This is an optimization exercise on Yosys and OpenROAD, whose aim is small area, not a production implementation.
In this exercise RTL edits were held to simulation tests only and were not proved equivalent to the original.
The series may have gaps, and a smaller design here may also do less where the tests do not look.

Run 1, placement by cell class:
Fill, decap, tap and diode cells in gray.
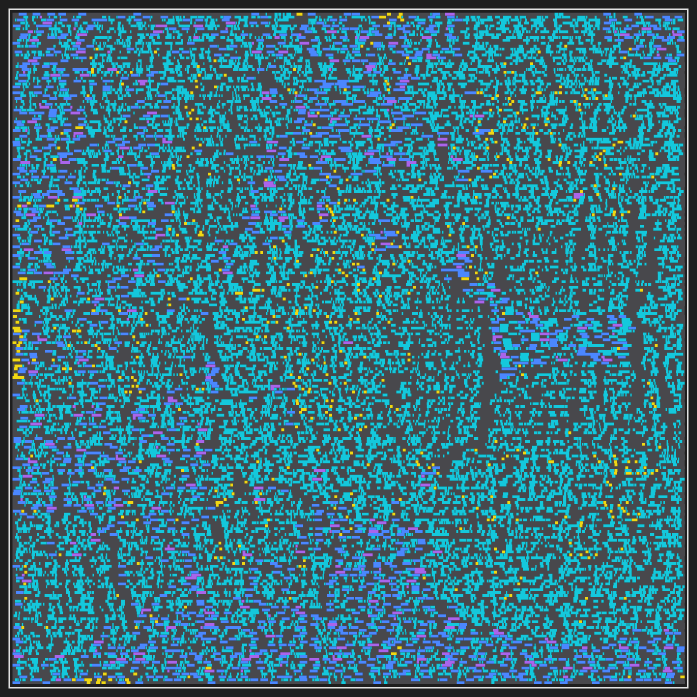
Run 1, flops by top-level scope:
Other sequential cells in the stronger gray, the rest of the logic in the fainter gray.
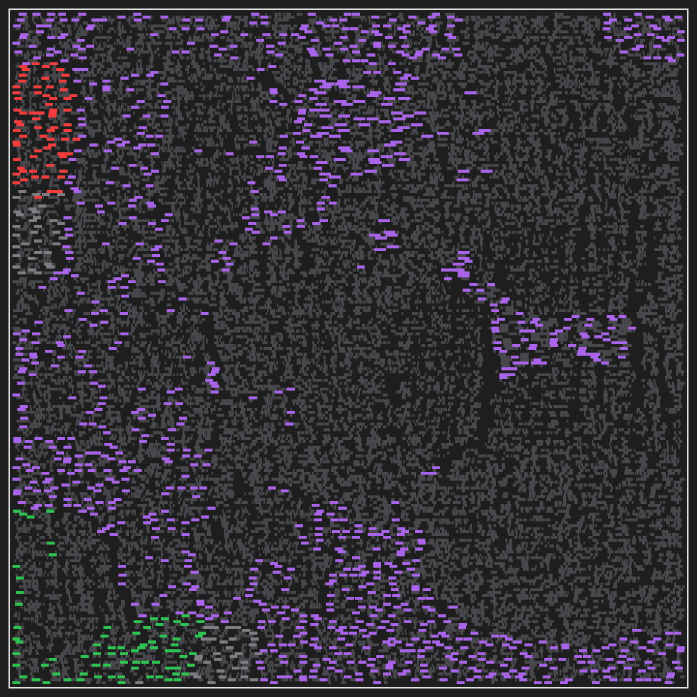
Run 1, placed standard cells:
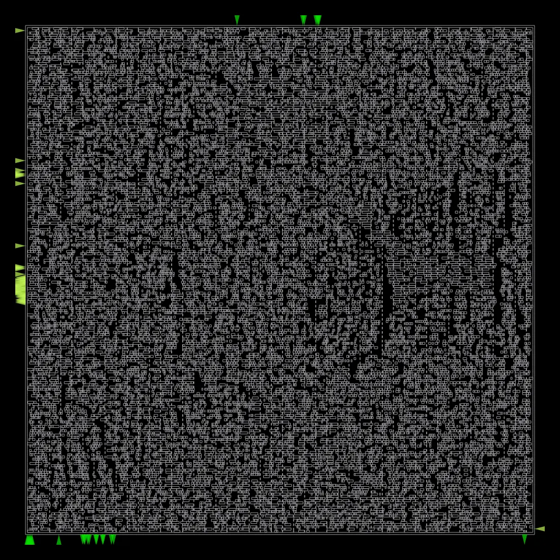
Run 1, wiring by layer:
Bar = 200 um. Two of the layers only.
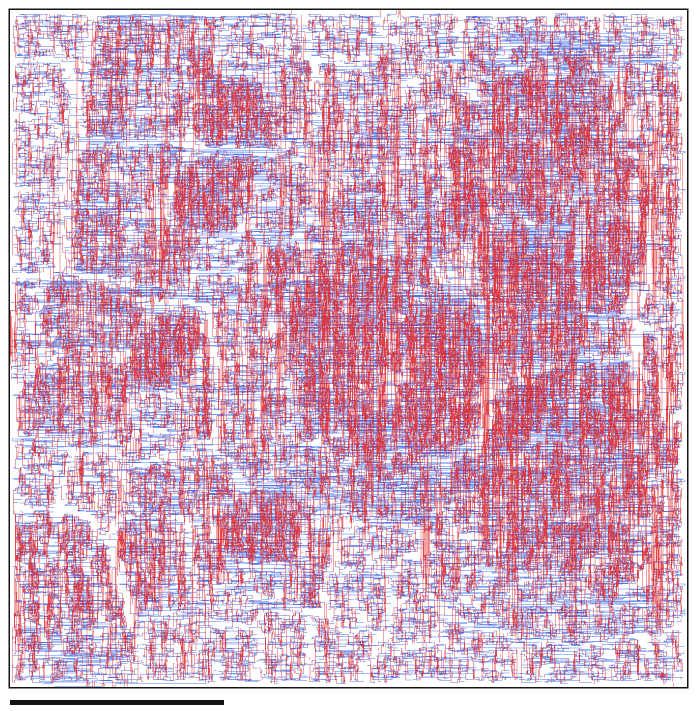
### flow/design.v
`timescale 1ns / 1ps
module var_clock #(parameter[31:0] M = 7)(input clk , input rst , output reg SLOW_CLOCK , output tick);
    reg[31:0] COUNT;
    assign tick = (COUNT == 0) & ~SLOW_CLOCK;
    always@(posedge clk)
    begin
        if(rst)
        begin
            COUNT <= 32'b0;
            SLOW_CLOCK <= 1'b0;
        end
        else begin
            COUNT <= (COUNT == M) ? 0 : COUNT +1;
            if(COUNT == 0)
            begin
                SLOW_CLOCK <= ~SLOW_CLOCK;
            end
        end
    end
endmodule
`timescale 1ns / 1ps
module Counter_100MHZ(input clk , rst , start , input[31:0] threshold , output reg reached);
    reg[31:0] count;
    always@(posedge clk)
    begin
        if(rst)
        begin
            count <= 32'b0;
            reached <= 0;
        end
        else if(start == 1'b1)
        begin
            count <= count + 1;
            if(count >= threshold)
            begin
                reached <= 1;
            end
            else begin
                reached <= 0;
            end
        end
        else begin
            count <= 0;
            reached <= 0;
        end
    end
endmodule
`timescale 1ns / 1ps
module ButtonDebouncing(input button , clk , rst , output reg DebouncedSignal);
    reg start;
    wire reached;
    reg pressed;
    Counter_100MHZ counter(.clk(clk) , .rst(rst) , .start(start) , .threshold(32'd2500) , .reached(reached));
    wire tick1khz;
    var_clock #(.M(32'd5)) clock_1khz(.clk(clk) , .rst(rst) , .SLOW_CLOCK() , .tick(tick1khz));
    always @ (posedge clk)
    begin
        if(rst)
        begin
            DebouncedSignal <= 1'b0;
            start <= 1'b0;
            pressed <= 1'b0;
        end
        else if(tick1khz)
        begin
            if(pressed == 1'b0)
            begin
                if(button == 1'b1)
                begin
                    DebouncedSignal <= 1'b1;
                    start <= 1'b1;
                    pressed <= 1'b1;
                end
                else begin
                    DebouncedSignal <= 1'b0;
                end
            end
            if(button == 1'b0 & reached == 1'b1)
            begin
                pressed <= 1'b0;
                start <= 1'b0;
            end
        end
    end
endmodule
`timescale 1ns / 1ps
module isColourPixel(input[6:0] min_x , max_x , input[5:0] min_y , max_y , input[12:0] pixel_index ,output isColouredPixel);
    wire[12:0] x_coor = pixel_index % 13'd96;
    wire[12:0] y_coor = pixel_index / 13'd96;
    assign isColouredPixel = (x_coor >= min_x && x_coor <= max_x)
                           && (y_coor >= min_y && y_coor <= max_y);
endmodule
`timescale 1ns / 1ps
module WithinXY(
    input [6:0] PlayerMinX , PlayerMaxX , 
    input [5:0] PlayerMinY , PlayerMaxY ,
    input[6:0] min_x , max_x , 
    input[5:0] min_y , max_y , 
    output collided
);
    assign collided = ~(
        PlayerMaxX < min_x ||
        PlayerMinX > max_x ||
        PlayerMinY > max_y ||
        PlayerMaxY < min_y
    );
endmodule
`timescale 1ns / 1ps
module Walls(
    input[12:0] pixel_index , 
    output walls
);
    wire TopWall , LeftWall , RightWall , BottomWall;
    isColourPixel TopBlock(.min_x(0) , .max_x(95) , .min_y(0) , .max_y(0) , .pixel_index(pixel_index) , .isColouredPixel(TopWall));
    isColourPixel LeftBlock(.min_x(0) , .max_x(2) , .min_y(0) , .max_y(63) , .pixel_index(pixel_index) , .isColouredPixel(LeftWall));
    isColourPixel RightBlock(.min_x(93) , .max_x(95) , .min_y(0) , .max_y(63) , .pixel_index(pixel_index) , .isColouredPixel(RightWall));
    isColourPixel BottomBlock(.min_x(1) , .max_x(0) , .min_y(1) , .max_y(0) , .pixel_index(pixel_index) , .isColouredPixel(BottomWall));
    assign walls = TopWall | LeftWall | RightWall | BottomWall;
endmodule
`timescale 1ns / 1ps
module CentreConcreteBlock 
#(
    parameter dimensions = 9 , 
    parameter minX = 3 ,maxX = 93 ,
    parameter minY = 1 , maxY = 64
)(
    input[12:0] pixel_index , 
    output CenterBlock
);
    localparam num_x_blocks = (maxX - minX) / dimensions; 
    localparam num_y_blocks = (maxY - minY) / dimensions;
    genvar x , y;
    wire[((maxY - minY)/dimensions) * ((maxX - minX)/dimensions) - 1 : 0]  block;
    generate
        for (x = minX +dimensions; x < maxX; x = x + 2*dimensions) begin : outer_loop
            for (y = minY + dimensions; y < maxY; y = y + 2*dimensions) begin : mod_inst
                isColourPixel Block(
                    .min_x(x) , .max_x(x+dimensions-1) , 
                    .min_y(y) , .max_y(y+dimensions-1) , 
                    .pixel_index(pixel_index) , .isColouredPixel(block[(num_x_blocks * ((y - minY)/dimensions)) + (((x - minX)/dimensions))])
                );
            end
        end
    endgenerate
    genvar xi , yi;
    generate
        for (xi = 0; xi < num_x_blocks; xi = xi + 1) begin : tie_x
            for (yi = 0; yi < num_y_blocks; yi = yi + 1) begin : tie_y
                if (!((xi % 2 == 1) && (yi % 2 == 1))) begin : tie
                    assign block[(num_x_blocks * yi) + xi] = 1'b0;
                end
            end
        end
    endgenerate
    assign CenterBlock = |block;
endmodule
`timescale 1ns / 1ps
module ConcreteBlocks
#(
    parameter dimensions = 9 , 
    parameter minX = 3 ,maxX = 93 ,
    parameter minY = 1 , maxY = 64
)(
    input[12:0] pixel_index , 
    output walls , CenterBlock
);
    Walls SideWall(.pixel_index(pixel_index) , .walls(walls));
    CentreConcreteBlock #(dimensions,minX,maxX,minY,maxY)Concrete(.pixel_index(pixel_index) , .CenterBlock(CenterBlock));
endmodule
`timescale 1ns / 1ps
module CollisionCheck
#(
    parameter dimensions = 9 , 
    parameter minX = 3 ,maxX = 93 ,
    parameter minY = 1 , maxY = 64
)(
    input [6:0] PlayerMinX , PlayerMaxX , 
    input [5:0] PlayerMinY , PlayerMaxY ,
    output isCollisionWithImmutable
);
    localparam num_x_blocks = (maxX - minX) / dimensions; 
    localparam num_y_blocks = (maxY - minY) / dimensions;
    genvar x , y;
    wire[((maxY - minY)/dimensions) * ((maxX - minX)/dimensions) - 1 : 0]  block;
    wire TopWall , LeftWall , RightWall , BottomWall;
    generate
        for (x = minX +dimensions; x < maxX; x = x + 2*dimensions) begin : outer_loop
            for (y = minY + dimensions; y < maxY; y = y + 2*dimensions) begin : mod_inst
                WithinXY Block(
                    .PlayerMinX(PlayerMinX) , .PlayerMaxX(PlayerMaxX) , 
                    .PlayerMinY(PlayerMinY) , .PlayerMaxY(PlayerMaxY) , 
                    .min_x(x) , .max_x(x+dimensions-1) , 
                    .min_y(y) , .max_y(y+dimensions-1) , 
                    .collided(block[(num_x_blocks * ((y - minY)/dimensions)) + (((x - minX)/dimensions))])
                );
            end
        end
    endgenerate
    genvar xi , yi;
    generate
        for (xi = 0; xi < num_x_blocks; xi = xi + 1) begin : tie_x
            for (yi = 0; yi < num_y_blocks; yi = yi + 1) begin : tie_y
                if (!((xi % 2 == 1) && (yi % 2 == 1))) begin : tie
                    assign block[(num_x_blocks * yi) + xi] = 1'b0;
                end
            end
        end
    endgenerate
    WithinXY Top(.PlayerMinX(PlayerMinX) , .PlayerMaxX(PlayerMaxX) , .PlayerMinY(PlayerMinY) , .PlayerMaxY(PlayerMaxY) , .min_x(0) , .max_x(95) , .min_y(0) , .max_y(0) , .collided(TopWall));
    WithinXY Left(.PlayerMinX(PlayerMinX) , .PlayerMaxX(PlayerMaxX) , .PlayerMinY(PlayerMinY) , .PlayerMaxY(PlayerMaxY) , .min_x(0) , .max_x(2) , .min_y(0) , .max_y(63) , .collided(LeftWall));
    WithinXY Right(.PlayerMinX(PlayerMinX) , .PlayerMaxX(PlayerMaxX) , .PlayerMinY(PlayerMinY) , .PlayerMaxY(PlayerMaxY) , .min_x(93) , .max_x(95) , .min_y(0) , .max_y(63) , .collided(RightWall));
    assign isCollisionWithImmutable = |block | TopWall | LeftWall | RightWall;
endmodule
`timescale 1ns / 1ps
module SquareTracker 
#(
    parameter dimensions = 9 , 
    parameter minX = 3 ,maxX = 93 ,
    parameter minY = 1 , maxY = 64
)(
    input clk , rst ,
    input [6:0] PlayerMinX , PlayerMaxX , 
    input [5:0] PlayerMinY , PlayerMaxY ,
    output reg[6:0] Player1Block
);
    localparam num_x_blocks = (maxX - minX) / dimensions; 
    localparam num_y_blocks = (maxY - minY) / dimensions;
    genvar x , y;
    wire[((maxY - minY)/dimensions) * ((maxX - minX)/dimensions) - 1 : 0]  blocks;
    wire TopWall , LeftWall , RightWall , BottomWall;
    generate
        for (x = minX; x < maxX; x = x + dimensions) begin : outer_loop
            for (y = minY ; y < maxY; y = y + dimensions) begin : mod_inst
                WithinXY Block(
                    .PlayerMinX(PlayerMinX) , .PlayerMaxX(PlayerMaxX) , 
                    .PlayerMinY(PlayerMinY) , .PlayerMaxY(PlayerMaxY) , 
                    .min_x(x) , .max_x(x+dimensions-1) , 
                    .min_y(y) , .max_y(y+dimensions-1) , 
                    .collided(blocks[(num_x_blocks * ((y - minY)/dimensions)) + (((x - minX)/dimensions))])
                );
            end
        end
    endgenerate
    integer i;
    reg [3:0] xBlock;
    reg [2:0] yBlock;
    reg [6:0] min_x;
    reg [5:0] min_y;
    reg[6:0] FirstBlock , SecondBlock;
    reg BlocksSet;
    wire[6:0] FirstBlockMod10 = FirstBlock % 7'd10;
    wire[6:0] FirstBlockDiv10 = FirstBlock / 7'd10;
    always @ (posedge clk)
    begin
        if(rst)
        begin
            FirstBlock <= 7'b0;
            SecondBlock <= 7'b0;
            BlocksSet <= 0;
            Player1Block <= 7'b0;
            xBlock <= 0;
            yBlock <= 0;
            min_x <= 0;
            min_y <= 0;
        end
        else if(!BlocksSet)
        begin
            for (i = 0; i < 70; i = i + 1) 
            begin
                if(blocks[i])
                begin
                    if(FirstBlock == 7'b0)
                    begin
                        FirstBlock <= i;
                    end
                    else
                    begin
                        SecondBlock <= i;
                    end
                end
            end
            BlocksSet <= 1;
        end
        else begin
            FirstBlock <= 0;
            SecondBlock <= 0;
            if(SecondBlock == 7'b0)
            begin
                Player1Block <= FirstBlock;
            end
            else if((SecondBlock - FirstBlock) == 1)
            begin
                xBlock <= FirstBlockMod10 + 1;
                min_x <= 3 + (xBlock - 1) * 9 ;
                if(PlayerMinX - min_x > 5)
                begin
                    Player1Block <= SecondBlock;
                end
                else
                begin
                    Player1Block <= FirstBlock;
                end
            end
            else
            begin
                yBlock <= FirstBlockDiv10 + 1;
                min_y <= 3 + (yBlock - 1) * 9 ;
                if(PlayerMinY - min_y > 5)
                begin
                    Player1Block <= SecondBlock;
                end
                else
                begin
                    Player1Block <= FirstBlock;
                end
            end
            BlocksSet <= 0;
        end
    end
endmodule
`timescale 1ns / 1ps
module Player(
    input[12:0] pixel_index ,
    input[6:0] PlayerMinX , PlayerMaxX , input[5:0] PlayerMinY , PlayerMaxY ,
    output player
);
    isColourPixel Player1(.min_x(PlayerMinX) , .max_x(PlayerMaxX) , .min_y(PlayerMinY) , .max_y(PlayerMaxY) , .pixel_index(pixel_index) , .isColouredPixel(player));
endmodule
`timescale 1ns / 1ps
module PlayerMovement 
#(
    parameter[6:0] InitialMinX = 4 , InitialMaxX = 10 , InitialMinY = 2, InitialMaxY = 8,
    parameter dimensions = 9 , minX = 3 ,maxX = 93 , minY = 1 , maxY = 64
)(
    input clk , rst,
    input initiate_reset,
    input[12:0] pixel_index ,
    input btnU , btnD , btnL , btnR , btnC , 
    input player_isReviving,
    input start_game,
    output reg[6:0] PlayerMinX , PlayerMaxX ,
    output reg[5:0] PlayerMinY , PlayerMaxY ,
    output [6:0] PlayerBlock ,
    output player
);
   SquareTracker  #(dimensions,minX,maxX,minY,maxY) TrackPlayer1Square(
       .clk(clk), .rst(rst),
       .PlayerMinX(PlayerMinX) , .PlayerMaxX(PlayerMaxX) , 
       .PlayerMinY(PlayerMinY) , .PlayerMaxY(PlayerMaxY) ,
       .Player1Block(PlayerBlock)
    );
    reg[6:0] FuturePlayerMinX , FuturePlayerMaxX; 
    reg[5:0] FuturePlayerMinY , FuturePlayerMaxY;
    reg FutureCheck;
    wire Collide_Immutable;
    CollisionCheck #(dimensions,minX,maxX,minY,maxY) Collision(
        .PlayerMinX(FuturePlayerMinX) , .PlayerMaxX(FuturePlayerMaxX) , 
        .PlayerMinY(FuturePlayerMinY) , .PlayerMaxY(FuturePlayerMaxY) ,
        .isCollisionWithImmutable(Collide_Immutable)
    );
    Player Player1(
        .pixel_index(pixel_index) ,
        .PlayerMinX(PlayerMinX) , .PlayerMaxX(PlayerMaxX) , 
        .PlayerMinY(PlayerMinY) , .PlayerMaxY(PlayerMaxY) ,
        .player(player)
    );
    wire tick40hz;
    var_clock #(.M(32'd155)) clk40hz(.clk(clk) , .rst(rst) , .SLOW_CLOCK() , .tick(tick40hz));
    wire isBottomBound = PlayerMaxY > 62;
    reg[2:0] button;
    always @ (posedge clk)
    begin
        if(rst)
        begin
            FutureCheck <= 0;
            PlayerMinX <= InitialMinX;
            PlayerMaxX <= InitialMaxX;
            PlayerMinY <= InitialMinY;
            PlayerMaxY <= InitialMaxY;
            FuturePlayerMinX <= InitialMinX;
            FuturePlayerMaxX <= InitialMaxX;
            FuturePlayerMinY <= InitialMinY;
            FuturePlayerMaxY <= InitialMaxY;
            button <= 0;
        end
        else if(~tick40hz)
        begin
        end
        else if(start_game)
        begin
            if(btnU & (button == 0 || button == 5) & ~initiate_reset)
            begin
                if(FutureCheck)
                begin
                    if(~Collide_Immutable)
                    begin
                        PlayerMinY <= PlayerMinY - 1;
                        PlayerMaxY <= PlayerMaxY - 1;
                    end
                    else begin
                        FuturePlayerMinY <= PlayerMinY;
                        FuturePlayerMaxY <= PlayerMaxY;
                    end
                    FutureCheck <= 0;
                end
                else begin
                    FuturePlayerMinY <= FuturePlayerMinY - 1;
                    FuturePlayerMaxY <= FuturePlayerMaxY - 1;
                    FutureCheck <= 1;
                end
                button <= 0;
            end
            else if(btnD & (button == 1 || button == 5) & ~initiate_reset)
            begin
                if(FutureCheck)
                begin
                    if(~Collide_Immutable && ~isBottomBound)
                    begin
                        PlayerMinY <= PlayerMinY + 1;
                        PlayerMaxY <= PlayerMaxY + 1;
                    end
                    else begin
                        FuturePlayerMinY <= PlayerMinY;
                        FuturePlayerMaxY <= PlayerMaxY;
                    end
                    FutureCheck <= 0;
                end
                else begin
                    FuturePlayerMinY <= FuturePlayerMinY + 1;
                    FuturePlayerMaxY <= FuturePlayerMaxY + 1;
                    FutureCheck <= 1;
                end
                button <= 1;
            end
            else if(btnL  & (button == 2 || button == 5) & ~initiate_reset)
            begin
                if(FutureCheck)
                begin
                    if(~Collide_Immutable)
                    begin
                        PlayerMinX <= PlayerMinX - 1;
                        PlayerMaxX <= PlayerMaxX - 1;
                    end
                    else begin
                        FuturePlayerMinX <= PlayerMinX;
                        FuturePlayerMaxX <= PlayerMaxX;
                    end
                    FutureCheck <= 0;
                end
                else begin
                    FuturePlayerMinX <= FuturePlayerMinX - 1;
                    FuturePlayerMaxX <= FuturePlayerMaxX - 1;
                    FutureCheck <= 1;
                end
                button <= 2;
            end
            else if(btnR  & (button == 3 || button == 5) & ~initiate_reset)
            begin
                if(FutureCheck)
                begin
                    if(~Collide_Immutable)
                    begin
                        PlayerMinX <= PlayerMinX + 1;
                        PlayerMaxX <= PlayerMaxX + 1;
                    end
                    else begin
                        FuturePlayerMinX <= PlayerMinX;
                        FuturePlayerMaxX <= PlayerMaxX;
                    end
                    FutureCheck <= 0;
                end
                else begin
                    FuturePlayerMinX <= FuturePlayerMinX + 1;
                    FuturePlayerMaxX <= FuturePlayerMaxX + 1;
                    FutureCheck <= 1;
                end
                button <= 3;
            end
            else begin
                FutureCheck <= 0;
                FuturePlayerMinY <= PlayerMinY;
                FuturePlayerMaxY <= PlayerMaxY;
                FuturePlayerMinX <= PlayerMinX;
                FuturePlayerMaxX <= PlayerMaxX;
                button <= 5;
            end
            if(player_isReviving)
            begin
                FutureCheck <= 0;
                PlayerMinX <= InitialMinX;
                PlayerMaxX <= InitialMaxX;
                PlayerMinY <= InitialMinY;
                PlayerMaxY <= InitialMaxY;
                FuturePlayerMinX <= InitialMinX;
                FuturePlayerMaxX <= InitialMaxX;
                FuturePlayerMinY <= InitialMinY;
                FuturePlayerMaxY <= InitialMaxY;
                button <= 5;
            end
        end
        else begin
            FutureCheck <= 0;
            PlayerMinX <= InitialMinX;
            PlayerMaxX <= InitialMaxX;
            PlayerMinY <= InitialMinY;
            PlayerMaxY <= InitialMaxY;
            FuturePlayerMinX <= InitialMinX;
            FuturePlayerMaxX <= InitialMaxX;
            FuturePlayerMinY <= InitialMinY;
            FuturePlayerMaxY <= InitialMaxY;
            button <= 5;
        end
    end
endmodule
`timescale 1ns / 1ps
module BlockIsImmutable(
    input[6:0] BombBlock,
    output Immutable
    );
    assign Immutable = (BombBlock == 11) | (BombBlock == 13) | (BombBlock == 15) | (BombBlock == 17) | (BombBlock == 19) | (BombBlock == 31) | (BombBlock == 33) | (BombBlock == 35) | (BombBlock == 37) | (BombBlock == 39) | (BombBlock == 51) | (BombBlock == 53) | (BombBlock == 55) | (BombBlock == 57) | (BombBlock == 59);
endmodule
`timescale 1ns / 1ps
module BlockColourPixel #(parameter[6:0] dimension = 9 , parameter[6:0] MaxBlocks = 69)(
    input[6:0] BombBlock,
    input[12:0] pixel_index ,
    output isColouredPixel
);
        wire[3:0] xBlock;
        wire[2:0] yBlock;
        wire[6:0] min_x , max_x;
        wire[5:0] min_y , max_y;
        wire[6:0] BombBlockMod10 = BombBlock % 7'd10;
        wire[6:0] BombBlockDiv10 = BombBlock / 7'd10;
        assign xBlock = BombBlockMod10 + 1;
        assign yBlock = BombBlockDiv10 + 1;
        assign min_x = 3 + (xBlock - 1) * dimension;
        assign max_x = 3 + (xBlock * dimension) - 1;
        assign min_y = 1 + (yBlock - 1) * dimension;
        assign max_y = 1 + (yBlock * dimension) - 1;
        wire[6:0] x_coor;
        assign x_coor = (pixel_index % 13'd96);
        wire[5:0] y_coor;
        assign y_coor = (pixel_index / 13'd96);
        assign isColouredPixel = (BombBlock >= 0 && BombBlock <= MaxBlocks) 
        ? (x_coor >= min_x && x_coor <= max_x)&& (y_coor >= min_y && y_coor <= max_y)
        : 0;
endmodule
`timescale 1ns / 1ps
module FreeBomb #(parameter[6:0] Maxbombcount = 5)(
    input clk , rst ,
    input [Maxbombcount-1 : 0]ActiveBombs,
    input Player1DebouncedBtnC , Player2DebouncedBtnC , Player3DebouncedBtnC , Player4DebouncedBtnC , 
    input start_game,
    input player1_isReviving,player2_isReviving,player3_isReviving,player4_isReviving,
    output reg[7:0] FreeBombIdx,
    output reg edge_registered ,
    output reg [(Maxbombcount * 2) - 1 : 0] WhichPlayerBomb
);
    integer k;
    reg reassign;
    reg[1:0] triggered_player;
    always @(posedge clk)
    begin
        if(rst)
        begin
            FreeBombIdx <= Maxbombcount - 1;
            edge_registered <= 0;
            WhichPlayerBomb <= 0;
            reassign <= 1;
            triggered_player <= 0;
        end
        else begin
        if(Player1DebouncedBtnC == 1 & ~player1_isReviving & start_game & ~edge_registered)
        begin
            edge_registered <= 1;
            triggered_player <= 0;
        end
        else if(Player2DebouncedBtnC == 1 & ~player2_isReviving & start_game & ~edge_registered)
        begin
            edge_registered <= 1;
            triggered_player <= 1;
        end
        else if(Player3DebouncedBtnC == 1 & ~player3_isReviving & start_game & ~edge_registered)
        begin
            edge_registered <= 1;
            triggered_player <= 2;
        end
        else if(Player4DebouncedBtnC == 1 & ~player4_isReviving & start_game & ~edge_registered)
        begin
            edge_registered <= 1;
            triggered_player <= 3;
        end
        else begin
            edge_registered <= 0;
            if(~edge_registered & reassign)
            begin
                FreeBombIdx <= 99;
                for(k = 0 ; k < Maxbombcount ; k = k+1)
                begin
                    if(ActiveBombs[k] == 0)
                    begin
                        if(k != FreeBombIdx)
                        begin
                            FreeBombIdx <= k;
                            reassign <= 0;
                        end
                    end
                end
            end
        end
        if(FreeBombIdx == 99 | ActiveBombs[FreeBombIdx] == 1)
        begin
            reassign <= 1;
            WhichPlayerBomb <= WhichPlayerBomb & ~(2'b11 << (FreeBombIdx * 2));
            WhichPlayerBomb <= WhichPlayerBomb | triggered_player << (FreeBombIdx * 2);
        end
        end
    end
endmodule
`timescale 1ns / 1ps
module BombCounter(
    input clk , rst ,
    input immediate_explode,
    input[7:0] FreeBomb,
    input[7:0] MyNumber,
    input edge_registered ,
    output reg active
);
    reg[31:0] count;
    always @ (posedge clk)
    begin
        if(rst)
        begin
            active <= 0;
            count <= 32'd62500;
        end
        else begin
        if(edge_registered && (MyNumber == FreeBomb))
        begin
            active <= 1;
        end
        if(active == 1'b1)
        begin
            count <= count - 1;
            if(count == 0 | immediate_explode)
            begin
                active <= 1'b0;
                count <= 32'd62500;
            end
        end
        end
    end
endmodule
`timescale 1ns / 1ps
module ExplodeBomb(
    input clk, rst,
    input[6:0] Player1Block,Player2Block,Player3Block,Player4Block,
    input [12:0] pixel_index,
    input[6:0] BombBlock,
    input active , 
    output ExplosionAnimation ,
    output player1_died,  player2_died ,player3_died,player4_died,
    output [6:0] Up1 , Up2 , Left1 , Left2 , Right1 , Right2 , Down1 , Down2 ,
    output reg explode
);
    wire[8:0] blocks;
    reg initialise;            
    reg[31:0] counter;    
    wire ImmutableUp , ImmutableDown, ImmutableLeft, ImmutableRight;
    wire[6:0] Up , Down , Left , Right;
    wire[6:0] BombBlockMod10 = BombBlock % 7'd10;
    assign Up = BombBlock - 10;
    assign Down = BombBlock + 10;
    assign Left = BombBlock - 1;
    assign Right = BombBlock + 1;
    BlockIsImmutable ModuleUp(.BombBlock(Up), .Immutable(ImmutableUp));
    BlockIsImmutable ModuleDown(.BombBlock(Down), .Immutable(ImmutableDown));
    BlockIsImmutable ModuleLeft(.BombBlock(Left), .Immutable(ImmutableLeft));
    BlockIsImmutable ModuleRight(.BombBlock(Right), .Immutable(ImmutableRight));
    assign Up1 = (BombBlock < 10 | ImmutableUp) ? BombBlock : BombBlock - 10;
    assign Up2 = (BombBlock < 20 | (Up1 == BombBlock)) ? BombBlock : BombBlock - 20;
    assign Left1 = (BombBlockMod10 <= 0 | ImmutableLeft) ? BombBlock : BombBlock - 1;
    assign Left2 = (BombBlockMod10 <= 1 | (Left1 == BombBlock)) ? BombBlock : BombBlock - 2;
    assign Right1 = (BombBlockMod10 >= 9 | ImmutableRight) ? BombBlock : BombBlock + 1;
    assign Right2 = (BombBlockMod10 >= 8 | (Right1 == BombBlock)) ? BombBlock : BombBlock + 2;
    assign Down1 = (BombBlock > 60 | ImmutableDown) ? BombBlock : BombBlock + 10;
    assign Down2 = (BombBlock > 50 | (Down1 == BombBlock)) ? BombBlock : BombBlock + 20;
    assign player1_died = explode ? ((Player1Block == Up1) | (Player1Block == Up2) | (Player1Block == Down1) | (Player1Block == Down2) 
                        | (Player1Block == Left1) | (Player1Block == Left2) | (Player1Block == Right1) | (Player1Block == Right2) | (Player1Block == BombBlock)) : 0;
    assign player2_died = explode ? ((Player2Block == Up1) | (Player2Block == Up2) | (Player2Block == Down1) | (Player2Block == Down2) 
                        | (Player2Block == Left1) | (Player2Block == Left2) | (Player2Block == Right1) | (Player2Block == Right2) | (Player2Block == BombBlock)) : 0;
    assign player3_died = explode ? ((Player3Block == Up1) | (Player3Block == Up2) | (Player3Block == Down1) | (Player3Block == Down2) 
                        | (Player3Block == Left1) | (Player3Block == Left2) | (Player3Block == Right1) | (Player3Block == Right2) | (Player3Block == BombBlock)) : 0;
    assign player4_died = explode ? ((Player4Block == Up1) | (Player4Block == Up2) | (Player4Block == Down1) | (Player4Block == Down2) 
                        | (Player4Block == Left1) | (Player4Block == Left2) | (Player4Block == Right1) | (Player4Block == Right2) | (Player4Block == BombBlock)) : 0;
    BlockColourPixel BombExplosion1(.BombBlock(BombBlock) , .pixel_index(pixel_index) , .isColouredPixel(blocks[0]));
    BlockColourPixel BombExplosion2(.BombBlock(Up1) , .pixel_index(pixel_index) , .isColouredPixel(blocks[1]));
    BlockColourPixel BombExplosion3(.BombBlock(Up2) , .pixel_index(pixel_index) , .isColouredPixel(blocks[2]));
    BlockColourPixel BombExplosion4(.BombBlock(Down1) , .pixel_index(pixel_index) , .isColouredPixel(blocks[3]));
    BlockColourPixel BombExplosion5(.BombBlock(Down2) , .pixel_index(pixel_index) , .isColouredPixel(blocks[4]));
    BlockColourPixel BombExplosion6(.BombBlock(Left1) , .pixel_index(pixel_index) , .isColouredPixel(blocks[5]));
    BlockColourPixel BombExplosion7(.BombBlock(Left2) , .pixel_index(pixel_index) , .isColouredPixel(blocks[6]));
    BlockColourPixel BombExplosion8(.BombBlock(Right1) , .pixel_index(pixel_index) , .isColouredPixel(blocks[7]));
    BlockColourPixel BombExplosion9(.BombBlock(Right2) , .pixel_index(pixel_index) , .isColouredPixel(blocks[8]));
    assign ExplosionAnimation = explode 
            ? (blocks[0] | blocks[1] | blocks[2] | blocks[3] | blocks[4] | blocks[5] | blocks[6] | blocks[7] | blocks[8])
            : 0;
    always @ (posedge clk)
    begin
        if(rst)
        begin
            initialise <= 0;
            explode <= 0;
            counter <= 32'd2500;
        end
        else begin
        if(active & ~initialise)
        begin
            initialise <= 1;
        end
        if(~active & initialise)
        begin 
            initialise <= 0;
            explode <= 1;
        end  
        if(explode == 1)
        begin
            counter <= counter - 1;
            if(counter == 0)
            begin
                counter <= 1250;
                explode <= 0;
            end      
        end   
        end
    end
endmodule
`timescale 1ns / 1ps
module TriggerExplosion #(parameter[6:0] Maxbombcount = 5)(
    input[6:0] BombBlock ,
    input [1 : 0] WhichPlayerBomb,
    input [2:0] Player1SW,
    input active,
    input[69:0] blocksAffectedByExplosion,
    output immediate_explode
);
    wire ExplodeByExplosion = blocksAffectedByExplosion[BombBlock] & active;
    wire ExplodeByManual = &Player1SW & (WhichPlayerBomb == 0);
    assign immediate_explode = (ExplodeByExplosion | ExplodeByManual) ? 1 : 0;
endmodule
`timescale 1ns / 1ps
module Bomb(
    input clk, rst,
    input[12:0] pixel_index ,
    input[6:0] Player1Block , Player2Block,Player3Block,Player4Block,
    input Player1DebouncedBtnC , Player2DebouncedBtnC, Player3DebouncedBtnC, Player4DebouncedBtnC, 
    input[15:0] SW,
    input player1_isReviving, player2_isReviving,player3_isReviving,player4_isReviving,
    input start_game,
    output reg bomb ,
    output ExplosionAnimations ,
    output player1_die , player2_die ,player3_die,player4_die
);  
    wire[3:0] xBlock;
    wire[2:0] yBlock;
    wire[6:0] BombMinX , BombMaxX;
    wire[5:0] BombMinY , BombMaxY;
    parameter dimension = 9;
    parameter[6:0] Maxbombcount = 3; 
    reg[25:0] Bombs [0:Maxbombcount-1];
    reg[6:0] BombsBlock [0:Maxbombcount-1];
    wire[6:0] ExplosionRadiusBlocks[0 : Maxbombcount-1][0:7];
    wire[69:0] ExplosionBlocks;
    wire[Maxbombcount-1 :0] bombs;
    wire[Maxbombcount-1 :0] explode;
    wire[Maxbombcount-1 : 0] ActiveBombs;
    wire[Maxbombcount-1 : 0] player1_died;
    wire[Maxbombcount-1 : 0] player2_died;
    wire[Maxbombcount-1 : 0] player3_died;
    wire[Maxbombcount-1 : 0] player4_died;
    wire[Maxbombcount-1 : 0] immediate_explode;
    wire[(Maxbombcount * 2) - 1 : 0] WhichPlayerBomb;
    wire[7:0] FreeBomb;
    wire edge_registered;
    wire[Maxbombcount-1 : 0] ExplosionAnimation;
    reg[69:0] blocksAffectedByExplosion;
    assign player1_die = |player1_died;
    assign player2_die = |player2_died;
    assign player3_die = |player3_died;
    assign player4_die = |player4_died;
    integer k;
    FreeBomb #(Maxbombcount)FindFreeBomb(
        .clk(clk) , .rst(rst) , 
        .ActiveBombs(ActiveBombs) ,
        .FreeBombIdx(FreeBomb) , 
        .Player1DebouncedBtnC(Player1DebouncedBtnC) ,
        .Player2DebouncedBtnC(Player2DebouncedBtnC) ,
        .Player3DebouncedBtnC(Player3DebouncedBtnC) ,
        .Player4DebouncedBtnC(Player4DebouncedBtnC) ,
        .edge_registered(edge_registered),
        .player1_isReviving(player1_isReviving),
        .player2_isReviving(player2_isReviving),
        .player3_isReviving(player3_isReviving),
        .player4_isReviving(player4_isReviving),
        .start_game(start_game),
        .WhichPlayerBomb(WhichPlayerBomb)
    );
    genvar j;
    generate
        for(j = 0 ; j < Maxbombcount ; j = j+1)
        begin : mod_inst
            isColourPixel BombDrop(
                .min_x(Bombs[j][25:19]) , .max_x(Bombs[j][18:12]) , 
                .min_y(Bombs[j][11:6]) , .max_y(Bombs[j][5:0]) , 
                .pixel_index(pixel_index) , .isColouredPixel(bombs[j])
            );
        end
    endgenerate
    generate
        for(j = 0 ; j < Maxbombcount ; j = j+1)
        begin : mod_inst1
            BombCounter Bombcounter(
                .immediate_explode(immediate_explode[j]),
                .clk(clk) , .rst(rst) , 
                .active(ActiveBombs[j]) , .FreeBomb(FreeBomb) , 
                .MyNumber(j) ,
                .edge_registered(edge_registered)
            );
        end
    endgenerate
    generate
        for(j = 0 ; j < Maxbombcount ; j = j+1)
        begin : mod_inst2
            ExplodeBomb ExplodeAnimation(
                .clk(clk), .rst(rst), 
                .pixel_index(pixel_index),
                .BombBlock(BombsBlock[j]),    
                .active(ActiveBombs[j]),   
                .Player1Block(Player1Block), .Player2Block(Player2Block),.Player3Block(Player3Block),.Player4Block(Player4Block), 
                .ExplosionAnimation(ExplosionAnimation[j]),
                .player1_died(player1_died[j]),.player2_died(player2_died[j]),.player3_died(player3_died[j]),.player4_died(player4_died[j]),
                .Up1(ExplosionRadiusBlocks[j][0]) , .Up2(ExplosionRadiusBlocks[j][1]),
                .Left1(ExplosionRadiusBlocks[j][2]) , .Left2(ExplosionRadiusBlocks[j][3]),
                .Right1(ExplosionRadiusBlocks[j][4]) , .Right2(ExplosionRadiusBlocks[j][5]),
                .Down1(ExplosionRadiusBlocks[j][6]) , .Down2(ExplosionRadiusBlocks[j][7]),
                .explode(explode[j])
            );
        end
    endgenerate
    generate
        for(j = 0 ; j < Maxbombcount ; j = j+1)
        begin : mod_inst3
            TriggerExplosion #(Maxbombcount) TriggerForBlockJ(
                .BombBlock(BombsBlock[j]) ,
                .WhichPlayerBomb(WhichPlayerBomb[j*2 +1 : j*2]),
                .Player1SW(SW[15:13]),
                .active(ActiveBombs[j]),
                .blocksAffectedByExplosion(blocksAffectedByExplosion),
                .immediate_explode(immediate_explode[j])
            );
        end
    endgenerate
    wire[6:0] PlayerBlock;
    assign PlayerBlock = SW[5] ? Player1Block : SW[6] ? Player2Block : SW[7] ? Player3Block : Player4Block;
    assign ExplosionAnimations = |ExplosionAnimation;
    wire[6:0] PlayerBlockMod10 = PlayerBlock % 7'd10;
    wire[6:0] PlayerBlockDiv10 = PlayerBlock / 7'd10;
    assign xBlock = PlayerBlockMod10 + 1;
    assign yBlock = PlayerBlockDiv10 + 1;
    assign BombMinX = 3 + (xBlock - 1) * dimension;
    assign BombMaxX = 3 + (xBlock * dimension) - 1;
    assign BombMinY = 1 + (yBlock - 1) * dimension;
    assign BombMaxY = 1 + (yBlock * dimension) - 1;
    always @ (posedge clk)
    begin
        if(rst)
        begin
            for(k = 0 ; k < Maxbombcount ; k = k+1)
            begin
                Bombs[k] <= 26'b0;
                BombsBlock[k] <= 7'b0;
            end
            bomb <= 1'b0;
        end
        else begin
        if(FreeBomb != 99)
        begin
            BombsBlock[FreeBomb] <= PlayerBlock;
            Bombs[FreeBomb][25:19] <= BombMinX;
            Bombs[FreeBomb][18:12] <= BombMaxX;
            Bombs[FreeBomb][11:6] <= BombMinY;
            Bombs[FreeBomb][5:0] <= BombMaxY;
        end
        bomb <= 1'b0; 
        for(k = 0 ; k < Maxbombcount ; k = k+1)
        begin
            if(bombs[k] == 1'b1 && ActiveBombs[k] == 1'b1)
            begin
                bomb <= 1'b1;
            end
        end
        end
    end
    integer x,y;
    always @ (posedge clk)
    begin
        if(rst)
            blocksAffectedByExplosion <= 70'b0;
        else begin
        blocksAffectedByExplosion <= 70'b0;
        for(x = 0 ; x < Maxbombcount ; x = x+1)
        begin
            if(explode[x] == 1'b1)
            begin
                for(y = 0 ; y < 8 ; y = y + 1)
                begin
                    if((ExplosionRadiusBlocks[x][y]) < 70)
                    begin
                       blocksAffectedByExplosion[ExplosionRadiusBlocks[x][y]] <= 1'b1;
                    end
                end
            end
        end
        end
    end
endmodule
`timescale 1ns / 1ps
module AnimateDeath(
    input clk,rst,PlayerBlinkClk,
    input player,
    input player_die,
    output player_status,
    output reg isReviving
);
    wire reached;
    Counter_100MHZ counter(.clk(clk) , .rst(rst) , .start(isReviving) , .threshold(32'd62_500) , .reached(reached));
       always @(posedge clk)
       begin
           if(rst)
               isReviving <= 0;
           else begin
           if(player_die & ~isReviving)
           begin
               isReviving <= 1;
           end
           if(reached == 1)
               isReviving <= 0;
           end
       end
       assign player_status = isReviving ? (PlayerBlinkClk & player) : player;
endmodule
`timescale 1ns / 1ps
module PixelDataControl(
    input clk , rst , 
    input player1_die,player2_die,player3_die,player4_die,
    input CenterBlock , walls , 
    input player1 , player2 , player3 , player4 , 
    input bomb , ExplosionAnimations,
    input start_game ,
    output reg[15:0] pixel_data ,
    output player1_isReviving ,player2_isReviving,player3_isReviving,player4_isReviving
);
   wire[15:0] WHITE = 16'hFFFF;
   wire[15:0] BLUE = 16'h001F;
   wire[15:0] GREEN = 16'h07E0;
   wire[15:0] RED = 16'hF800;
   wire[15:0] BLACK = 16'h0000;
   wire[15:0] DARK_GREY = 16'h1042;
   wire[15:0] BROWN = 16'hA52A;
   wire[15:0] ORANGE = 16'hFCA0;
   wire PlayerBlinkClk;
   var_clock #(.M(32'd1249)) player_blink(.clk(clk) , .rst(rst) , .SLOW_CLOCK(PlayerBlinkClk) , .tick());
   wire player1_status , player2_status,player3_status,player4_status , player_status;
   assign player_status = player1_status | player2_status | player3_status | player4_status;
   AnimateDeath Player1(
       .clk(clk), .rst(rst), .PlayerBlinkClk(PlayerBlinkClk),
       .player(player1),
       .player_die(player1_die),
       .player_status(player1_status),
       .isReviving(player1_isReviving)
   );
   AnimateDeath Player2(
      .clk(clk), .rst(rst), .PlayerBlinkClk(PlayerBlinkClk),
      .player(player2),
      .player_die(player2_die),
      .player_status(player2_status),
      .isReviving(player2_isReviving)
    );
    AnimateDeath Player3(
        .clk(clk), .rst(rst), .PlayerBlinkClk(PlayerBlinkClk),
        .player(player3),
        .player_die(player3_die),
        .player_status(player3_status),
        .isReviving(player3_isReviving)
    );
    AnimateDeath Player4(
        .clk(clk), .rst(rst), .PlayerBlinkClk(PlayerBlinkClk),
        .player(player4),
        .player_die(player4_die),
        .player_status(player4_status),
        .isReviving(player4_isReviving)
    );
   always @(posedge clk)
   begin
       if(rst)
       begin
           pixel_data <= 16'b0;
       end
       else if(~start_game)
       begin
           pixel_data <= WHITE;
       end
       else if(CenterBlock)
       begin
           pixel_data <= DARK_GREY;
       end
       else if(walls)
           pixel_data <= BROWN;
       else if(player_status)
           pixel_data <= GREEN;
       else if(ExplosionAnimations)
           pixel_data <= ORANGE;
       else if(bomb)
           pixel_data <= RED;
       else
           pixel_data <= BLACK;
   end
endmodule
`timescale 1ns / 1ps
module PixelControl(
    input clk , rst ,
    input initiate_reset,
    input btnU , btnD , btnL , btnR , btnC ,
    input [15:0]SW , 
    input DebouncedBtnC ,
    input [12:0] pixel_index ,
    input start_game,
    output[15:0] pixel_data ,
    output player1_isReviving,player2_isReviving,player3_isReviving,player4_isReviving
);
   parameter dimensions = 9;
   parameter minX = 3 ,maxX = 93;
   parameter minY = 1 , maxY = 64;
   parameter player_dimensions = 7;
   wire CenterBlock , walls;
   ConcreteBlocks #(dimensions,minX,maxX,minY,maxY) ConcreteBlock(
      .pixel_index(pixel_index) ,
      .walls(walls) , .CenterBlock(CenterBlock)
   );
   wire player1;
   wire[6:0] Player1MinX , Player1MaxX;
   wire[5:0] Player1MinY , Player1MaxY;
   wire btnUPlayer1,btnDPlayer1,btnLPlayer1,btnRPlayer1,btnCPlayer1,Player1DebouncedBtnC;
   wire[6:0] Player1Block;
   wire player1_die;
   assign btnUPlayer1 = SW[5] ? btnU : 0;
   assign btnDPlayer1 = SW[5] ? btnD : 0;
   assign btnLPlayer1 = SW[5] ? btnL : 0;
   assign btnRPlayer1 = SW[5] ? btnR : 0;
   assign btnCPlayer1 = SW[5] ? btnC : 0;
   assign Player1DebouncedBtnC = SW[5] ? DebouncedBtnC : 0;
   wire btnUPlayer2,btnDPlayer2,btnLPlayer2,btnRPlayer2,btnCPlayer2 ,Player2DebouncedBtnC;
   wire player2;
   wire[6:0] Player2MinX , Player2MaxX;
   wire[5:0] Player2MinY , Player2MaxY;
   wire[6:0] Player2Block;
   wire player2_die;
   assign btnUPlayer2 = SW[6] ? btnU : 0;
   assign btnDPlayer2 = SW[6] ? btnD : 0;
   assign btnLPlayer2 = SW[6] ? btnL : 0;
   assign btnRPlayer2 = SW[6] ? btnR : 0;
   assign btnCPlayer2 = SW[6] ? btnC : 0;
   assign Player2DebouncedBtnC = SW[6] ? DebouncedBtnC : 0;
   wire btnUPlayer3,btnDPlayer3,btnLPlayer3,btnRPlayer3,btnCPlayer3, Player3DebouncedBtnC;
   wire player3;
   wire[6:0] Player3MinX , Player3MaxX;
   wire[5:0] Player3MinY , Player3MaxY;
   wire[6:0] Player3Block;
   wire player3_die;
   assign btnUPlayer3 = SW[7] ? btnU : 0;
   assign btnDPlayer3 = SW[7] ? btnD : 0;
   assign btnLPlayer3 = SW[7] ? btnL : 0;
   assign btnRPlayer3 = SW[7] ? btnR : 0;
   assign btnCPlayer3 = SW[7] ? btnC : 0;
   assign Player3DebouncedBtnC = SW[7] ? DebouncedBtnC : 0;
   wire btnUPlayer4,btnDPlayer4,btnLPlayer4,btnRPlayer4,btnCPlayer4,Player4DebouncedBtnC;
   wire player4;
   wire[6:0] Player4MinX , Player4MaxX;
   wire[5:0] Player4MinY , Player4MaxY;
   wire[6:0] Player4Block;
   wire player4_die;
   assign btnUPlayer4 = SW[8] ? btnU : 0;
   assign btnDPlayer4 = SW[8] ? btnD : 0;
   assign btnLPlayer4 = SW[8] ? btnL : 0;
   assign btnRPlayer4 = SW[8] ? btnR : 0;
   assign btnCPlayer4 = SW[8] ? btnC : 0;
   assign Player4DebouncedBtnC = SW[8] ? DebouncedBtnC : 0;
   PlayerMovement 
   #(4,10,2,8,dimensions,minX,maxX,minY,maxY) 
   Player1MovementControl(
       .clk(clk) , .rst(rst),
       .btnU(btnUPlayer1) , .btnD(btnDPlayer1) , .btnL(btnLPlayer1) , .btnR(btnRPlayer1) , .btnC(btnCPlayer1) ,
       .pixel_index(pixel_index) ,
       .player_isReviving(player1_isReviving),
       .start_game(start_game), .initiate_reset(initiate_reset),
       .player(player1),
       .PlayerMinX(Player1MinX) , .PlayerMaxX(Player1MaxX) ,
       .PlayerMinY(Player1MinY) , .PlayerMaxY(Player1MaxY) ,
       .PlayerBlock(Player1Block)
   );
  PlayerMovement 
  #(87,93,2,8,dimensions,minX,maxX,minY,maxY) 
  Player2MovementControl(
      .clk(clk) , .rst(rst),
      .btnU(btnUPlayer2) , .btnD(btnDPlayer2) , .btnL(btnLPlayer2) , .btnR(btnRPlayer2) , .btnC(btnCPlayer2) ,
      .pixel_index(pixel_index) ,
      .player_isReviving(player2_isReviving),
      .start_game(start_game), .initiate_reset(initiate_reset),
      .player(player2),
      .PlayerMinX(Player2MinX) , .PlayerMaxX(Player2MaxX) ,
      .PlayerMinY(Player2MinY) , .PlayerMaxY(Player2MaxY) ,
      .PlayerBlock(Player2Block)
  );
    PlayerMovement 
    #(4,10,57,63,dimensions,minX,maxX,minY,maxY) 
    Player3MovementControl(
        .clk(clk) , .rst(rst),
        .btnU(btnUPlayer3) , .btnD(btnDPlayer3) , .btnL(btnLPlayer3) , .btnR(btnRPlayer3) , .btnC(btnCPlayer3) ,
        .pixel_index(pixel_index) ,
        .player_isReviving(player3_isReviving),
        .start_game(start_game), .initiate_reset(initiate_reset),
        .player(player3),
        .PlayerMinX(Player3MinX) , .PlayerMaxX(Player3MaxX) ,
        .PlayerMinY(Player3MinY) , .PlayerMaxY(Player3MaxY) ,
        .PlayerBlock(Player3Block)
    );
    PlayerMovement 
    #(87,93,57,63,dimensions,minX,maxX,minY,maxY) 
    Player4MovementControl(
        .clk(clk) , .rst(rst),
        .btnU(btnUPlayer4) , .btnD(btnDPlayer4) , .btnL(btnLPlayer4) , .btnR(btnRPlayer4) , .btnC(btnCPlayer4) ,
        .pixel_index(pixel_index) ,
        .player_isReviving(player4_isReviving),
        .start_game(start_game), .initiate_reset(initiate_reset),
        .player(player4),
        .PlayerMinX(Player4MinX) , .PlayerMaxX(Player4MaxX) ,
        .PlayerMinY(Player4MinY) , .PlayerMaxY(Player4MaxY) ,
        .PlayerBlock(Player4Block)
    );
   wire bomb;
   wire ExplosionAnimations;
   Bomb BombControl(
       .clk(clk), .rst(rst),
       .pixel_index(pixel_index) ,
       .bomb(bomb),.SW(SW),
       .Player1Block(Player1Block) ,
       .Player1DebouncedBtnC(Player1DebouncedBtnC), 
       .player1_die(player1_die),
       .player1_isReviving(player1_isReviving),
       .Player2Block(Player2Block) ,
       .Player2DebouncedBtnC(Player2DebouncedBtnC), 
       .player2_die(player2_die),
       .player2_isReviving(player3_isReviving),
       .Player3Block(Player3Block) ,
       .Player3DebouncedBtnC(Player3DebouncedBtnC), 
       .player3_die(player3_die),
       .player3_isReviving(player3_isReviving),
       .Player4Block(Player4Block),
       .Player4DebouncedBtnC(Player4DebouncedBtnC), 
       .player4_die(player4_die),
       .player4_isReviving(player4_isReviving),
       .ExplosionAnimations(ExplosionAnimations),
       .start_game(start_game)
   );
   PixelDataControl ColourControl(
       .clk(clk) , .rst(rst) , 
       .player1_die(player1_die), .player2_die(player2_die), .player3_die(player3_die), .player4_die(player4_die),
       .walls(walls) , .CenterBlock(CenterBlock), 
       .player1(player1) , .player2(player2) ,.player3(player3) ,.player4(player4) ,
       .bomb(bomb) , .ExplosionAnimations(ExplosionAnimations),
       .pixel_data(pixel_data) ,
       .player1_isReviving(player1_isReviving) , .player2_isReviving(player2_isReviving) ,
       .player3_isReviving(player3_isReviving) , .player4_isReviving(player4_isReviving) ,
       .start_game(start_game)
   );
endmodule
`timescale 1ns / 1ps
module GameReset(
    input clk, rst,
    input SW1,
    input btnU , btnD , btnL , btnR ,
    output reg  start_game ,
    output reg initiate_reset
);
    reg[31:0] count;
    always @ (posedge clk)
    begin
        if(rst)
        begin
            start_game <= 0;
            initiate_reset <= 0;
            count <= 0;
        end
        else begin
        if(btnU & btnD & btnL & btnR)
        begin
            initiate_reset <= 1;
            count <= (count == 62_500) ? count : count + 1;
        end 
        else begin
            initiate_reset <= 0;
            count <= 0;
        end
        if(SW1)
        begin
            start_game <= 1;
        end
        if(count == 62_500)
        begin
            start_game <= 0;
        end
        end
    end
endmodule
`timescale 1ns / 1ps
module SevenSegDisplay(
    input clk, rst, tick200hz,
    input start_game ,
    output reg[3:0] an ,
    output reg[6:0] seg ,
    output reg dp
);      
    wire tick1hz;
    var_clock #(.M(32'd6249)) onehz(.clk(clk) , .rst(rst) , .SLOW_CLOCK() , .tick(tick1hz));
    parameter[5:0] game_mins = 10;
    parameter[5:0] game_seconds = 0;
    reg[15:0] total_seconds;
    reg[3:0] durations [0 : 3];
    wire[15:0] seconds_div600 = total_seconds / 16'd600;
    wire[15:0] seconds_div60 = total_seconds / 16'd60;
    wire[15:0] seconds_mod60 = total_seconds % 16'd60;
    wire[15:0] minutes_mod10 = seconds_div60 % 16'd10;
    wire[15:0] tens_of_seconds = seconds_mod60 / 16'd10;
    wire[15:0] seconds_mod10 = total_seconds % 16'd10;
    always @ (posedge clk)
    begin
        if(rst)
        begin
            total_seconds <= game_mins*60 + game_seconds;
            durations[3] <= 0;
            durations[2] <= 0;
            durations[1] <= 0;
            durations[0] <= 0;
        end
        else if(tick1hz)
        begin
        if(start_game)
        begin
            total_seconds <= total_seconds - 1;
        end
        else begin
            total_seconds <= game_mins*60 + game_seconds;
        end
        durations[3] <= seconds_div600;
        durations[2] <= minutes_mod10;
        durations[1] <= tens_of_seconds;
        durations[0] <= seconds_mod10;
        end
    end 
    reg[1:0] duration_loopcount;
    always @ (posedge clk)
    begin
        if(rst)
        begin
            an <= 4'b1111;
            seg <= 7'b111_1111;
            dp <= 1'b1;
            duration_loopcount <= 0;
        end
        else if(tick200hz)
        begin
        an <= (4'b1111) & ~(1 << duration_loopcount);
        case(durations[duration_loopcount])
            0 : seg <= 7'b1000000;
            1 : seg <= 7'b1111001;
            2 : seg <= 7'b0100100;
            3 : seg <= 7'b0110000;
            4 : seg <= 7'b0011001;
            5 : seg <= 7'b0010010;
            6 : seg <= 7'b000_0010;
            7 : seg <= 7'b111_1000;
            8 : seg <= 7'b000_0000;
            9 : seg <= 7'b001_1000;
            default : seg <= 7'b011_1111;
        endcase
        duration_loopcount <= duration_loopcount + 1;
        end
    end
endmodule
`timescale 1ns / 1ps
module BomberGameTopLevel(
    input clk ,
    input rst ,
    input[15:0] SW,
    input btnU , btnD , btnL , btnR , btnC ,
    input[12:0] pixel_index,
    output[15:0] pixel_data,
    output[3:0] an,
    output[6:0] seg,
    output dp
);
    wire start_game;
    wire initiate_reset;
    wire tick200hz;
    var_clock #(.M(30)) twohundredhz(.clk(clk) , .rst(rst) , .SLOW_CLOCK() , .tick(tick200hz));
    wire DebouncedBtnC;
    ButtonDebouncing DebounceC(.button(btnC) , .clk(clk) , .rst(rst) , .DebouncedSignal(DebouncedBtnC));
    wire player1_isReviving,player2_isReviving,player3_isReviving,player4_isReviving;
    PixelControl pixelColourControl(
        .clk(clk), .rst(rst),
        .initiate_reset(initiate_reset),
        .btnU(btnU) , .btnD(btnD) , .btnL(btnL) , .btnR(btnR) , .btnC(btnC) ,
        .SW(SW),
        .pixel_index(pixel_index), .pixel_data(pixel_data) ,
        .DebouncedBtnC(DebouncedBtnC) ,
        .player1_isReviving(player1_isReviving),
        .player2_isReviving(player2_isReviving),
        .player3_isReviving(player3_isReviving),
        .player4_isReviving(player4_isReviving),
        .start_game(start_game)
    );
    SevenSegDisplay SevenSegControl(
        .clk(clk), .rst(rst), .tick200hz(tick200hz),
        .an(an),
        .seg(seg),
        .dp(dp) ,
        .start_game(start_game)
    );     
    GameReset ResetControl(
        .clk(clk), .rst(rst),
        .SW1(SW[1]),
        .btnU(btnU) , .btnD(btnD) , .btnL(btnL) , .btnR(btnR) ,
        .start_game(start_game),
        .initiate_reset(initiate_reset)
    );
endmodule
### flow/config.mk
export PLATFORM = sky130hd
export DESIGN_NAME = BomberGameTopLevel
export DESIGN_NICKNAME = BomberGameTopLevel
export VERILOG_FILES = /design/flow/design.v
export SDC_FILE = /design/flow/constraint.sdc
export NUM_CORES = 8
export LEC_CHECK = 0
export CAP_MARGIN = 20
export CORE_MARGIN = 2
export CORE_UTILIZATION = 40
export PLACE_DENSITY = 0.45
export SLEW_MARGIN = 20
### flow/constraint.sdc
create_clock -name core_clock -period 20.0 [get_ports {clk}]
set_input_delay 4.0000 -clock core_clock [delete_from_list [all_inputs] [get_ports {clk}]]
set_output_delay 4.0000 -clock core_clock [all_outputs]
set_load 0.01 [all_outputs]
### flow/run.sh
#!/bin/bash
# synth_recipe.tcl (not shown) runs the flow's synth.tcl, then flattens the netlist and writes it again
# the make line also repeats each setting of config.mk as NAME=value (left out here)
make -C /OpenROAD-flow-scripts/flow DESIGN_CONFIG=/design/flow/config.mk WORK_HOME=/design/flow/orfs CLKGATE_MAP_FILE= SYNTH_SCRIPT=/design/flow/synth_recipe.tcl finish
==> summary.txt, run 1 <==
Plain + repair buffers: 558
Total grt overflow: 0
CTS resizes: 0
Syn Nets: 23,601
Post-synth top area share: 0.1519
H-Tree Depth: 4
Top_reg_cell synth: dfxtp_1
CP Class: flip-flop to flip-flop
Initial core utilization: 0.4011
Worst Hold End: twohundredhz.SLOW_CLOCK
Slew margin rel.: 0.1580
R2R cell count: 62
Multi-input combinational area share: 0.7264
Unrepaired setup endpoints after global routing: no
Crit share post-route: 0.8588
Pre-antenna DRT Iters: 13
IO Count: 64
Setup TNS: 0 ps
Status: finished clean
Stages on worst setup path: 62
Met2 Usage GRT: 0.4803
Final ANT Viol Nets: 0
Clock buffer depth: 4
Ranking of synthesized cells by area: dfxtp_1, ha_1, xnor2_1
Multi-input gates: 18,374
Nets@finish: 23,065
Compound-gate portion of the synthesized area: 0.2625
Reg2reg setup slack: 2820 ps
Mapped Cells: 21,876
Layout cells sized above 1: 0.05803
Worst Setup Slack post-DPL: 3202 ps
Largest net degree at the start of global routing: 75
CP max FO: 22
Post-synth cell types: 127
Buffering overhead: 0.02593
Setup bufs post-CTS: 0
Clock transition at path regs: 60 ps
Setup violators final: 0
CP bufs+invs: 7
Die W: 633.7 um
Hold path depth: 2
Post-synthesis mux area share: 0.02540
Detailed Place HPWL: 485,400 um
Non-clk invs: 954
Worst EP arrival: 17,980 ps
Drt initial violations: 16,128
Syn avg cell area: 7.249 um^2
Xor and xnor fraction of the mapped netlist area: 0.1243
Clock sink count: 1,281
GP Congestion: 1.022
Synthesis-to-finish area growth: 7.599%
Top cell family by delay on the critical path: compound AO/OA/AOI/OAI gates
Commonest non-fill, non-tap cell in the layout: nor2_1
Synth area leader: dfxtp_1
DP Cell Count: 26,406
Met3 WL: 46,670 um
Min-delay src: twohundredhz.SLOW_CLOCK
# DRC: 0
Vias per inst: 6.150
Placed standard-cell area: 164,900 um^2
Grt met1 use: 0.4234
Vias in the first global route: 151,054
Cts hold-fix bufs: 0
Netlist Area Pre-Place: 158,600 um^2
Worst Clk Skew: 84.35 ps
Data required, critical path: 20,800 ps
Initial antenna violation count: 28
Register area: 26,470 um^2
Wire length on met1: 292,200 um
TritonCTS buffer count: 171
Die height: 633.7 um
Setup ws final: 2824 ps
Min Hold Slack: 448.2 ps
Sequential share of cell area: 0.1551
First-pass GRT wire length: 973,200 um
Synth Area in Adders: 0.1359
Post-Synth Simple-Gate Area: 0.2316
GR peak layer: met2
Root Buffer: clkbuf_16
Top sig layer: met5
GR met3 Demand/Resource: 0.04505
Fin. max-slew vios: 0
Most frequent cell after synthesis: nor2_1
Ys Warns: 452
Area of the multi-input gates: 124,000 um^2
TritonCTS clock tree: yes
Critical path's slowest cell: a2111oi_0
Port bufs: 54
Max incr delay on CP: 910 ps
#FFs+latches synth: 1,281
Antenna cells: 12
Tightest Pin Transition: 1247 ps
Largest family of logic cells by synthesized area: compound AO/OA/AOI/OAI gates
Clock network contribution to total cell area: 0.03283
Max-Cap Viols: 0
Crit path capture: pixelColourControl.ColourControl.pixel_data[10]
Asr flop ratio synth: 0
Min Tclk post-route: 17,180 ps
R2R Path End: pixelColourControl.ColourControl.pixel_data[10]
Most frequent cells after synthesis: nor2_1, nand2_1, ha_1, a21oi_1, xnor2_1
Final Hold Fails: 0
Crit-path most repeated cell: ha_1
Largest cell class: multi-input gates
EDFF count, synth: 78
CLK BUF: 239
Crit path capture type: flip-flop
Worst skew pair latency: 940 ps
Sequential fraction of the synthesis area: 0.1666
Fmax: 0.05822 GHz
Commonest cells after routing, fill and taps aside: nor2_1, nand2_1, ha_1
Met2 WL: 279,000 um
Worst hold-check path type: flip-flop to flip-flop
Crit start category: flip-flop
Notes on 'placement by cell class' above:
Key: clock drivers and dummy loads = purple [cells 305]; remaining logic cells = cyan [cells 19,328]; remaining buffers and delay cells = yellow [cells 558]; registers = blue [cells 1,281]
Core ar.: 395,400 um^2
Row Count: 231
post-route cell area: 170,600 um^2

Notes on 'flops by top-level scope' above:
Key: SevenSegControl = green [flops 78, where lower left]; DebounceC = red [flops 69, where upper left]; pixelColourControl = purple [flops 1,067, where spread over the die]
Another 67 sequential cells are not colored.
fin util: 0.4316
final non-filler cell total: 26,726
die area: 401,500 um^2

Notes on 'placed standard cells' above:
tap cells: 5,242
number of fill cells in the layout: 41,423
number of sequential cells: 1,281

Notes on 'wiring by layer' above:
Key: M2 = red [wire length 279 mm]; M1 = blue [wire length 292 mm]
routed len/inst: 24.38 um
total number of vias: 164,372
Total Routing Usage GR: 0.3098
DRT Wirelength: 651,700 um

Run 1, M3 wires:
Cells faint in the background.
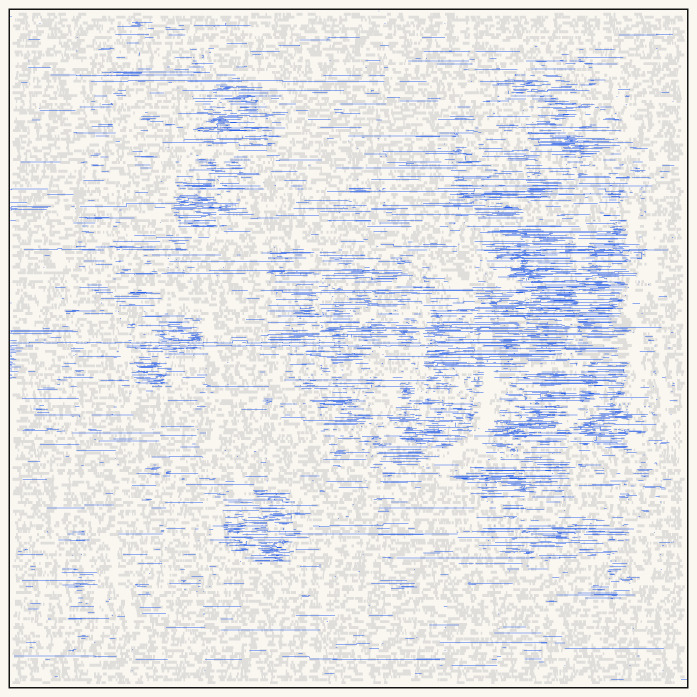

## Run 2: files that changed since run 1, shown whole
==> flow/design.v <==
`timescale 1ns / 1ps
module BomberGameTopLevel(
    input clk ,
    input rst ,
    input[15:0] SW,
    input btnU , btnD , btnL , btnR , btnC ,
    input[12:0] pixel_index,
    output[15:0] pixel_data,
    output[3:0] an,
    output[6:0] seg,
    output dp
);
    function [9:0] t_hi(input [7:0] i);
        case (i)
            8'd3: t_hi = 10'd0;
            8'd6: t_hi = 10'd1;
            8'd9: t_hi = 10'd2;
            8'd12: t_hi = 10'd3;
            8'd15: t_hi = 10'd4;
            8'd18: t_hi = 10'd5;
            8'd21: t_hi = 10'd6;
            8'd24: t_hi = 10'd7;
            8'd27: t_hi = 10'd8;
            8'd30: t_hi = 10'd16;
            8'd33: t_hi = 10'd17;
            8'd36: t_hi = 10'd18;
            8'd39: t_hi = 10'd19;
            8'd42: t_hi = 10'd20;
            8'd45: t_hi = 10'd21;
            8'd48: t_hi = 10'd22;
            8'd51: t_hi = 10'd23;
            8'd54: t_hi = 10'd24;
            8'd57: t_hi = 10'd32;
            8'd60: t_hi = 10'd33;
            8'd63: t_hi = 10'd34;
            8'd66: t_hi = 10'd35;
            8'd69: t_hi = 10'd36;
            8'd72: t_hi = 10'd37;
            8'd75: t_hi = 10'd38;
            8'd78: t_hi = 10'd39;
            8'd81: t_hi = 10'd40;
            8'd84: t_hi = 10'd48;
            8'd87: t_hi = 10'd49;
            8'd90: t_hi = 10'd50;
            8'd93: t_hi = 10'd51;
            8'd96: t_hi = 10'd52;
            8'd99: t_hi = 10'd53;
            8'd102: t_hi = 10'd54;
            8'd105: t_hi = 10'd55;
            8'd108: t_hi = 10'd56;
            8'd111: t_hi = 10'd64;
            8'd114: t_hi = 10'd65;
            8'd117: t_hi = 10'd66;
            8'd120: t_hi = 10'd67;
            8'd123: t_hi = 10'd68;
            8'd126: t_hi = 10'd69;
            8'd129: t_hi = 10'd70;
            8'd132: t_hi = 10'd71;
            8'd135: t_hi = 10'd72;
            8'd138: t_hi = 10'd80;
            8'd141: t_hi = 10'd81;
            8'd144: t_hi = 10'd82;
            8'd147: t_hi = 10'd83;
            8'd150: t_hi = 10'd84;
            8'd153: t_hi = 10'd85;
            8'd156: t_hi = 10'd86;
            8'd159: t_hi = 10'd87;
            8'd162: t_hi = 10'd88;
            8'd165: t_hi = 10'd96;
            8'd168: t_hi = 10'd97;
            8'd171: t_hi = 10'd98;
            8'd174: t_hi = 10'd99;
            8'd177: t_hi = 10'd100;
            8'd180: t_hi = 10'd101;
            8'd183: t_hi = 10'd102;
            8'd186: t_hi = 10'd103;
            8'd189: t_hi = 10'd104;
            8'd0: t_hi = 10'd128;
            8'd4: t_hi = 10'd256;
            8'd7: t_hi = 10'd257;
            8'd10: t_hi = 10'd258;
            8'd13: t_hi = 10'd259;
            8'd16: t_hi = 10'd260;
            8'd19: t_hi = 10'd261;
            8'd22: t_hi = 10'd262;
            8'd25: t_hi = 10'd263;
            8'd28: t_hi = 10'd264;
            8'd31: t_hi = 10'd272;
            8'd34: t_hi = 10'd273;
            8'd37: t_hi = 10'd274;
            8'd40: t_hi = 10'd275;
            8'd43: t_hi = 10'd276;
            8'd46: t_hi = 10'd277;
            8'd49: t_hi = 10'd278;
            8'd52: t_hi = 10'd279;
            8'd55: t_hi = 10'd280;
            8'd58: t_hi = 10'd288;
            8'd61: t_hi = 10'd289;
            8'd64: t_hi = 10'd290;
            8'd67: t_hi = 10'd291;
            8'd70: t_hi = 10'd292;
            8'd73: t_hi = 10'd293;
            8'd76: t_hi = 10'd294;
            8'd79: t_hi = 10'd295;
            8'd82: t_hi = 10'd296;
            8'd85: t_hi = 10'd304;
            8'd88: t_hi = 10'd305;
            8'd91: t_hi = 10'd306;
            8'd94: t_hi = 10'd307;
            8'd97: t_hi = 10'd308;
            8'd100: t_hi = 10'd309;
            8'd103: t_hi = 10'd310;
            8'd106: t_hi = 10'd311;
            8'd109: t_hi = 10'd312;
            8'd112: t_hi = 10'd320;
            8'd115: t_hi = 10'd321;
            8'd118: t_hi = 10'd322;
            8'd121: t_hi = 10'd323;
            8'd124: t_hi = 10'd324;
            8'd127: t_hi = 10'd325;
            8'd130: t_hi = 10'd326;
            8'd133: t_hi = 10'd327;
            8'd136: t_hi = 10'd328;
            8'd139: t_hi = 10'd336;
            8'd142: t_hi = 10'd337;
            8'd145: t_hi = 10'd338;
            8'd148: t_hi = 10'd339;
            8'd151: t_hi = 10'd340;
            8'd154: t_hi = 10'd341;
            8'd157: t_hi = 10'd342;
            8'd160: t_hi = 10'd343;
            8'd163: t_hi = 10'd344;
            8'd166: t_hi = 10'd352;
            8'd169: t_hi = 10'd353;
            8'd172: t_hi = 10'd354;
            8'd175: t_hi = 10'd355;
            8'd178: t_hi = 10'd356;
            8'd181: t_hi = 10'd357;
            8'd184: t_hi = 10'd358;
            8'd187: t_hi = 10'd359;
            8'd190: t_hi = 10'd360;
            8'd1: t_hi = 10'd384;
            8'd5: t_hi = 10'd512;
            8'd8: t_hi = 10'd513;
            8'd11: t_hi = 10'd514;
            8'd14: t_hi = 10'd515;
            8'd17: t_hi = 10'd516;
            8'd20: t_hi = 10'd517;
            8'd23: t_hi = 10'd518;
            8'd26: t_hi = 10'd519;
            8'd29: t_hi = 10'd520;
            8'd32: t_hi = 10'd528;
            8'd35: t_hi = 10'd529;
            8'd38: t_hi = 10'd530;
            8'd41: t_hi = 10'd531;
            8'd44: t_hi = 10'd532;
            8'd47: t_hi = 10'd533;
            8'd50: t_hi = 10'd534;
            8'd53: t_hi = 10'd535;
            8'd56: t_hi = 10'd536;
            8'd59: t_hi = 10'd544;
            8'd62: t_hi = 10'd545;
            8'd65: t_hi = 10'd546;
            8'd68: t_hi = 10'd547;
            8'd71: t_hi = 10'd548;
            8'd74: t_hi = 10'd549;
            8'd77: t_hi = 10'd550;
            8'd80: t_hi = 10'd551;
            8'd83: t_hi = 10'd552;
            8'd86: t_hi = 10'd560;
            8'd89: t_hi = 10'd561;
            8'd92: t_hi = 10'd562;
            8'd95: t_hi = 10'd563;
            8'd98: t_hi = 10'd564;
            8'd101: t_hi = 10'd565;
            8'd104: t_hi = 10'd566;
            8'd107: t_hi = 10'd567;
            8'd110: t_hi = 10'd568;
            8'd113: t_hi = 10'd576;
            8'd116: t_hi = 10'd577;
            8'd119: t_hi = 10'd578;
            8'd122: t_hi = 10'd579;
            8'd125: t_hi = 10'd580;
            8'd128: t_hi = 10'd581;
            8'd131: t_hi = 10'd582;
            8'd134: t_hi = 10'd583;
            8'd137: t_hi = 10'd584;
            8'd140: t_hi = 10'd592;
            8'd143: t_hi = 10'd593;
            8'd146: t_hi = 10'd594;
            8'd149: t_hi = 10'd595;
            8'd152: t_hi = 10'd596;
            8'd155: t_hi = 10'd597;
            8'd158: t_hi = 10'd598;
            8'd161: t_hi = 10'd599;
            8'd164: t_hi = 10'd600;
            8'd167: t_hi = 10'd608;
            8'd170: t_hi = 10'd609;
            8'd173: t_hi = 10'd610;
            8'd176: t_hi = 10'd611;
            8'd179: t_hi = 10'd612;
            8'd182: t_hi = 10'd613;
            8'd185: t_hi = 10'd614;
            8'd188: t_hi = 10'd615;
            8'd191: t_hi = 10'd616;
            8'd2: t_hi = 10'd640;
            default: t_hi = 10'bx;
        endcase
    endfunction
    function [8:0] t_lo(input [6:0] i);
        case (i)
            7'd3: t_lo = 9'd0;
            7'd4: t_lo = 9'd1;
            7'd5: t_lo = 9'd2;
            7'd6: t_lo = 9'd3;
            7'd7: t_lo = 9'd4;
            7'd8: t_lo = 9'd5;
            7'd9: t_lo = 9'd6;
            7'd10: t_lo = 9'd7;
            7'd11: t_lo = 9'd8;
            7'd12: t_lo = 9'd16;
            7'd13: t_lo = 9'd17;
            7'd14: t_lo = 9'd18;
            7'd15: t_lo = 9'd19;
            7'd16: t_lo = 9'd20;
            7'd17: t_lo = 9'd21;
            7'd18: t_lo = 9'd22;
            7'd19: t_lo = 9'd23;
            7'd20: t_lo = 9'd24;
            7'd21: t_lo = 9'd32;
            7'd22: t_lo = 9'd33;
            7'd23: t_lo = 9'd34;
            7'd24: t_lo = 9'd35;
            7'd25: t_lo = 9'd36;
            7'd26: t_lo = 9'd37;
            7'd27: t_lo = 9'd38;
            7'd28: t_lo = 9'd39;
            7'd29: t_lo = 9'd40;
            7'd30: t_lo = 9'd48;
            7'd31: t_lo = 9'd49;
            7'd32: t_lo = 9'd50;
            7'd33: t_lo = 9'd51;
            7'd34: t_lo = 9'd52;
            7'd35: t_lo = 9'd53;
            7'd36: t_lo = 9'd54;
            7'd37: t_lo = 9'd55;
            7'd38: t_lo = 9'd56;
            7'd39: t_lo = 9'd64;
            7'd40: t_lo = 9'd65;
            7'd41: t_lo = 9'd66;
            7'd42: t_lo = 9'd67;
            7'd43: t_lo = 9'd68;
            7'd44: t_lo = 9'd69;
            7'd45: t_lo = 9'd70;
            7'd46: t_lo = 9'd71;
            7'd47: t_lo = 9'd72;
            7'd48: t_lo = 9'd80;
            7'd49: t_lo = 9'd81;
            7'd50: t_lo = 9'd82;
            7'd51: t_lo = 9'd83;
            7'd52: t_lo = 9'd84;
            7'd53: t_lo = 9'd85;
            7'd54: t_lo = 9'd86;
            7'd55: t_lo = 9'd87;
            7'd56: t_lo = 9'd88;
            7'd57: t_lo = 9'd96;
            7'd58: t_lo = 9'd97;
            7'd59: t_lo = 9'd98;
            7'd60: t_lo = 9'd99;
            7'd61: t_lo = 9'd100;
            7'd62: t_lo = 9'd101;
            7'd63: t_lo = 9'd102;
            7'd64: t_lo = 9'd103;
            7'd65: t_lo = 9'd104;
            7'd66: t_lo = 9'd112;
            7'd67: t_lo = 9'd113;
            7'd68: t_lo = 9'd114;
            7'd69: t_lo = 9'd115;
            7'd70: t_lo = 9'd116;
            7'd71: t_lo = 9'd117;
            7'd72: t_lo = 9'd118;
            7'd73: t_lo = 9'd119;
            7'd74: t_lo = 9'd120;
            7'd75: t_lo = 9'd128;
            7'd76: t_lo = 9'd129;
            7'd77: t_lo = 9'd130;
            7'd78: t_lo = 9'd131;
            7'd79: t_lo = 9'd132;
            7'd80: t_lo = 9'd133;
            7'd81: t_lo = 9'd134;
            7'd82: t_lo = 9'd135;
            7'd83: t_lo = 9'd136;
            7'd84: t_lo = 9'd144;
            7'd85: t_lo = 9'd145;
            7'd86: t_lo = 9'd146;
            7'd87: t_lo = 9'd147;
            7'd88: t_lo = 9'd148;
            7'd89: t_lo = 9'd149;
            7'd90: t_lo = 9'd150;
            7'd91: t_lo = 9'd151;
            7'd92: t_lo = 9'd152;
            7'd0, 7'd1, 7'd2, 7'd93, 7'd94, 7'd95: t_lo = 9'd256;
            default: t_lo = 9'bx;
        endcase
    endfunction
    function [0:0] t_nc(input [7:0] i);
        case (i)
            8'd3, 8'd4, 8'd5, 8'd6, 8'd7, 8'd8, 8'd9, 8'd20, 8'd21, 8'd22, 8'd23, 8'd24, 8'd25, 8'd37, 8'd38, 8'd39, 8'd40, 8'd41, 8'd48, 8'd54, 8'd55, 8'd56, 8'd57, 8'd64, 8'd65, 8'd71, 8'd72, 8'd73, 8'd80, 8'd81, 8'd82, 8'd88, 8'd89, 8'd96, 8'd97, 8'd98, 8'd99, 8'd105, 8'd112, 8'd113, 8'd114, 8'd115, 8'd116, 8'd128, 8'd129, 8'd130, 8'd131, 8'd132, 8'd133, 8'd144, 8'd145, 8'd146, 8'd147, 8'd148, 8'd149, 8'd150: t_nc = 1'd0;
            8'd0, 8'd1, 8'd2, 8'd16, 8'd17, 8'd18, 8'd19, 8'd32, 8'd33, 8'd34, 8'd35, 8'd36, 8'd49, 8'd50, 8'd51, 8'd52, 8'd53, 8'd66, 8'd67, 8'd68, 8'd69, 8'd70, 8'd83, 8'd84, 8'd85, 8'd86, 8'd87, 8'd100, 8'd101, 8'd102, 8'd103, 8'd104, 8'd117, 8'd118, 8'd119, 8'd120, 8'd121, 8'd134, 8'd135, 8'd136, 8'd137, 8'd151, 8'd152, 8'd153: t_nc = 1'd1;
            default: t_nc = 1'bx;
        endcase
    endfunction
    function [0:0] t_nr(input [5:0] i);
        case (i)
            6'd3, 6'd4, 6'd5, 6'd6, 6'd12, 6'd13, 6'd14, 6'd21, 6'd22, 6'd24, 6'd30, 6'd32, 6'd33, 6'd40, 6'd41, 6'd42, 6'd48, 6'd49, 6'd50, 6'd51: t_nr = 1'd0;
            6'd0, 6'd1, 6'd2, 6'd8, 6'd9, 6'd10, 6'd11, 6'd16, 6'd17, 6'd18, 6'd19, 6'd20, 6'd25, 6'd26, 6'd27, 6'd28, 6'd29, 6'd34, 6'd35, 6'd36, 6'd37, 6'd38, 6'd43, 6'd44, 6'd45, 6'd46, 6'd52, 6'd53, 6'd54: t_nr = 1'd1;
            default: t_nr = 1'bx;
        endcase
    endfunction
    function [1:0] t_ab(input [7:0] i);
        case (i)
            8'd1, 8'd2, 8'd18, 8'd19, 8'd35, 8'd36, 8'd52, 8'd53, 8'd69, 8'd70, 8'd86, 8'd87, 8'd103, 8'd104, 8'd112, 8'd120, 8'd128, 8'd129: t_ab = 2'd0;
            8'd0, 8'd16, 8'd17, 8'd32, 8'd33, 8'd34, 8'd48, 8'd49, 8'd50, 8'd51, 8'd64, 8'd65, 8'd66, 8'd67, 8'd68, 8'd80, 8'd81, 8'd82, 8'd83, 8'd84, 8'd85, 8'd96, 8'd97, 8'd98, 8'd99, 8'd100, 8'd101, 8'd102, 8'd113, 8'd114, 8'd115, 8'd116, 8'd117, 8'd118, 8'd119, 8'd130, 8'd131, 8'd132, 8'd133, 8'd134, 8'd135, 8'd136: t_ab = 2'd1;
            8'd3, 8'd4, 8'd5, 8'd6, 8'd7, 8'd8, 8'd20, 8'd21, 8'd22, 8'd23, 8'd24, 8'd37, 8'd38, 8'd39, 8'd40, 8'd54, 8'd55, 8'd56, 8'd71, 8'd72, 8'd88: t_ab = 2'd2;
            default: t_ab = 2'bx;
        endcase
    endfunction
    integer i;
    genvar j, k;
    reg [2:0] m8;
    reg [1:0] m3;
    reg [3:0] m13;
    reg [4:0] l31;
    reg [9:0] c625;
    reg [2:0] c5;
    reg S;
    wire c625_end = (c625 == 'h13d);
    always @(posedge clk) begin
        if (rst) begin
            m8 <= 0; m3 <= 0; m13 <= 0; l31 <= 0; c625 <= 0; c5 <= 0; S <= 0;
        end else begin
            m8 <= m8 + 1'b1;
            m3 <= (m3 == 2) ? 2'd0 : m3 + 1'b1;
            m13 <= (m13 == 12) ? 4'd0 : m13 + 1'b1;
            l31 <= {l31[3:0], ~(l31[4] ^ l31[2])};
            c625 <= c625_end ? 10'd0 : {c625[8:0], ~(c625[9] ^ c625[6])};
            if (c625_end) c5 <= (c5 == 4) ? 3'd0 : c5 + 1'b1;
            if (~m8[0] && c625 == 0) S <= ~S;
        end
    end
    wire tick1k = (m8[1:0] == 0) && (m3 == 0);                   
    wire tick40 = (m8 == 0) && (m3 == 0) && (m13 == 0);          
    wire pbhold = ((m8 == 1) && (m3 == 1) && (m13 == 1))
               || ((m8 == 2) && (m3 == 2) && (m13 == 2));        
    wire tick200 = ~m8[0] && (l31 == 0);                         
    wire tick1hz = (m8[1:0] == 0) && (c625 == 0) && (c5 == 0);   
    wire blink = S;                                              
    reg start_game, init_rst, G;
    reg [15:0] grc;
    wire all4 = btnU & btnD & btnL & btnR;
    always @(posedge clk) begin
        grc <= (rst | ~all4) ? 16'd0 : {grc[14:0], ~(grc[15] ^ grc[14] ^ grc[12] ^ grc[3])};
        G <= ~rst & all4 & (G | (grc == 'h752d));
        init_rst <= ~rst & all4;
        start_game <= ~rst & ~G & (SW[1] | start_game);
    end
    reg deb, pressed, dreached;
    reg [31:0] dcnt;
    always @(posedge clk) begin
        dcnt <= pressed ? {dcnt[30:0], (dcnt[31] ^ dcnt[21] ^ dcnt[1] ^ dcnt[0]) ^ ~|dcnt[30:0]} : 32'd0;
        dreached <= pressed & (dcnt != 0) & (dreached | (dcnt == 'hd3ce5a9d));
        if (rst) begin
            deb <= 0; pressed <= 0;
        end else if (tick1k) begin
            if (!pressed) begin
                if (btnC) begin deb <= 1'b1; pressed <= 1'b1; end
                else deb <= 1'b0;
            end
            if (!btnC && dreached) pressed <= 1'b0;
        end
    end
    wire [9:0] hq = t_hi(pixel_index[12:5]);
    wire [8:0] lq = t_lo({hq[9:8], pixel_index[4:0]});
    wire wall = hq[7] | lq[8];            
    wire [2:0] gy = hq[6:4];              
    wire [3:0] oy = hq[3:0];              
    wire [3:0] gx = lq[7:4];              
    wire [3:0] ox = lq[3:0];
    wire [2:0] pr [0:3];     
    wire [3:0] pc [0:3];
    wire [3:0] R;            
    wire [3:0] pin;          
    localparam [15:0] QX0 = {4'd9, 4'd0, 4'd9, 4'd0};
    localparam [15:0] RX0 = {4'd3, 4'd1, 4'd3, 4'd1};
    localparam [11:0] QY0 = {3'd6, 3'd6, 3'd0, 3'd0};
    localparam [15:0] RY0 = {4'd2, 4'd2, 4'd1, 4'd1};
    generate for (j = 0; j < 4; j = j + 1) begin : pl
        reg [3:0] qx, rx, ry;
        reg [2:0] qy;
        reg fc;
        reg [2:0] btn;
        reg [2:0] prr;
        reg [3:0] pcc;
        assign pr[j] = prr;
        assign pc[j] = pcc;
        wire sw = SW[5 + j];
        wire bu = sw & btnU, bd = sw & btnD, bl = sw & btnL, br = sw & btnR;
        wire mu = fc & (btn == 3'd0);
        wire md = fc & (btn == 3'd1);
        wire ml = fc & (btn == 3'd2);
        wire mr = fc & (btn == 3'd3);
        reg [3:0] fqx, frx, fry;
        reg [2:0] fqy;
        reg fneg;
        always @* begin
            fqx = qx; frx = rx; fqy = qy; fry = ry; fneg = 1'b0;
            if (ml) begin
                if (rx == 0) begin fqx = qx - 1'b1; frx = 4'd8; fneg = (qx == 0); end
                else frx = rx - 1'b1;
            end
            if (mr) begin
                if (rx == 8) begin fqx = qx + 1'b1; frx = 4'd0; end
                else frx = rx + 1'b1;
            end
            if (mu) begin
                if (ry == 0) begin fqy = qy - 1'b1; fry = 4'd8; fneg = (qy == 0); end
                else fry = ry - 1'b1;
            end
            if (md) begin
                if (ry == 8) begin fqy = qy + 1'b1; fry = 4'd0; end
                else fry = ry + 1'b1;
            end
        end
        wire xodd = fqx[0] | (frx >= 3);
        wire yodd = fqy[0] | (fry >= 3);
        wire coll = fneg | ((fqx == 9) && (frx >= 3)) | (xodd & yodd);
        wire bottom = (qy == 6) && (ry >= 2);
        wire bsel = (btn == 3'd5);
        wire up = bu & ((btn == 3'd0) | bsel) & ~init_rst;
        wire dn = bd & ((btn == 3'd1) | bsel) & ~init_rst;
        wire lf = bl & ((btn == 3'd2) | bsel) & ~init_rst;
        wire rt = br & ((btn == 3'd3) | bsel) & ~init_rst;
        always @(posedge clk) begin
            if (rst || (tick40 && (!start_game || R[j]))) begin
                qx <= QX0[4*j +: 4]; rx <= RX0[4*j +: 4];
                qy <= QY0[3*j +: 3]; ry <= RY0[4*j +: 4];
                fc <= 1'b0; btn <= rst ? 3'd0 : 3'd5;
            end else if (tick40) begin
                if (up) begin
                    if (fc) begin
                        if (!coll) begin qy <= fqy; ry <= fry; end
                        fc <= 1'b0;
                    end else fc <= 1'b1;
                    btn <= 3'd0;
                end else if (dn) begin
                    if (fc) begin
                        if (!coll && !bottom) begin qy <= fqy; ry <= fry; end
                        fc <= 1'b0;
                    end else fc <= 1'b1;
                    btn <= 3'd1;
                end else if (lf) begin
                    if (fc) begin
                        if (!coll) begin qx <= fqx; rx <= frx; end
                        fc <= 1'b0;
                    end else fc <= 1'b1;
                    btn <= 3'd2;
                end else if (rt) begin
                    if (fc) begin
                        if (!coll) begin qx <= fqx; rx <= frx; end
                        fc <= 1'b0;
                    end else fc <= 1'b1;
                    btn <= 3'd3;
                end else begin
                    fc <= 1'b0; btn <= 3'd5;
                end
            end
        end
        wire [3:0] cq = qx + (rx >= 3);
        always @(posedge clk) begin
            if (!pbhold) begin
                prr <= qy + (ry >= 3);
                pcc <= (cq > 9) ? 4'd9 : cq;
            end
        end
        wire [1:0] abx = t_ab({ox, rx});
        wire [1:0] aby = t_ab({oy, ry});
        wire inx = ((gx == qx) & abx[0]) | ((gx == qx + 1'b1) & abx[1]);
        wire iny = ((gy == qy) & aby[0]) | ((gy == qy + 1'b1) & aby[1]);
        assign pin[j] = inx & iny & (~R[j] | blink);
    end endgenerate
    wire [2:0] sel_r = SW[5] ? pr[0] : SW[6] ? pr[1] : SW[7] ? pr[2] : pr[3];
    wire [3:0] sel_c = SW[5] ? pc[0] : SW[6] ? pc[1] : SW[7] ? pc[2] : pc[3];
    reg [1:0] fbi;           
    reg edge_reg, reassign;
    reg [1:0] tp;
    reg [5:0] wpb;           
    reg [2:0] hit;
    wire [2:0] active, explode;
    wire [2:0] brr [0:2];    
    wire [3:0] bcc [0:2];    
    wire fbi_act = (fbi == 2'd3) | (fbi == 2'd0 & active[0]) | (fbi == 2'd1 & active[1]) | (fbi == 2'd2 & active[2]);
    wire trig1 = SW[5] & deb & ~R[0] & start_game & ~edge_reg;
    wire trig2 = SW[6] & deb & ~R[2] & start_game & ~edge_reg;    
    wire trig3 = SW[7] & deb & ~R[2] & start_game & ~edge_reg;
    wire trig4 = SW[8] & deb & ~R[3] & start_game & ~edge_reg;
    reg [1:0] nfree;
    always @* begin
        nfree = 2'd3;
        if (!active[0] && fbi != 2'd0) nfree = 2'd0;
        if (!active[1] && fbi != 2'd1) nfree = 2'd1;
        if (!active[2] && fbi != 2'd2) nfree = 2'd2;
    end
    always @(posedge clk) begin
        if (rst) begin
            fbi <= 2'd2; edge_reg <= 0; reassign <= 1; wpb <= 0;
        end else begin
            if (trig1) begin edge_reg <= 1; tp <= 2'd0; end
            else if (trig2) begin edge_reg <= 1; tp <= 2'd1; end
            else if (trig3) begin edge_reg <= 1; tp <= 2'd2; end
            else if (trig4) begin edge_reg <= 1; tp <= 2'd3; end
            else begin
                edge_reg <= 0;
                if (!edge_reg && reassign) begin
                    fbi <= nfree;
                    if (nfree != 2'd3) reassign <= 0;
                end
            end
            if (fbi_act) begin
                reassign <= 1;
                if (fbi == 2'd0) wpb[1:0] <= wpb[1:0] | tp;
                if (fbi == 2'd1) wpb[3:2] <= wpb[3:2] | tp;
                if (fbi == 2'd2) wpb[5:4] <= wpb[5:4] | tp;
            end
        end
    end
    wire manual = &SW[15:13];
    wire [2:0] nbr [0:2];
    wire [3:0] nbc [0:2];
    wire [2:0] hnext;
    generate for (j = 0; j < 3; j = j + 1) begin : bomb
        reg act, initl, expl, Fx;
        reg [15:0] fuse;
        reg [11:0] ecnt;
        reg [2:0] br_;
        reg [3:0] bc_;
        assign active[j] = act;
        assign explode[j] = expl;
        assign brr[j] = br_;
        assign bcc[j] = bc_;
        wire imm = hit[j] | (manual & (wpb[2*j+1:2*j] == 2'd0));
        wire fdone = (fuse == 'hea5a);
        wire edone = expl & (Fx ? (ecnt == 'h2c1) : (ecnt == 'h40d));
        always @(posedge clk) begin
            fuse <= (act & ~(fdone | imm)) ? {fuse[14:0], ~(fuse[15] ^ fuse[14] ^ fuse[12] ^ fuse[3])} : 16'd0;
            ecnt <= expl ? {ecnt[10:0], ~(ecnt[11] ^ ecnt[5] ^ ecnt[3] ^ ecnt[0])} : 12'd0;
            if (rst) begin
                act <= 0; initl <= 0; expl <= 0; Fx <= 0;
            end else begin
                if (act & (fdone | imm)) act <= 1'b0;
                else if (edge_reg && fbi == j) act <= 1'b1;
                initl <= act;
                if (edone) expl <= 1'b0;
                else if (~act & initl) expl <= 1'b1;
                if (edone) Fx <= 1'b1;
            end
        end
        assign nbr[j] = (fbi == j) ? sel_r : br_;
        assign nbc[j] = (fbi == j) ? sel_c : bc_;
        always @(posedge clk) begin
            br_ <= nbr[j];
            bc_ <= nbc[j];
        end
    end endgenerate
    function in_cross(input [2:0] a, input [3:0] b, input [2:0] r, input [3:0] c);
        reg sr, sc;
        begin
            sr = (a == r);
            sc = (b == c);
            in_cross = (sr & (sc | (~r[0] & t_nc({b, c})))) | (sc & ~c[0] & t_nr({a, r}));
        end
    endfunction
    wire [2:0] ncaff;
    generate for (j = 0; j < 3; j = j + 1) begin : cf
        assign ncaff[j] = (brr[j] == 2 || brr[j] == 4) && (bcc[j] == 2 || bcc[j] == 4 || bcc[j] == 6);
    end endgenerate
    wire [3:0] die;
    wire [2:0] pin_b [0:3];      
    wire [2:0] peq_b [0:3];      
    generate for (j = 0; j < 4; j = j + 1) begin : deaths
        for (k = 0; k < 3; k = k + 1) begin : per
            assign pin_b[j][k] = in_cross(pr[j], pc[j], brr[k], bcc[k]);
            assign peq_b[j][k] = (pr[j] == brr[k]) && (pc[j] == bcc[k]);
        end
        assign die[j] = |(pin_b[j] & explode);
    end endgenerate
    wire [2:0] sel_in = SW[5] ? pin_b[0] : SW[6] ? pin_b[1] : SW[7] ? pin_b[2] : pin_b[3];
    wire [2:0] sel_eq = SW[5] ? peq_b[0] : SW[6] ? peq_b[1] : SW[7] ? peq_b[2] : peq_b[3];
    wire [2:0] sel_aff = sel_in & ~(sel_eq & ncaff);
    wire in01 = in_cross(brr[0], bcc[0], brr[1], bcc[1]);
    wire in02 = in_cross(brr[0], bcc[0], brr[2], bcc[2]);
    wire in12 = in_cross(brr[1], bcc[1], brr[2], bcc[2]);
    wire eq01 = (brr[0] == brr[1]) && (bcc[0] == bcc[1]);
    wire eq02 = (brr[0] == brr[2]) && (bcc[0] == bcc[2]);
    wire eq12 = (brr[1] == brr[2]) && (bcc[1] == bcc[2]);
    wire [2:0] bb_aff [0:2];
    assign bb_aff[0] = {in02 & ~(eq02 & ncaff[2]), in01 & ~(eq01 & ncaff[1]), ~ncaff[0]};
    assign bb_aff[1] = {in12 & ~(eq12 & ncaff[2]), ~ncaff[1], in01 & ~(eq01 & ncaff[0])};
    assign bb_aff[2] = {~ncaff[2], in12 & ~(eq12 & ncaff[1]), in02 & ~(eq02 & ncaff[0])};
    generate for (j = 0; j < 3; j = j + 1) begin : hits
        assign hnext[j] = |(explode & ((fbi == j) ? sel_aff : bb_aff[j]));
    end endgenerate
    always @(posedge clk) hit <= hnext;
    reg [3:0] Rr, Q;
    reg [15:0] rc [0:3];
    assign R = Rr;
    generate for (j = 0; j < 4; j = j + 1) begin : revive
        always @(posedge clk) begin
            rc[j] <= Rr[j] ? {rc[j][14:0], ~(rc[j][15] ^ rc[j][14] ^ rc[j][12] ^ rc[j][3])} : 16'd0;
            Q[j] <= Rr[j] & (Q[j] | (rc[j] == 'hea5a));
            Rr[j] <= ~rst & ~Q[j] & (Rr[j] | die[j]);
        end
    end endgenerate
    wire center = gx[0] & gy[0];             
    wire pstat = |pin;
    wire [2:0] ex, bm;
    generate for (j = 0; j < 3; j = j + 1) begin : edraw
        assign ex[j] = explode[j] & in_cross(gy, gx, brr[j], bcc[j]);
        assign bm[j] = active[j] & (gy == brr[j]) & (gx == bcc[j]);
    end endgenerate
    reg bomb_r;
    always @(posedge clk) bomb_r <= ~wall & (|bm);
    reg [2:0] code;
    always @(posedge clk) begin
        if (rst) code <= 3'd0;
        else if (!start_game) code <= 3'd1;
        else if (wall) code <= 3'd3;
        else if (center) code <= 3'd2;
        else if (pstat) code <= 3'd4;
        else if (|ex) code <= 3'd5;
        else if (bomb_r) code <= 3'd6;
        else code <= 3'd0;
    end
    reg [15:0] pd;
    always @* begin
        case (code)
            3'd1: pd = 16'hFFFF;
            3'd2: pd = 16'h1042;
            3'd3: pd = 16'hA52A;
            3'd4: pd = 16'h07E0;
            3'd5: pd = 16'hFCA0;
            3'd6: pd = 16'hF800;
            default: pd = 16'h0000;
        endcase
    end
    assign pixel_data = pd;
    reg [6:0] dq;
    reg [3:0] dm;
    reg [2:0] dt;
    reg [3:0] du;
    reg F;
    always @(posedge clk) begin
        if (rst) begin
            dq <= 0; dm <= 0; dt <= 0; du <= 0; F <= 0;
        end else if (tick1hz) begin
            F <= start_game;
            if (!F) begin
                dq <= 7'd1; dm <= 0; dt <= 0; du <= 0;
            end else if (dq == 0 && dm == 0 && dt == 0 && du == 0) begin
                dq <= 7'd109; dm <= 4'd2; dt <= 3'd1; du <= 4'd5;
            end else if (du != 0) begin
                du <= du - 1'b1;
            end else begin
                du <= 4'd9;
                if (dt != 0) dt <= dt - 1'b1;
                else begin
                    dt <= 3'd5;
                    if (dm != 0) dm <= dm - 1'b1;
                    else begin
                        dm <= 4'd9;
                        dq <= dq - 1'b1;
                    end
                end
            end
        end
    end
    reg V;
    reg [1:0] lc;
    reg [3:0] dig;
    always @(posedge clk) begin
        if (rst) begin
            V <= 0; lc <= 0;
        end else if (tick200) begin
            V <= 1'b1;
            lc <= lc + 1'b1;
        end
        if (tick200) begin
            case (lc)
                2'd0: dig <= du;
                2'd1: dig <= {1'b0, dt};
                2'd2: dig <= dm;
                default: dig <= dq[3:0];
            endcase
        end
    end
    reg [6:0] sg;
    always @* begin
        case (dig)
            4'd0: sg = 7'b1000000;
            4'd1: sg = 7'b1111001;
            4'd2: sg = 7'b0100100;
            4'd3: sg = 7'b0110000;
            4'd4: sg = 7'b0011001;
            4'd5: sg = 7'b0010010;
            4'd6: sg = 7'b0000010;
            4'd7: sg = 7'b1111000;
            4'd8: sg = 7'b0000000;
            4'd9: sg = 7'b0011000;
            default: sg = 7'b0111111;
        endcase
    end
    wire [1:0] lp = lc - 1'b1;
    assign seg = V ? sg : 7'b1111111;
    assign an = V ? ~(4'b0001 << lp) : 4'b1111;
    assign dp = 1'b1;
endmodule
Run 2, M3 wires:
Cells faint in the background.
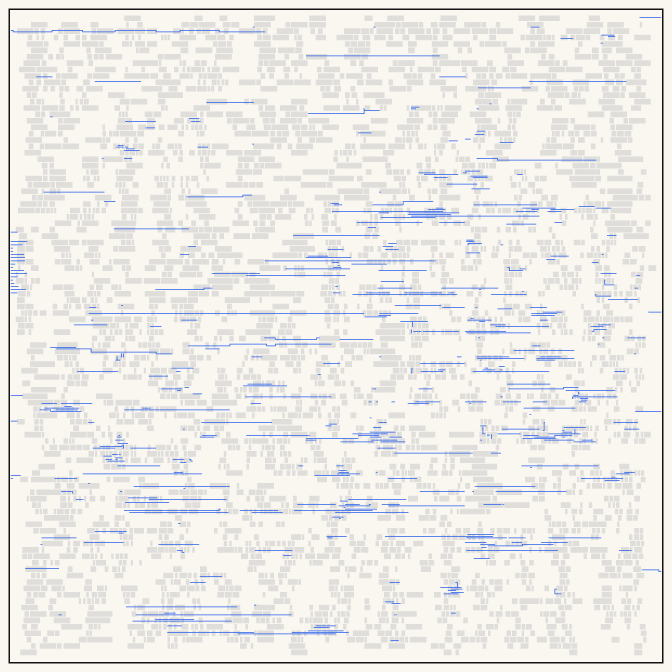
The layer holds 4.9% of the routed length. The longest straight run is 117 um. The layer carries 4,620 um of wire. The wires run mostly horizontal. 292 nets have wire on it.
DRT Wirelength: 94,670 um
GR met3 Demand/Resource: 0.02480

Run 2, the clock network:
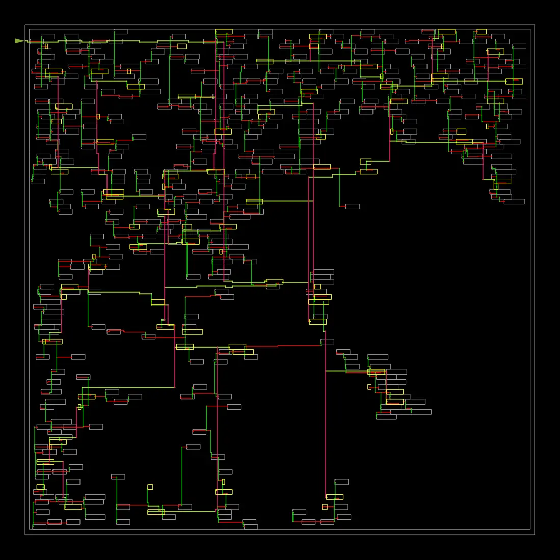
CLK BUF: 73
clock sink count: 427
Worst Clk Skew: 51.93 ps

==> run 2 against run 1 <==
Effect of this change:
- die area fell by 81%
- register-to-register slack better by 13000 ps
- synthesized cell count decreased by 83%
- core utilization is 0.69 points higher
- first-iteration DRC count down 85%
- maximum frequency grew 79%
- largest cell class unchanged
- clock-buffer cell count down 166
==> summary.txt, run 2 <==
Status: finished clean
Detailed Place HPWL: 69,620 um
Total number of vias: 27,323
GR peak layer: met2
R2R Path End: pl[1].qx[1]
# DRC: 0
Setup TNS: 0 ps
Final ANT Viol Nets: 0
Worst Setup Slack post-DPL: 9924 ps
Placed standard-cell area: 30,770 um^2
R2R cell count: 11
Post-synthesis mux area share: 0.02781
Area of the multi-input gates: 18,800 um^2
Asr flop ratio synth: 0
Total grt overflow: 0
Worst EP arrival: 10,050 ps
Fin util: 0.4385
Number of fill cells in the layout: 7,449
H-Tree Depth: 2
CP max FO: 20
Top cell family by delay on the critical path: compound AO/OA/AOI/OAI gates
Antenna cells: 1
Largest family of logic cells by synthesized area: simple AND/OR/NAND/NOR gates
IO Count: 64
Nets@finish: 3,821
Setup bufs post-CTS: 0
Most frequent cell after synthesis: dfxtp_1
Slew margin rel.: 0.2599
Sequential fraction of the synthesis area: 0.3095
Vias in the first global route: 25,362
Largest net degree at the start of global routing: 53
Pre-antenna DRT Iters: 6
Commonest cells after routing, fill and taps aside: dfxtp_1, nor2_1, nand2_1
Synthesis-to-finish area growth: 9.039%
Tap cells: 969
Stages on worst setup path: 16
Min-delay src: Q[1]
Tightest Pin Transition: 1099 ps
CTS resizes: 0
Crit start category: primary input
Plain + repair buffers: 109
Post-synth cell types: 105
Compound-gate portion of the synthesized area: 0.2271
Xor and xnor fraction of the mapped netlist area: 0.07082
Setup violators final: 0
First-pass GRT wire length: 147,700 um
Hold path depth: 1
Die W: 276.9 um
TritonCTS clock tree: yes
Commonest non-fill, non-tap cell in the layout: dfxtp_1
Reg2reg setup slack: 15,530 ps
Worst hold-check path type: flip-flop to flip-flop
Wire length on met1: 46,410 um
Worst skew pair latency: 620 ps
Min Hold Slack: 436.4 ps
Non-clk invs: 162
DP Cell Count: 4,555
Largest cell class: multi-input gates
Post-Synth Simple-Gate Area: 0.2438
Netlist Area Pre-Place: 29,790 um^2
Final Hold Fails: 0
Root Buffer: clkbuf_16
Die area: 76,670 um^2
Post-synth top area share: 0.2419
Unrepaired setup endpoints after global routing: no
Buffering overhead: 0.02897
Top sig layer: met4
Ys Warns: 2
Data required, critical path: 20,430 ps
Multi-input gates: 2,889
Sequential share of cell area: 0.2838
Crit path capture type: flip-flop
Crit share post-route: 0.4811
Crit path capture: code[1]
Total Routing Usage GR: 0.2390
Synth Area in Adders: 0.06091
Drt initial violations: 2,472
Layout cells sized above 1: 0.05546
Die height: 276.9 um
Port bufs: 54
Max incr delay on CP: 870 ps
Syn Nets: 3,934
Multi-input combinational area share: 0.5787
Fin. max-slew vios: 0
Ranking of synthesized cells by area: dfxtp_1, edfxtp_1, ha_1
Top_reg_cell synth: dfxtp_1
CP bufs+invs: 2
Synth area leader: dfxtp_1
Register area: 9219 um^2
Cts hold-fix bufs: 0
Fmax: 0.1039 GHz
GP Congestion: 0.8999
Max-Cap Viols: 0
Most frequent cells after synthesis: dfxtp_1, nor2_1, nand2_1, a21oi_1, o21ai_0
Run 2, placement by cell class:
Fill, decap, tap and diode cells in gray.
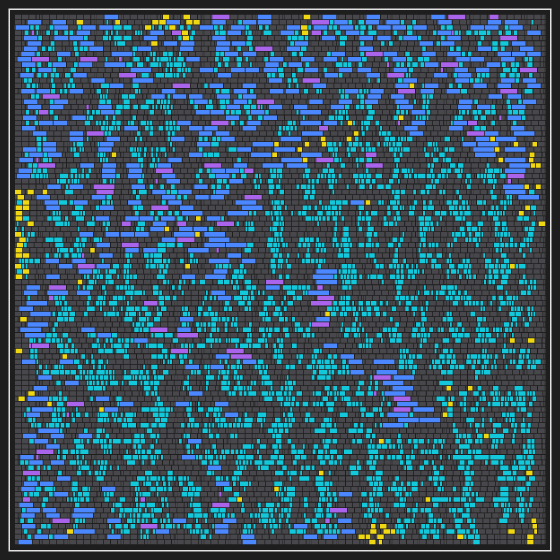
Key: clock drivers and dummy loads = purple [cells 91]; registers = blue [cells 427]; remaining logic cells = cyan [cells 3,051]; remaining buffers and delay cells = yellow [cells 109]

-- afterwards: timing with drivers on the ports --
Ports are ideal in the flow. The routed layouts listed here were re-timed in OpenROAD.
Step 1 sets driving cells, clkbuf_16 on the clock port and buf_2 on the other inputs (assumed; they add their load-dependent delay and slew).
Step 2 also shifts input and output timing later by t, the mid clock arrival at the registers, as if the neighbouring blocks saw the same clock.
a / b / c = ideal ports / drivers / drivers and shift; a / b = the first two.
run	t, ns	slack for setup (ns)	hold WS [ns]	latest minus earliest clock arrival (ns)	pins driven straight from the clock port
run 1	1.004	2.824 / 2.824 / 2.824	0.448 / 0.448 / 0.448	0.105 / 0.105	1
run 2	0.662	10.378 / 10.412 / 9.749	0.436 / 0.436 / 0.436	0.055 / 0.055	1
After both steps setup and hold are still met in every run listed. For run 2, which loses most, drivers alone change the setup slack by +0.034 ns; drivers and shift together by -0.629 ns.
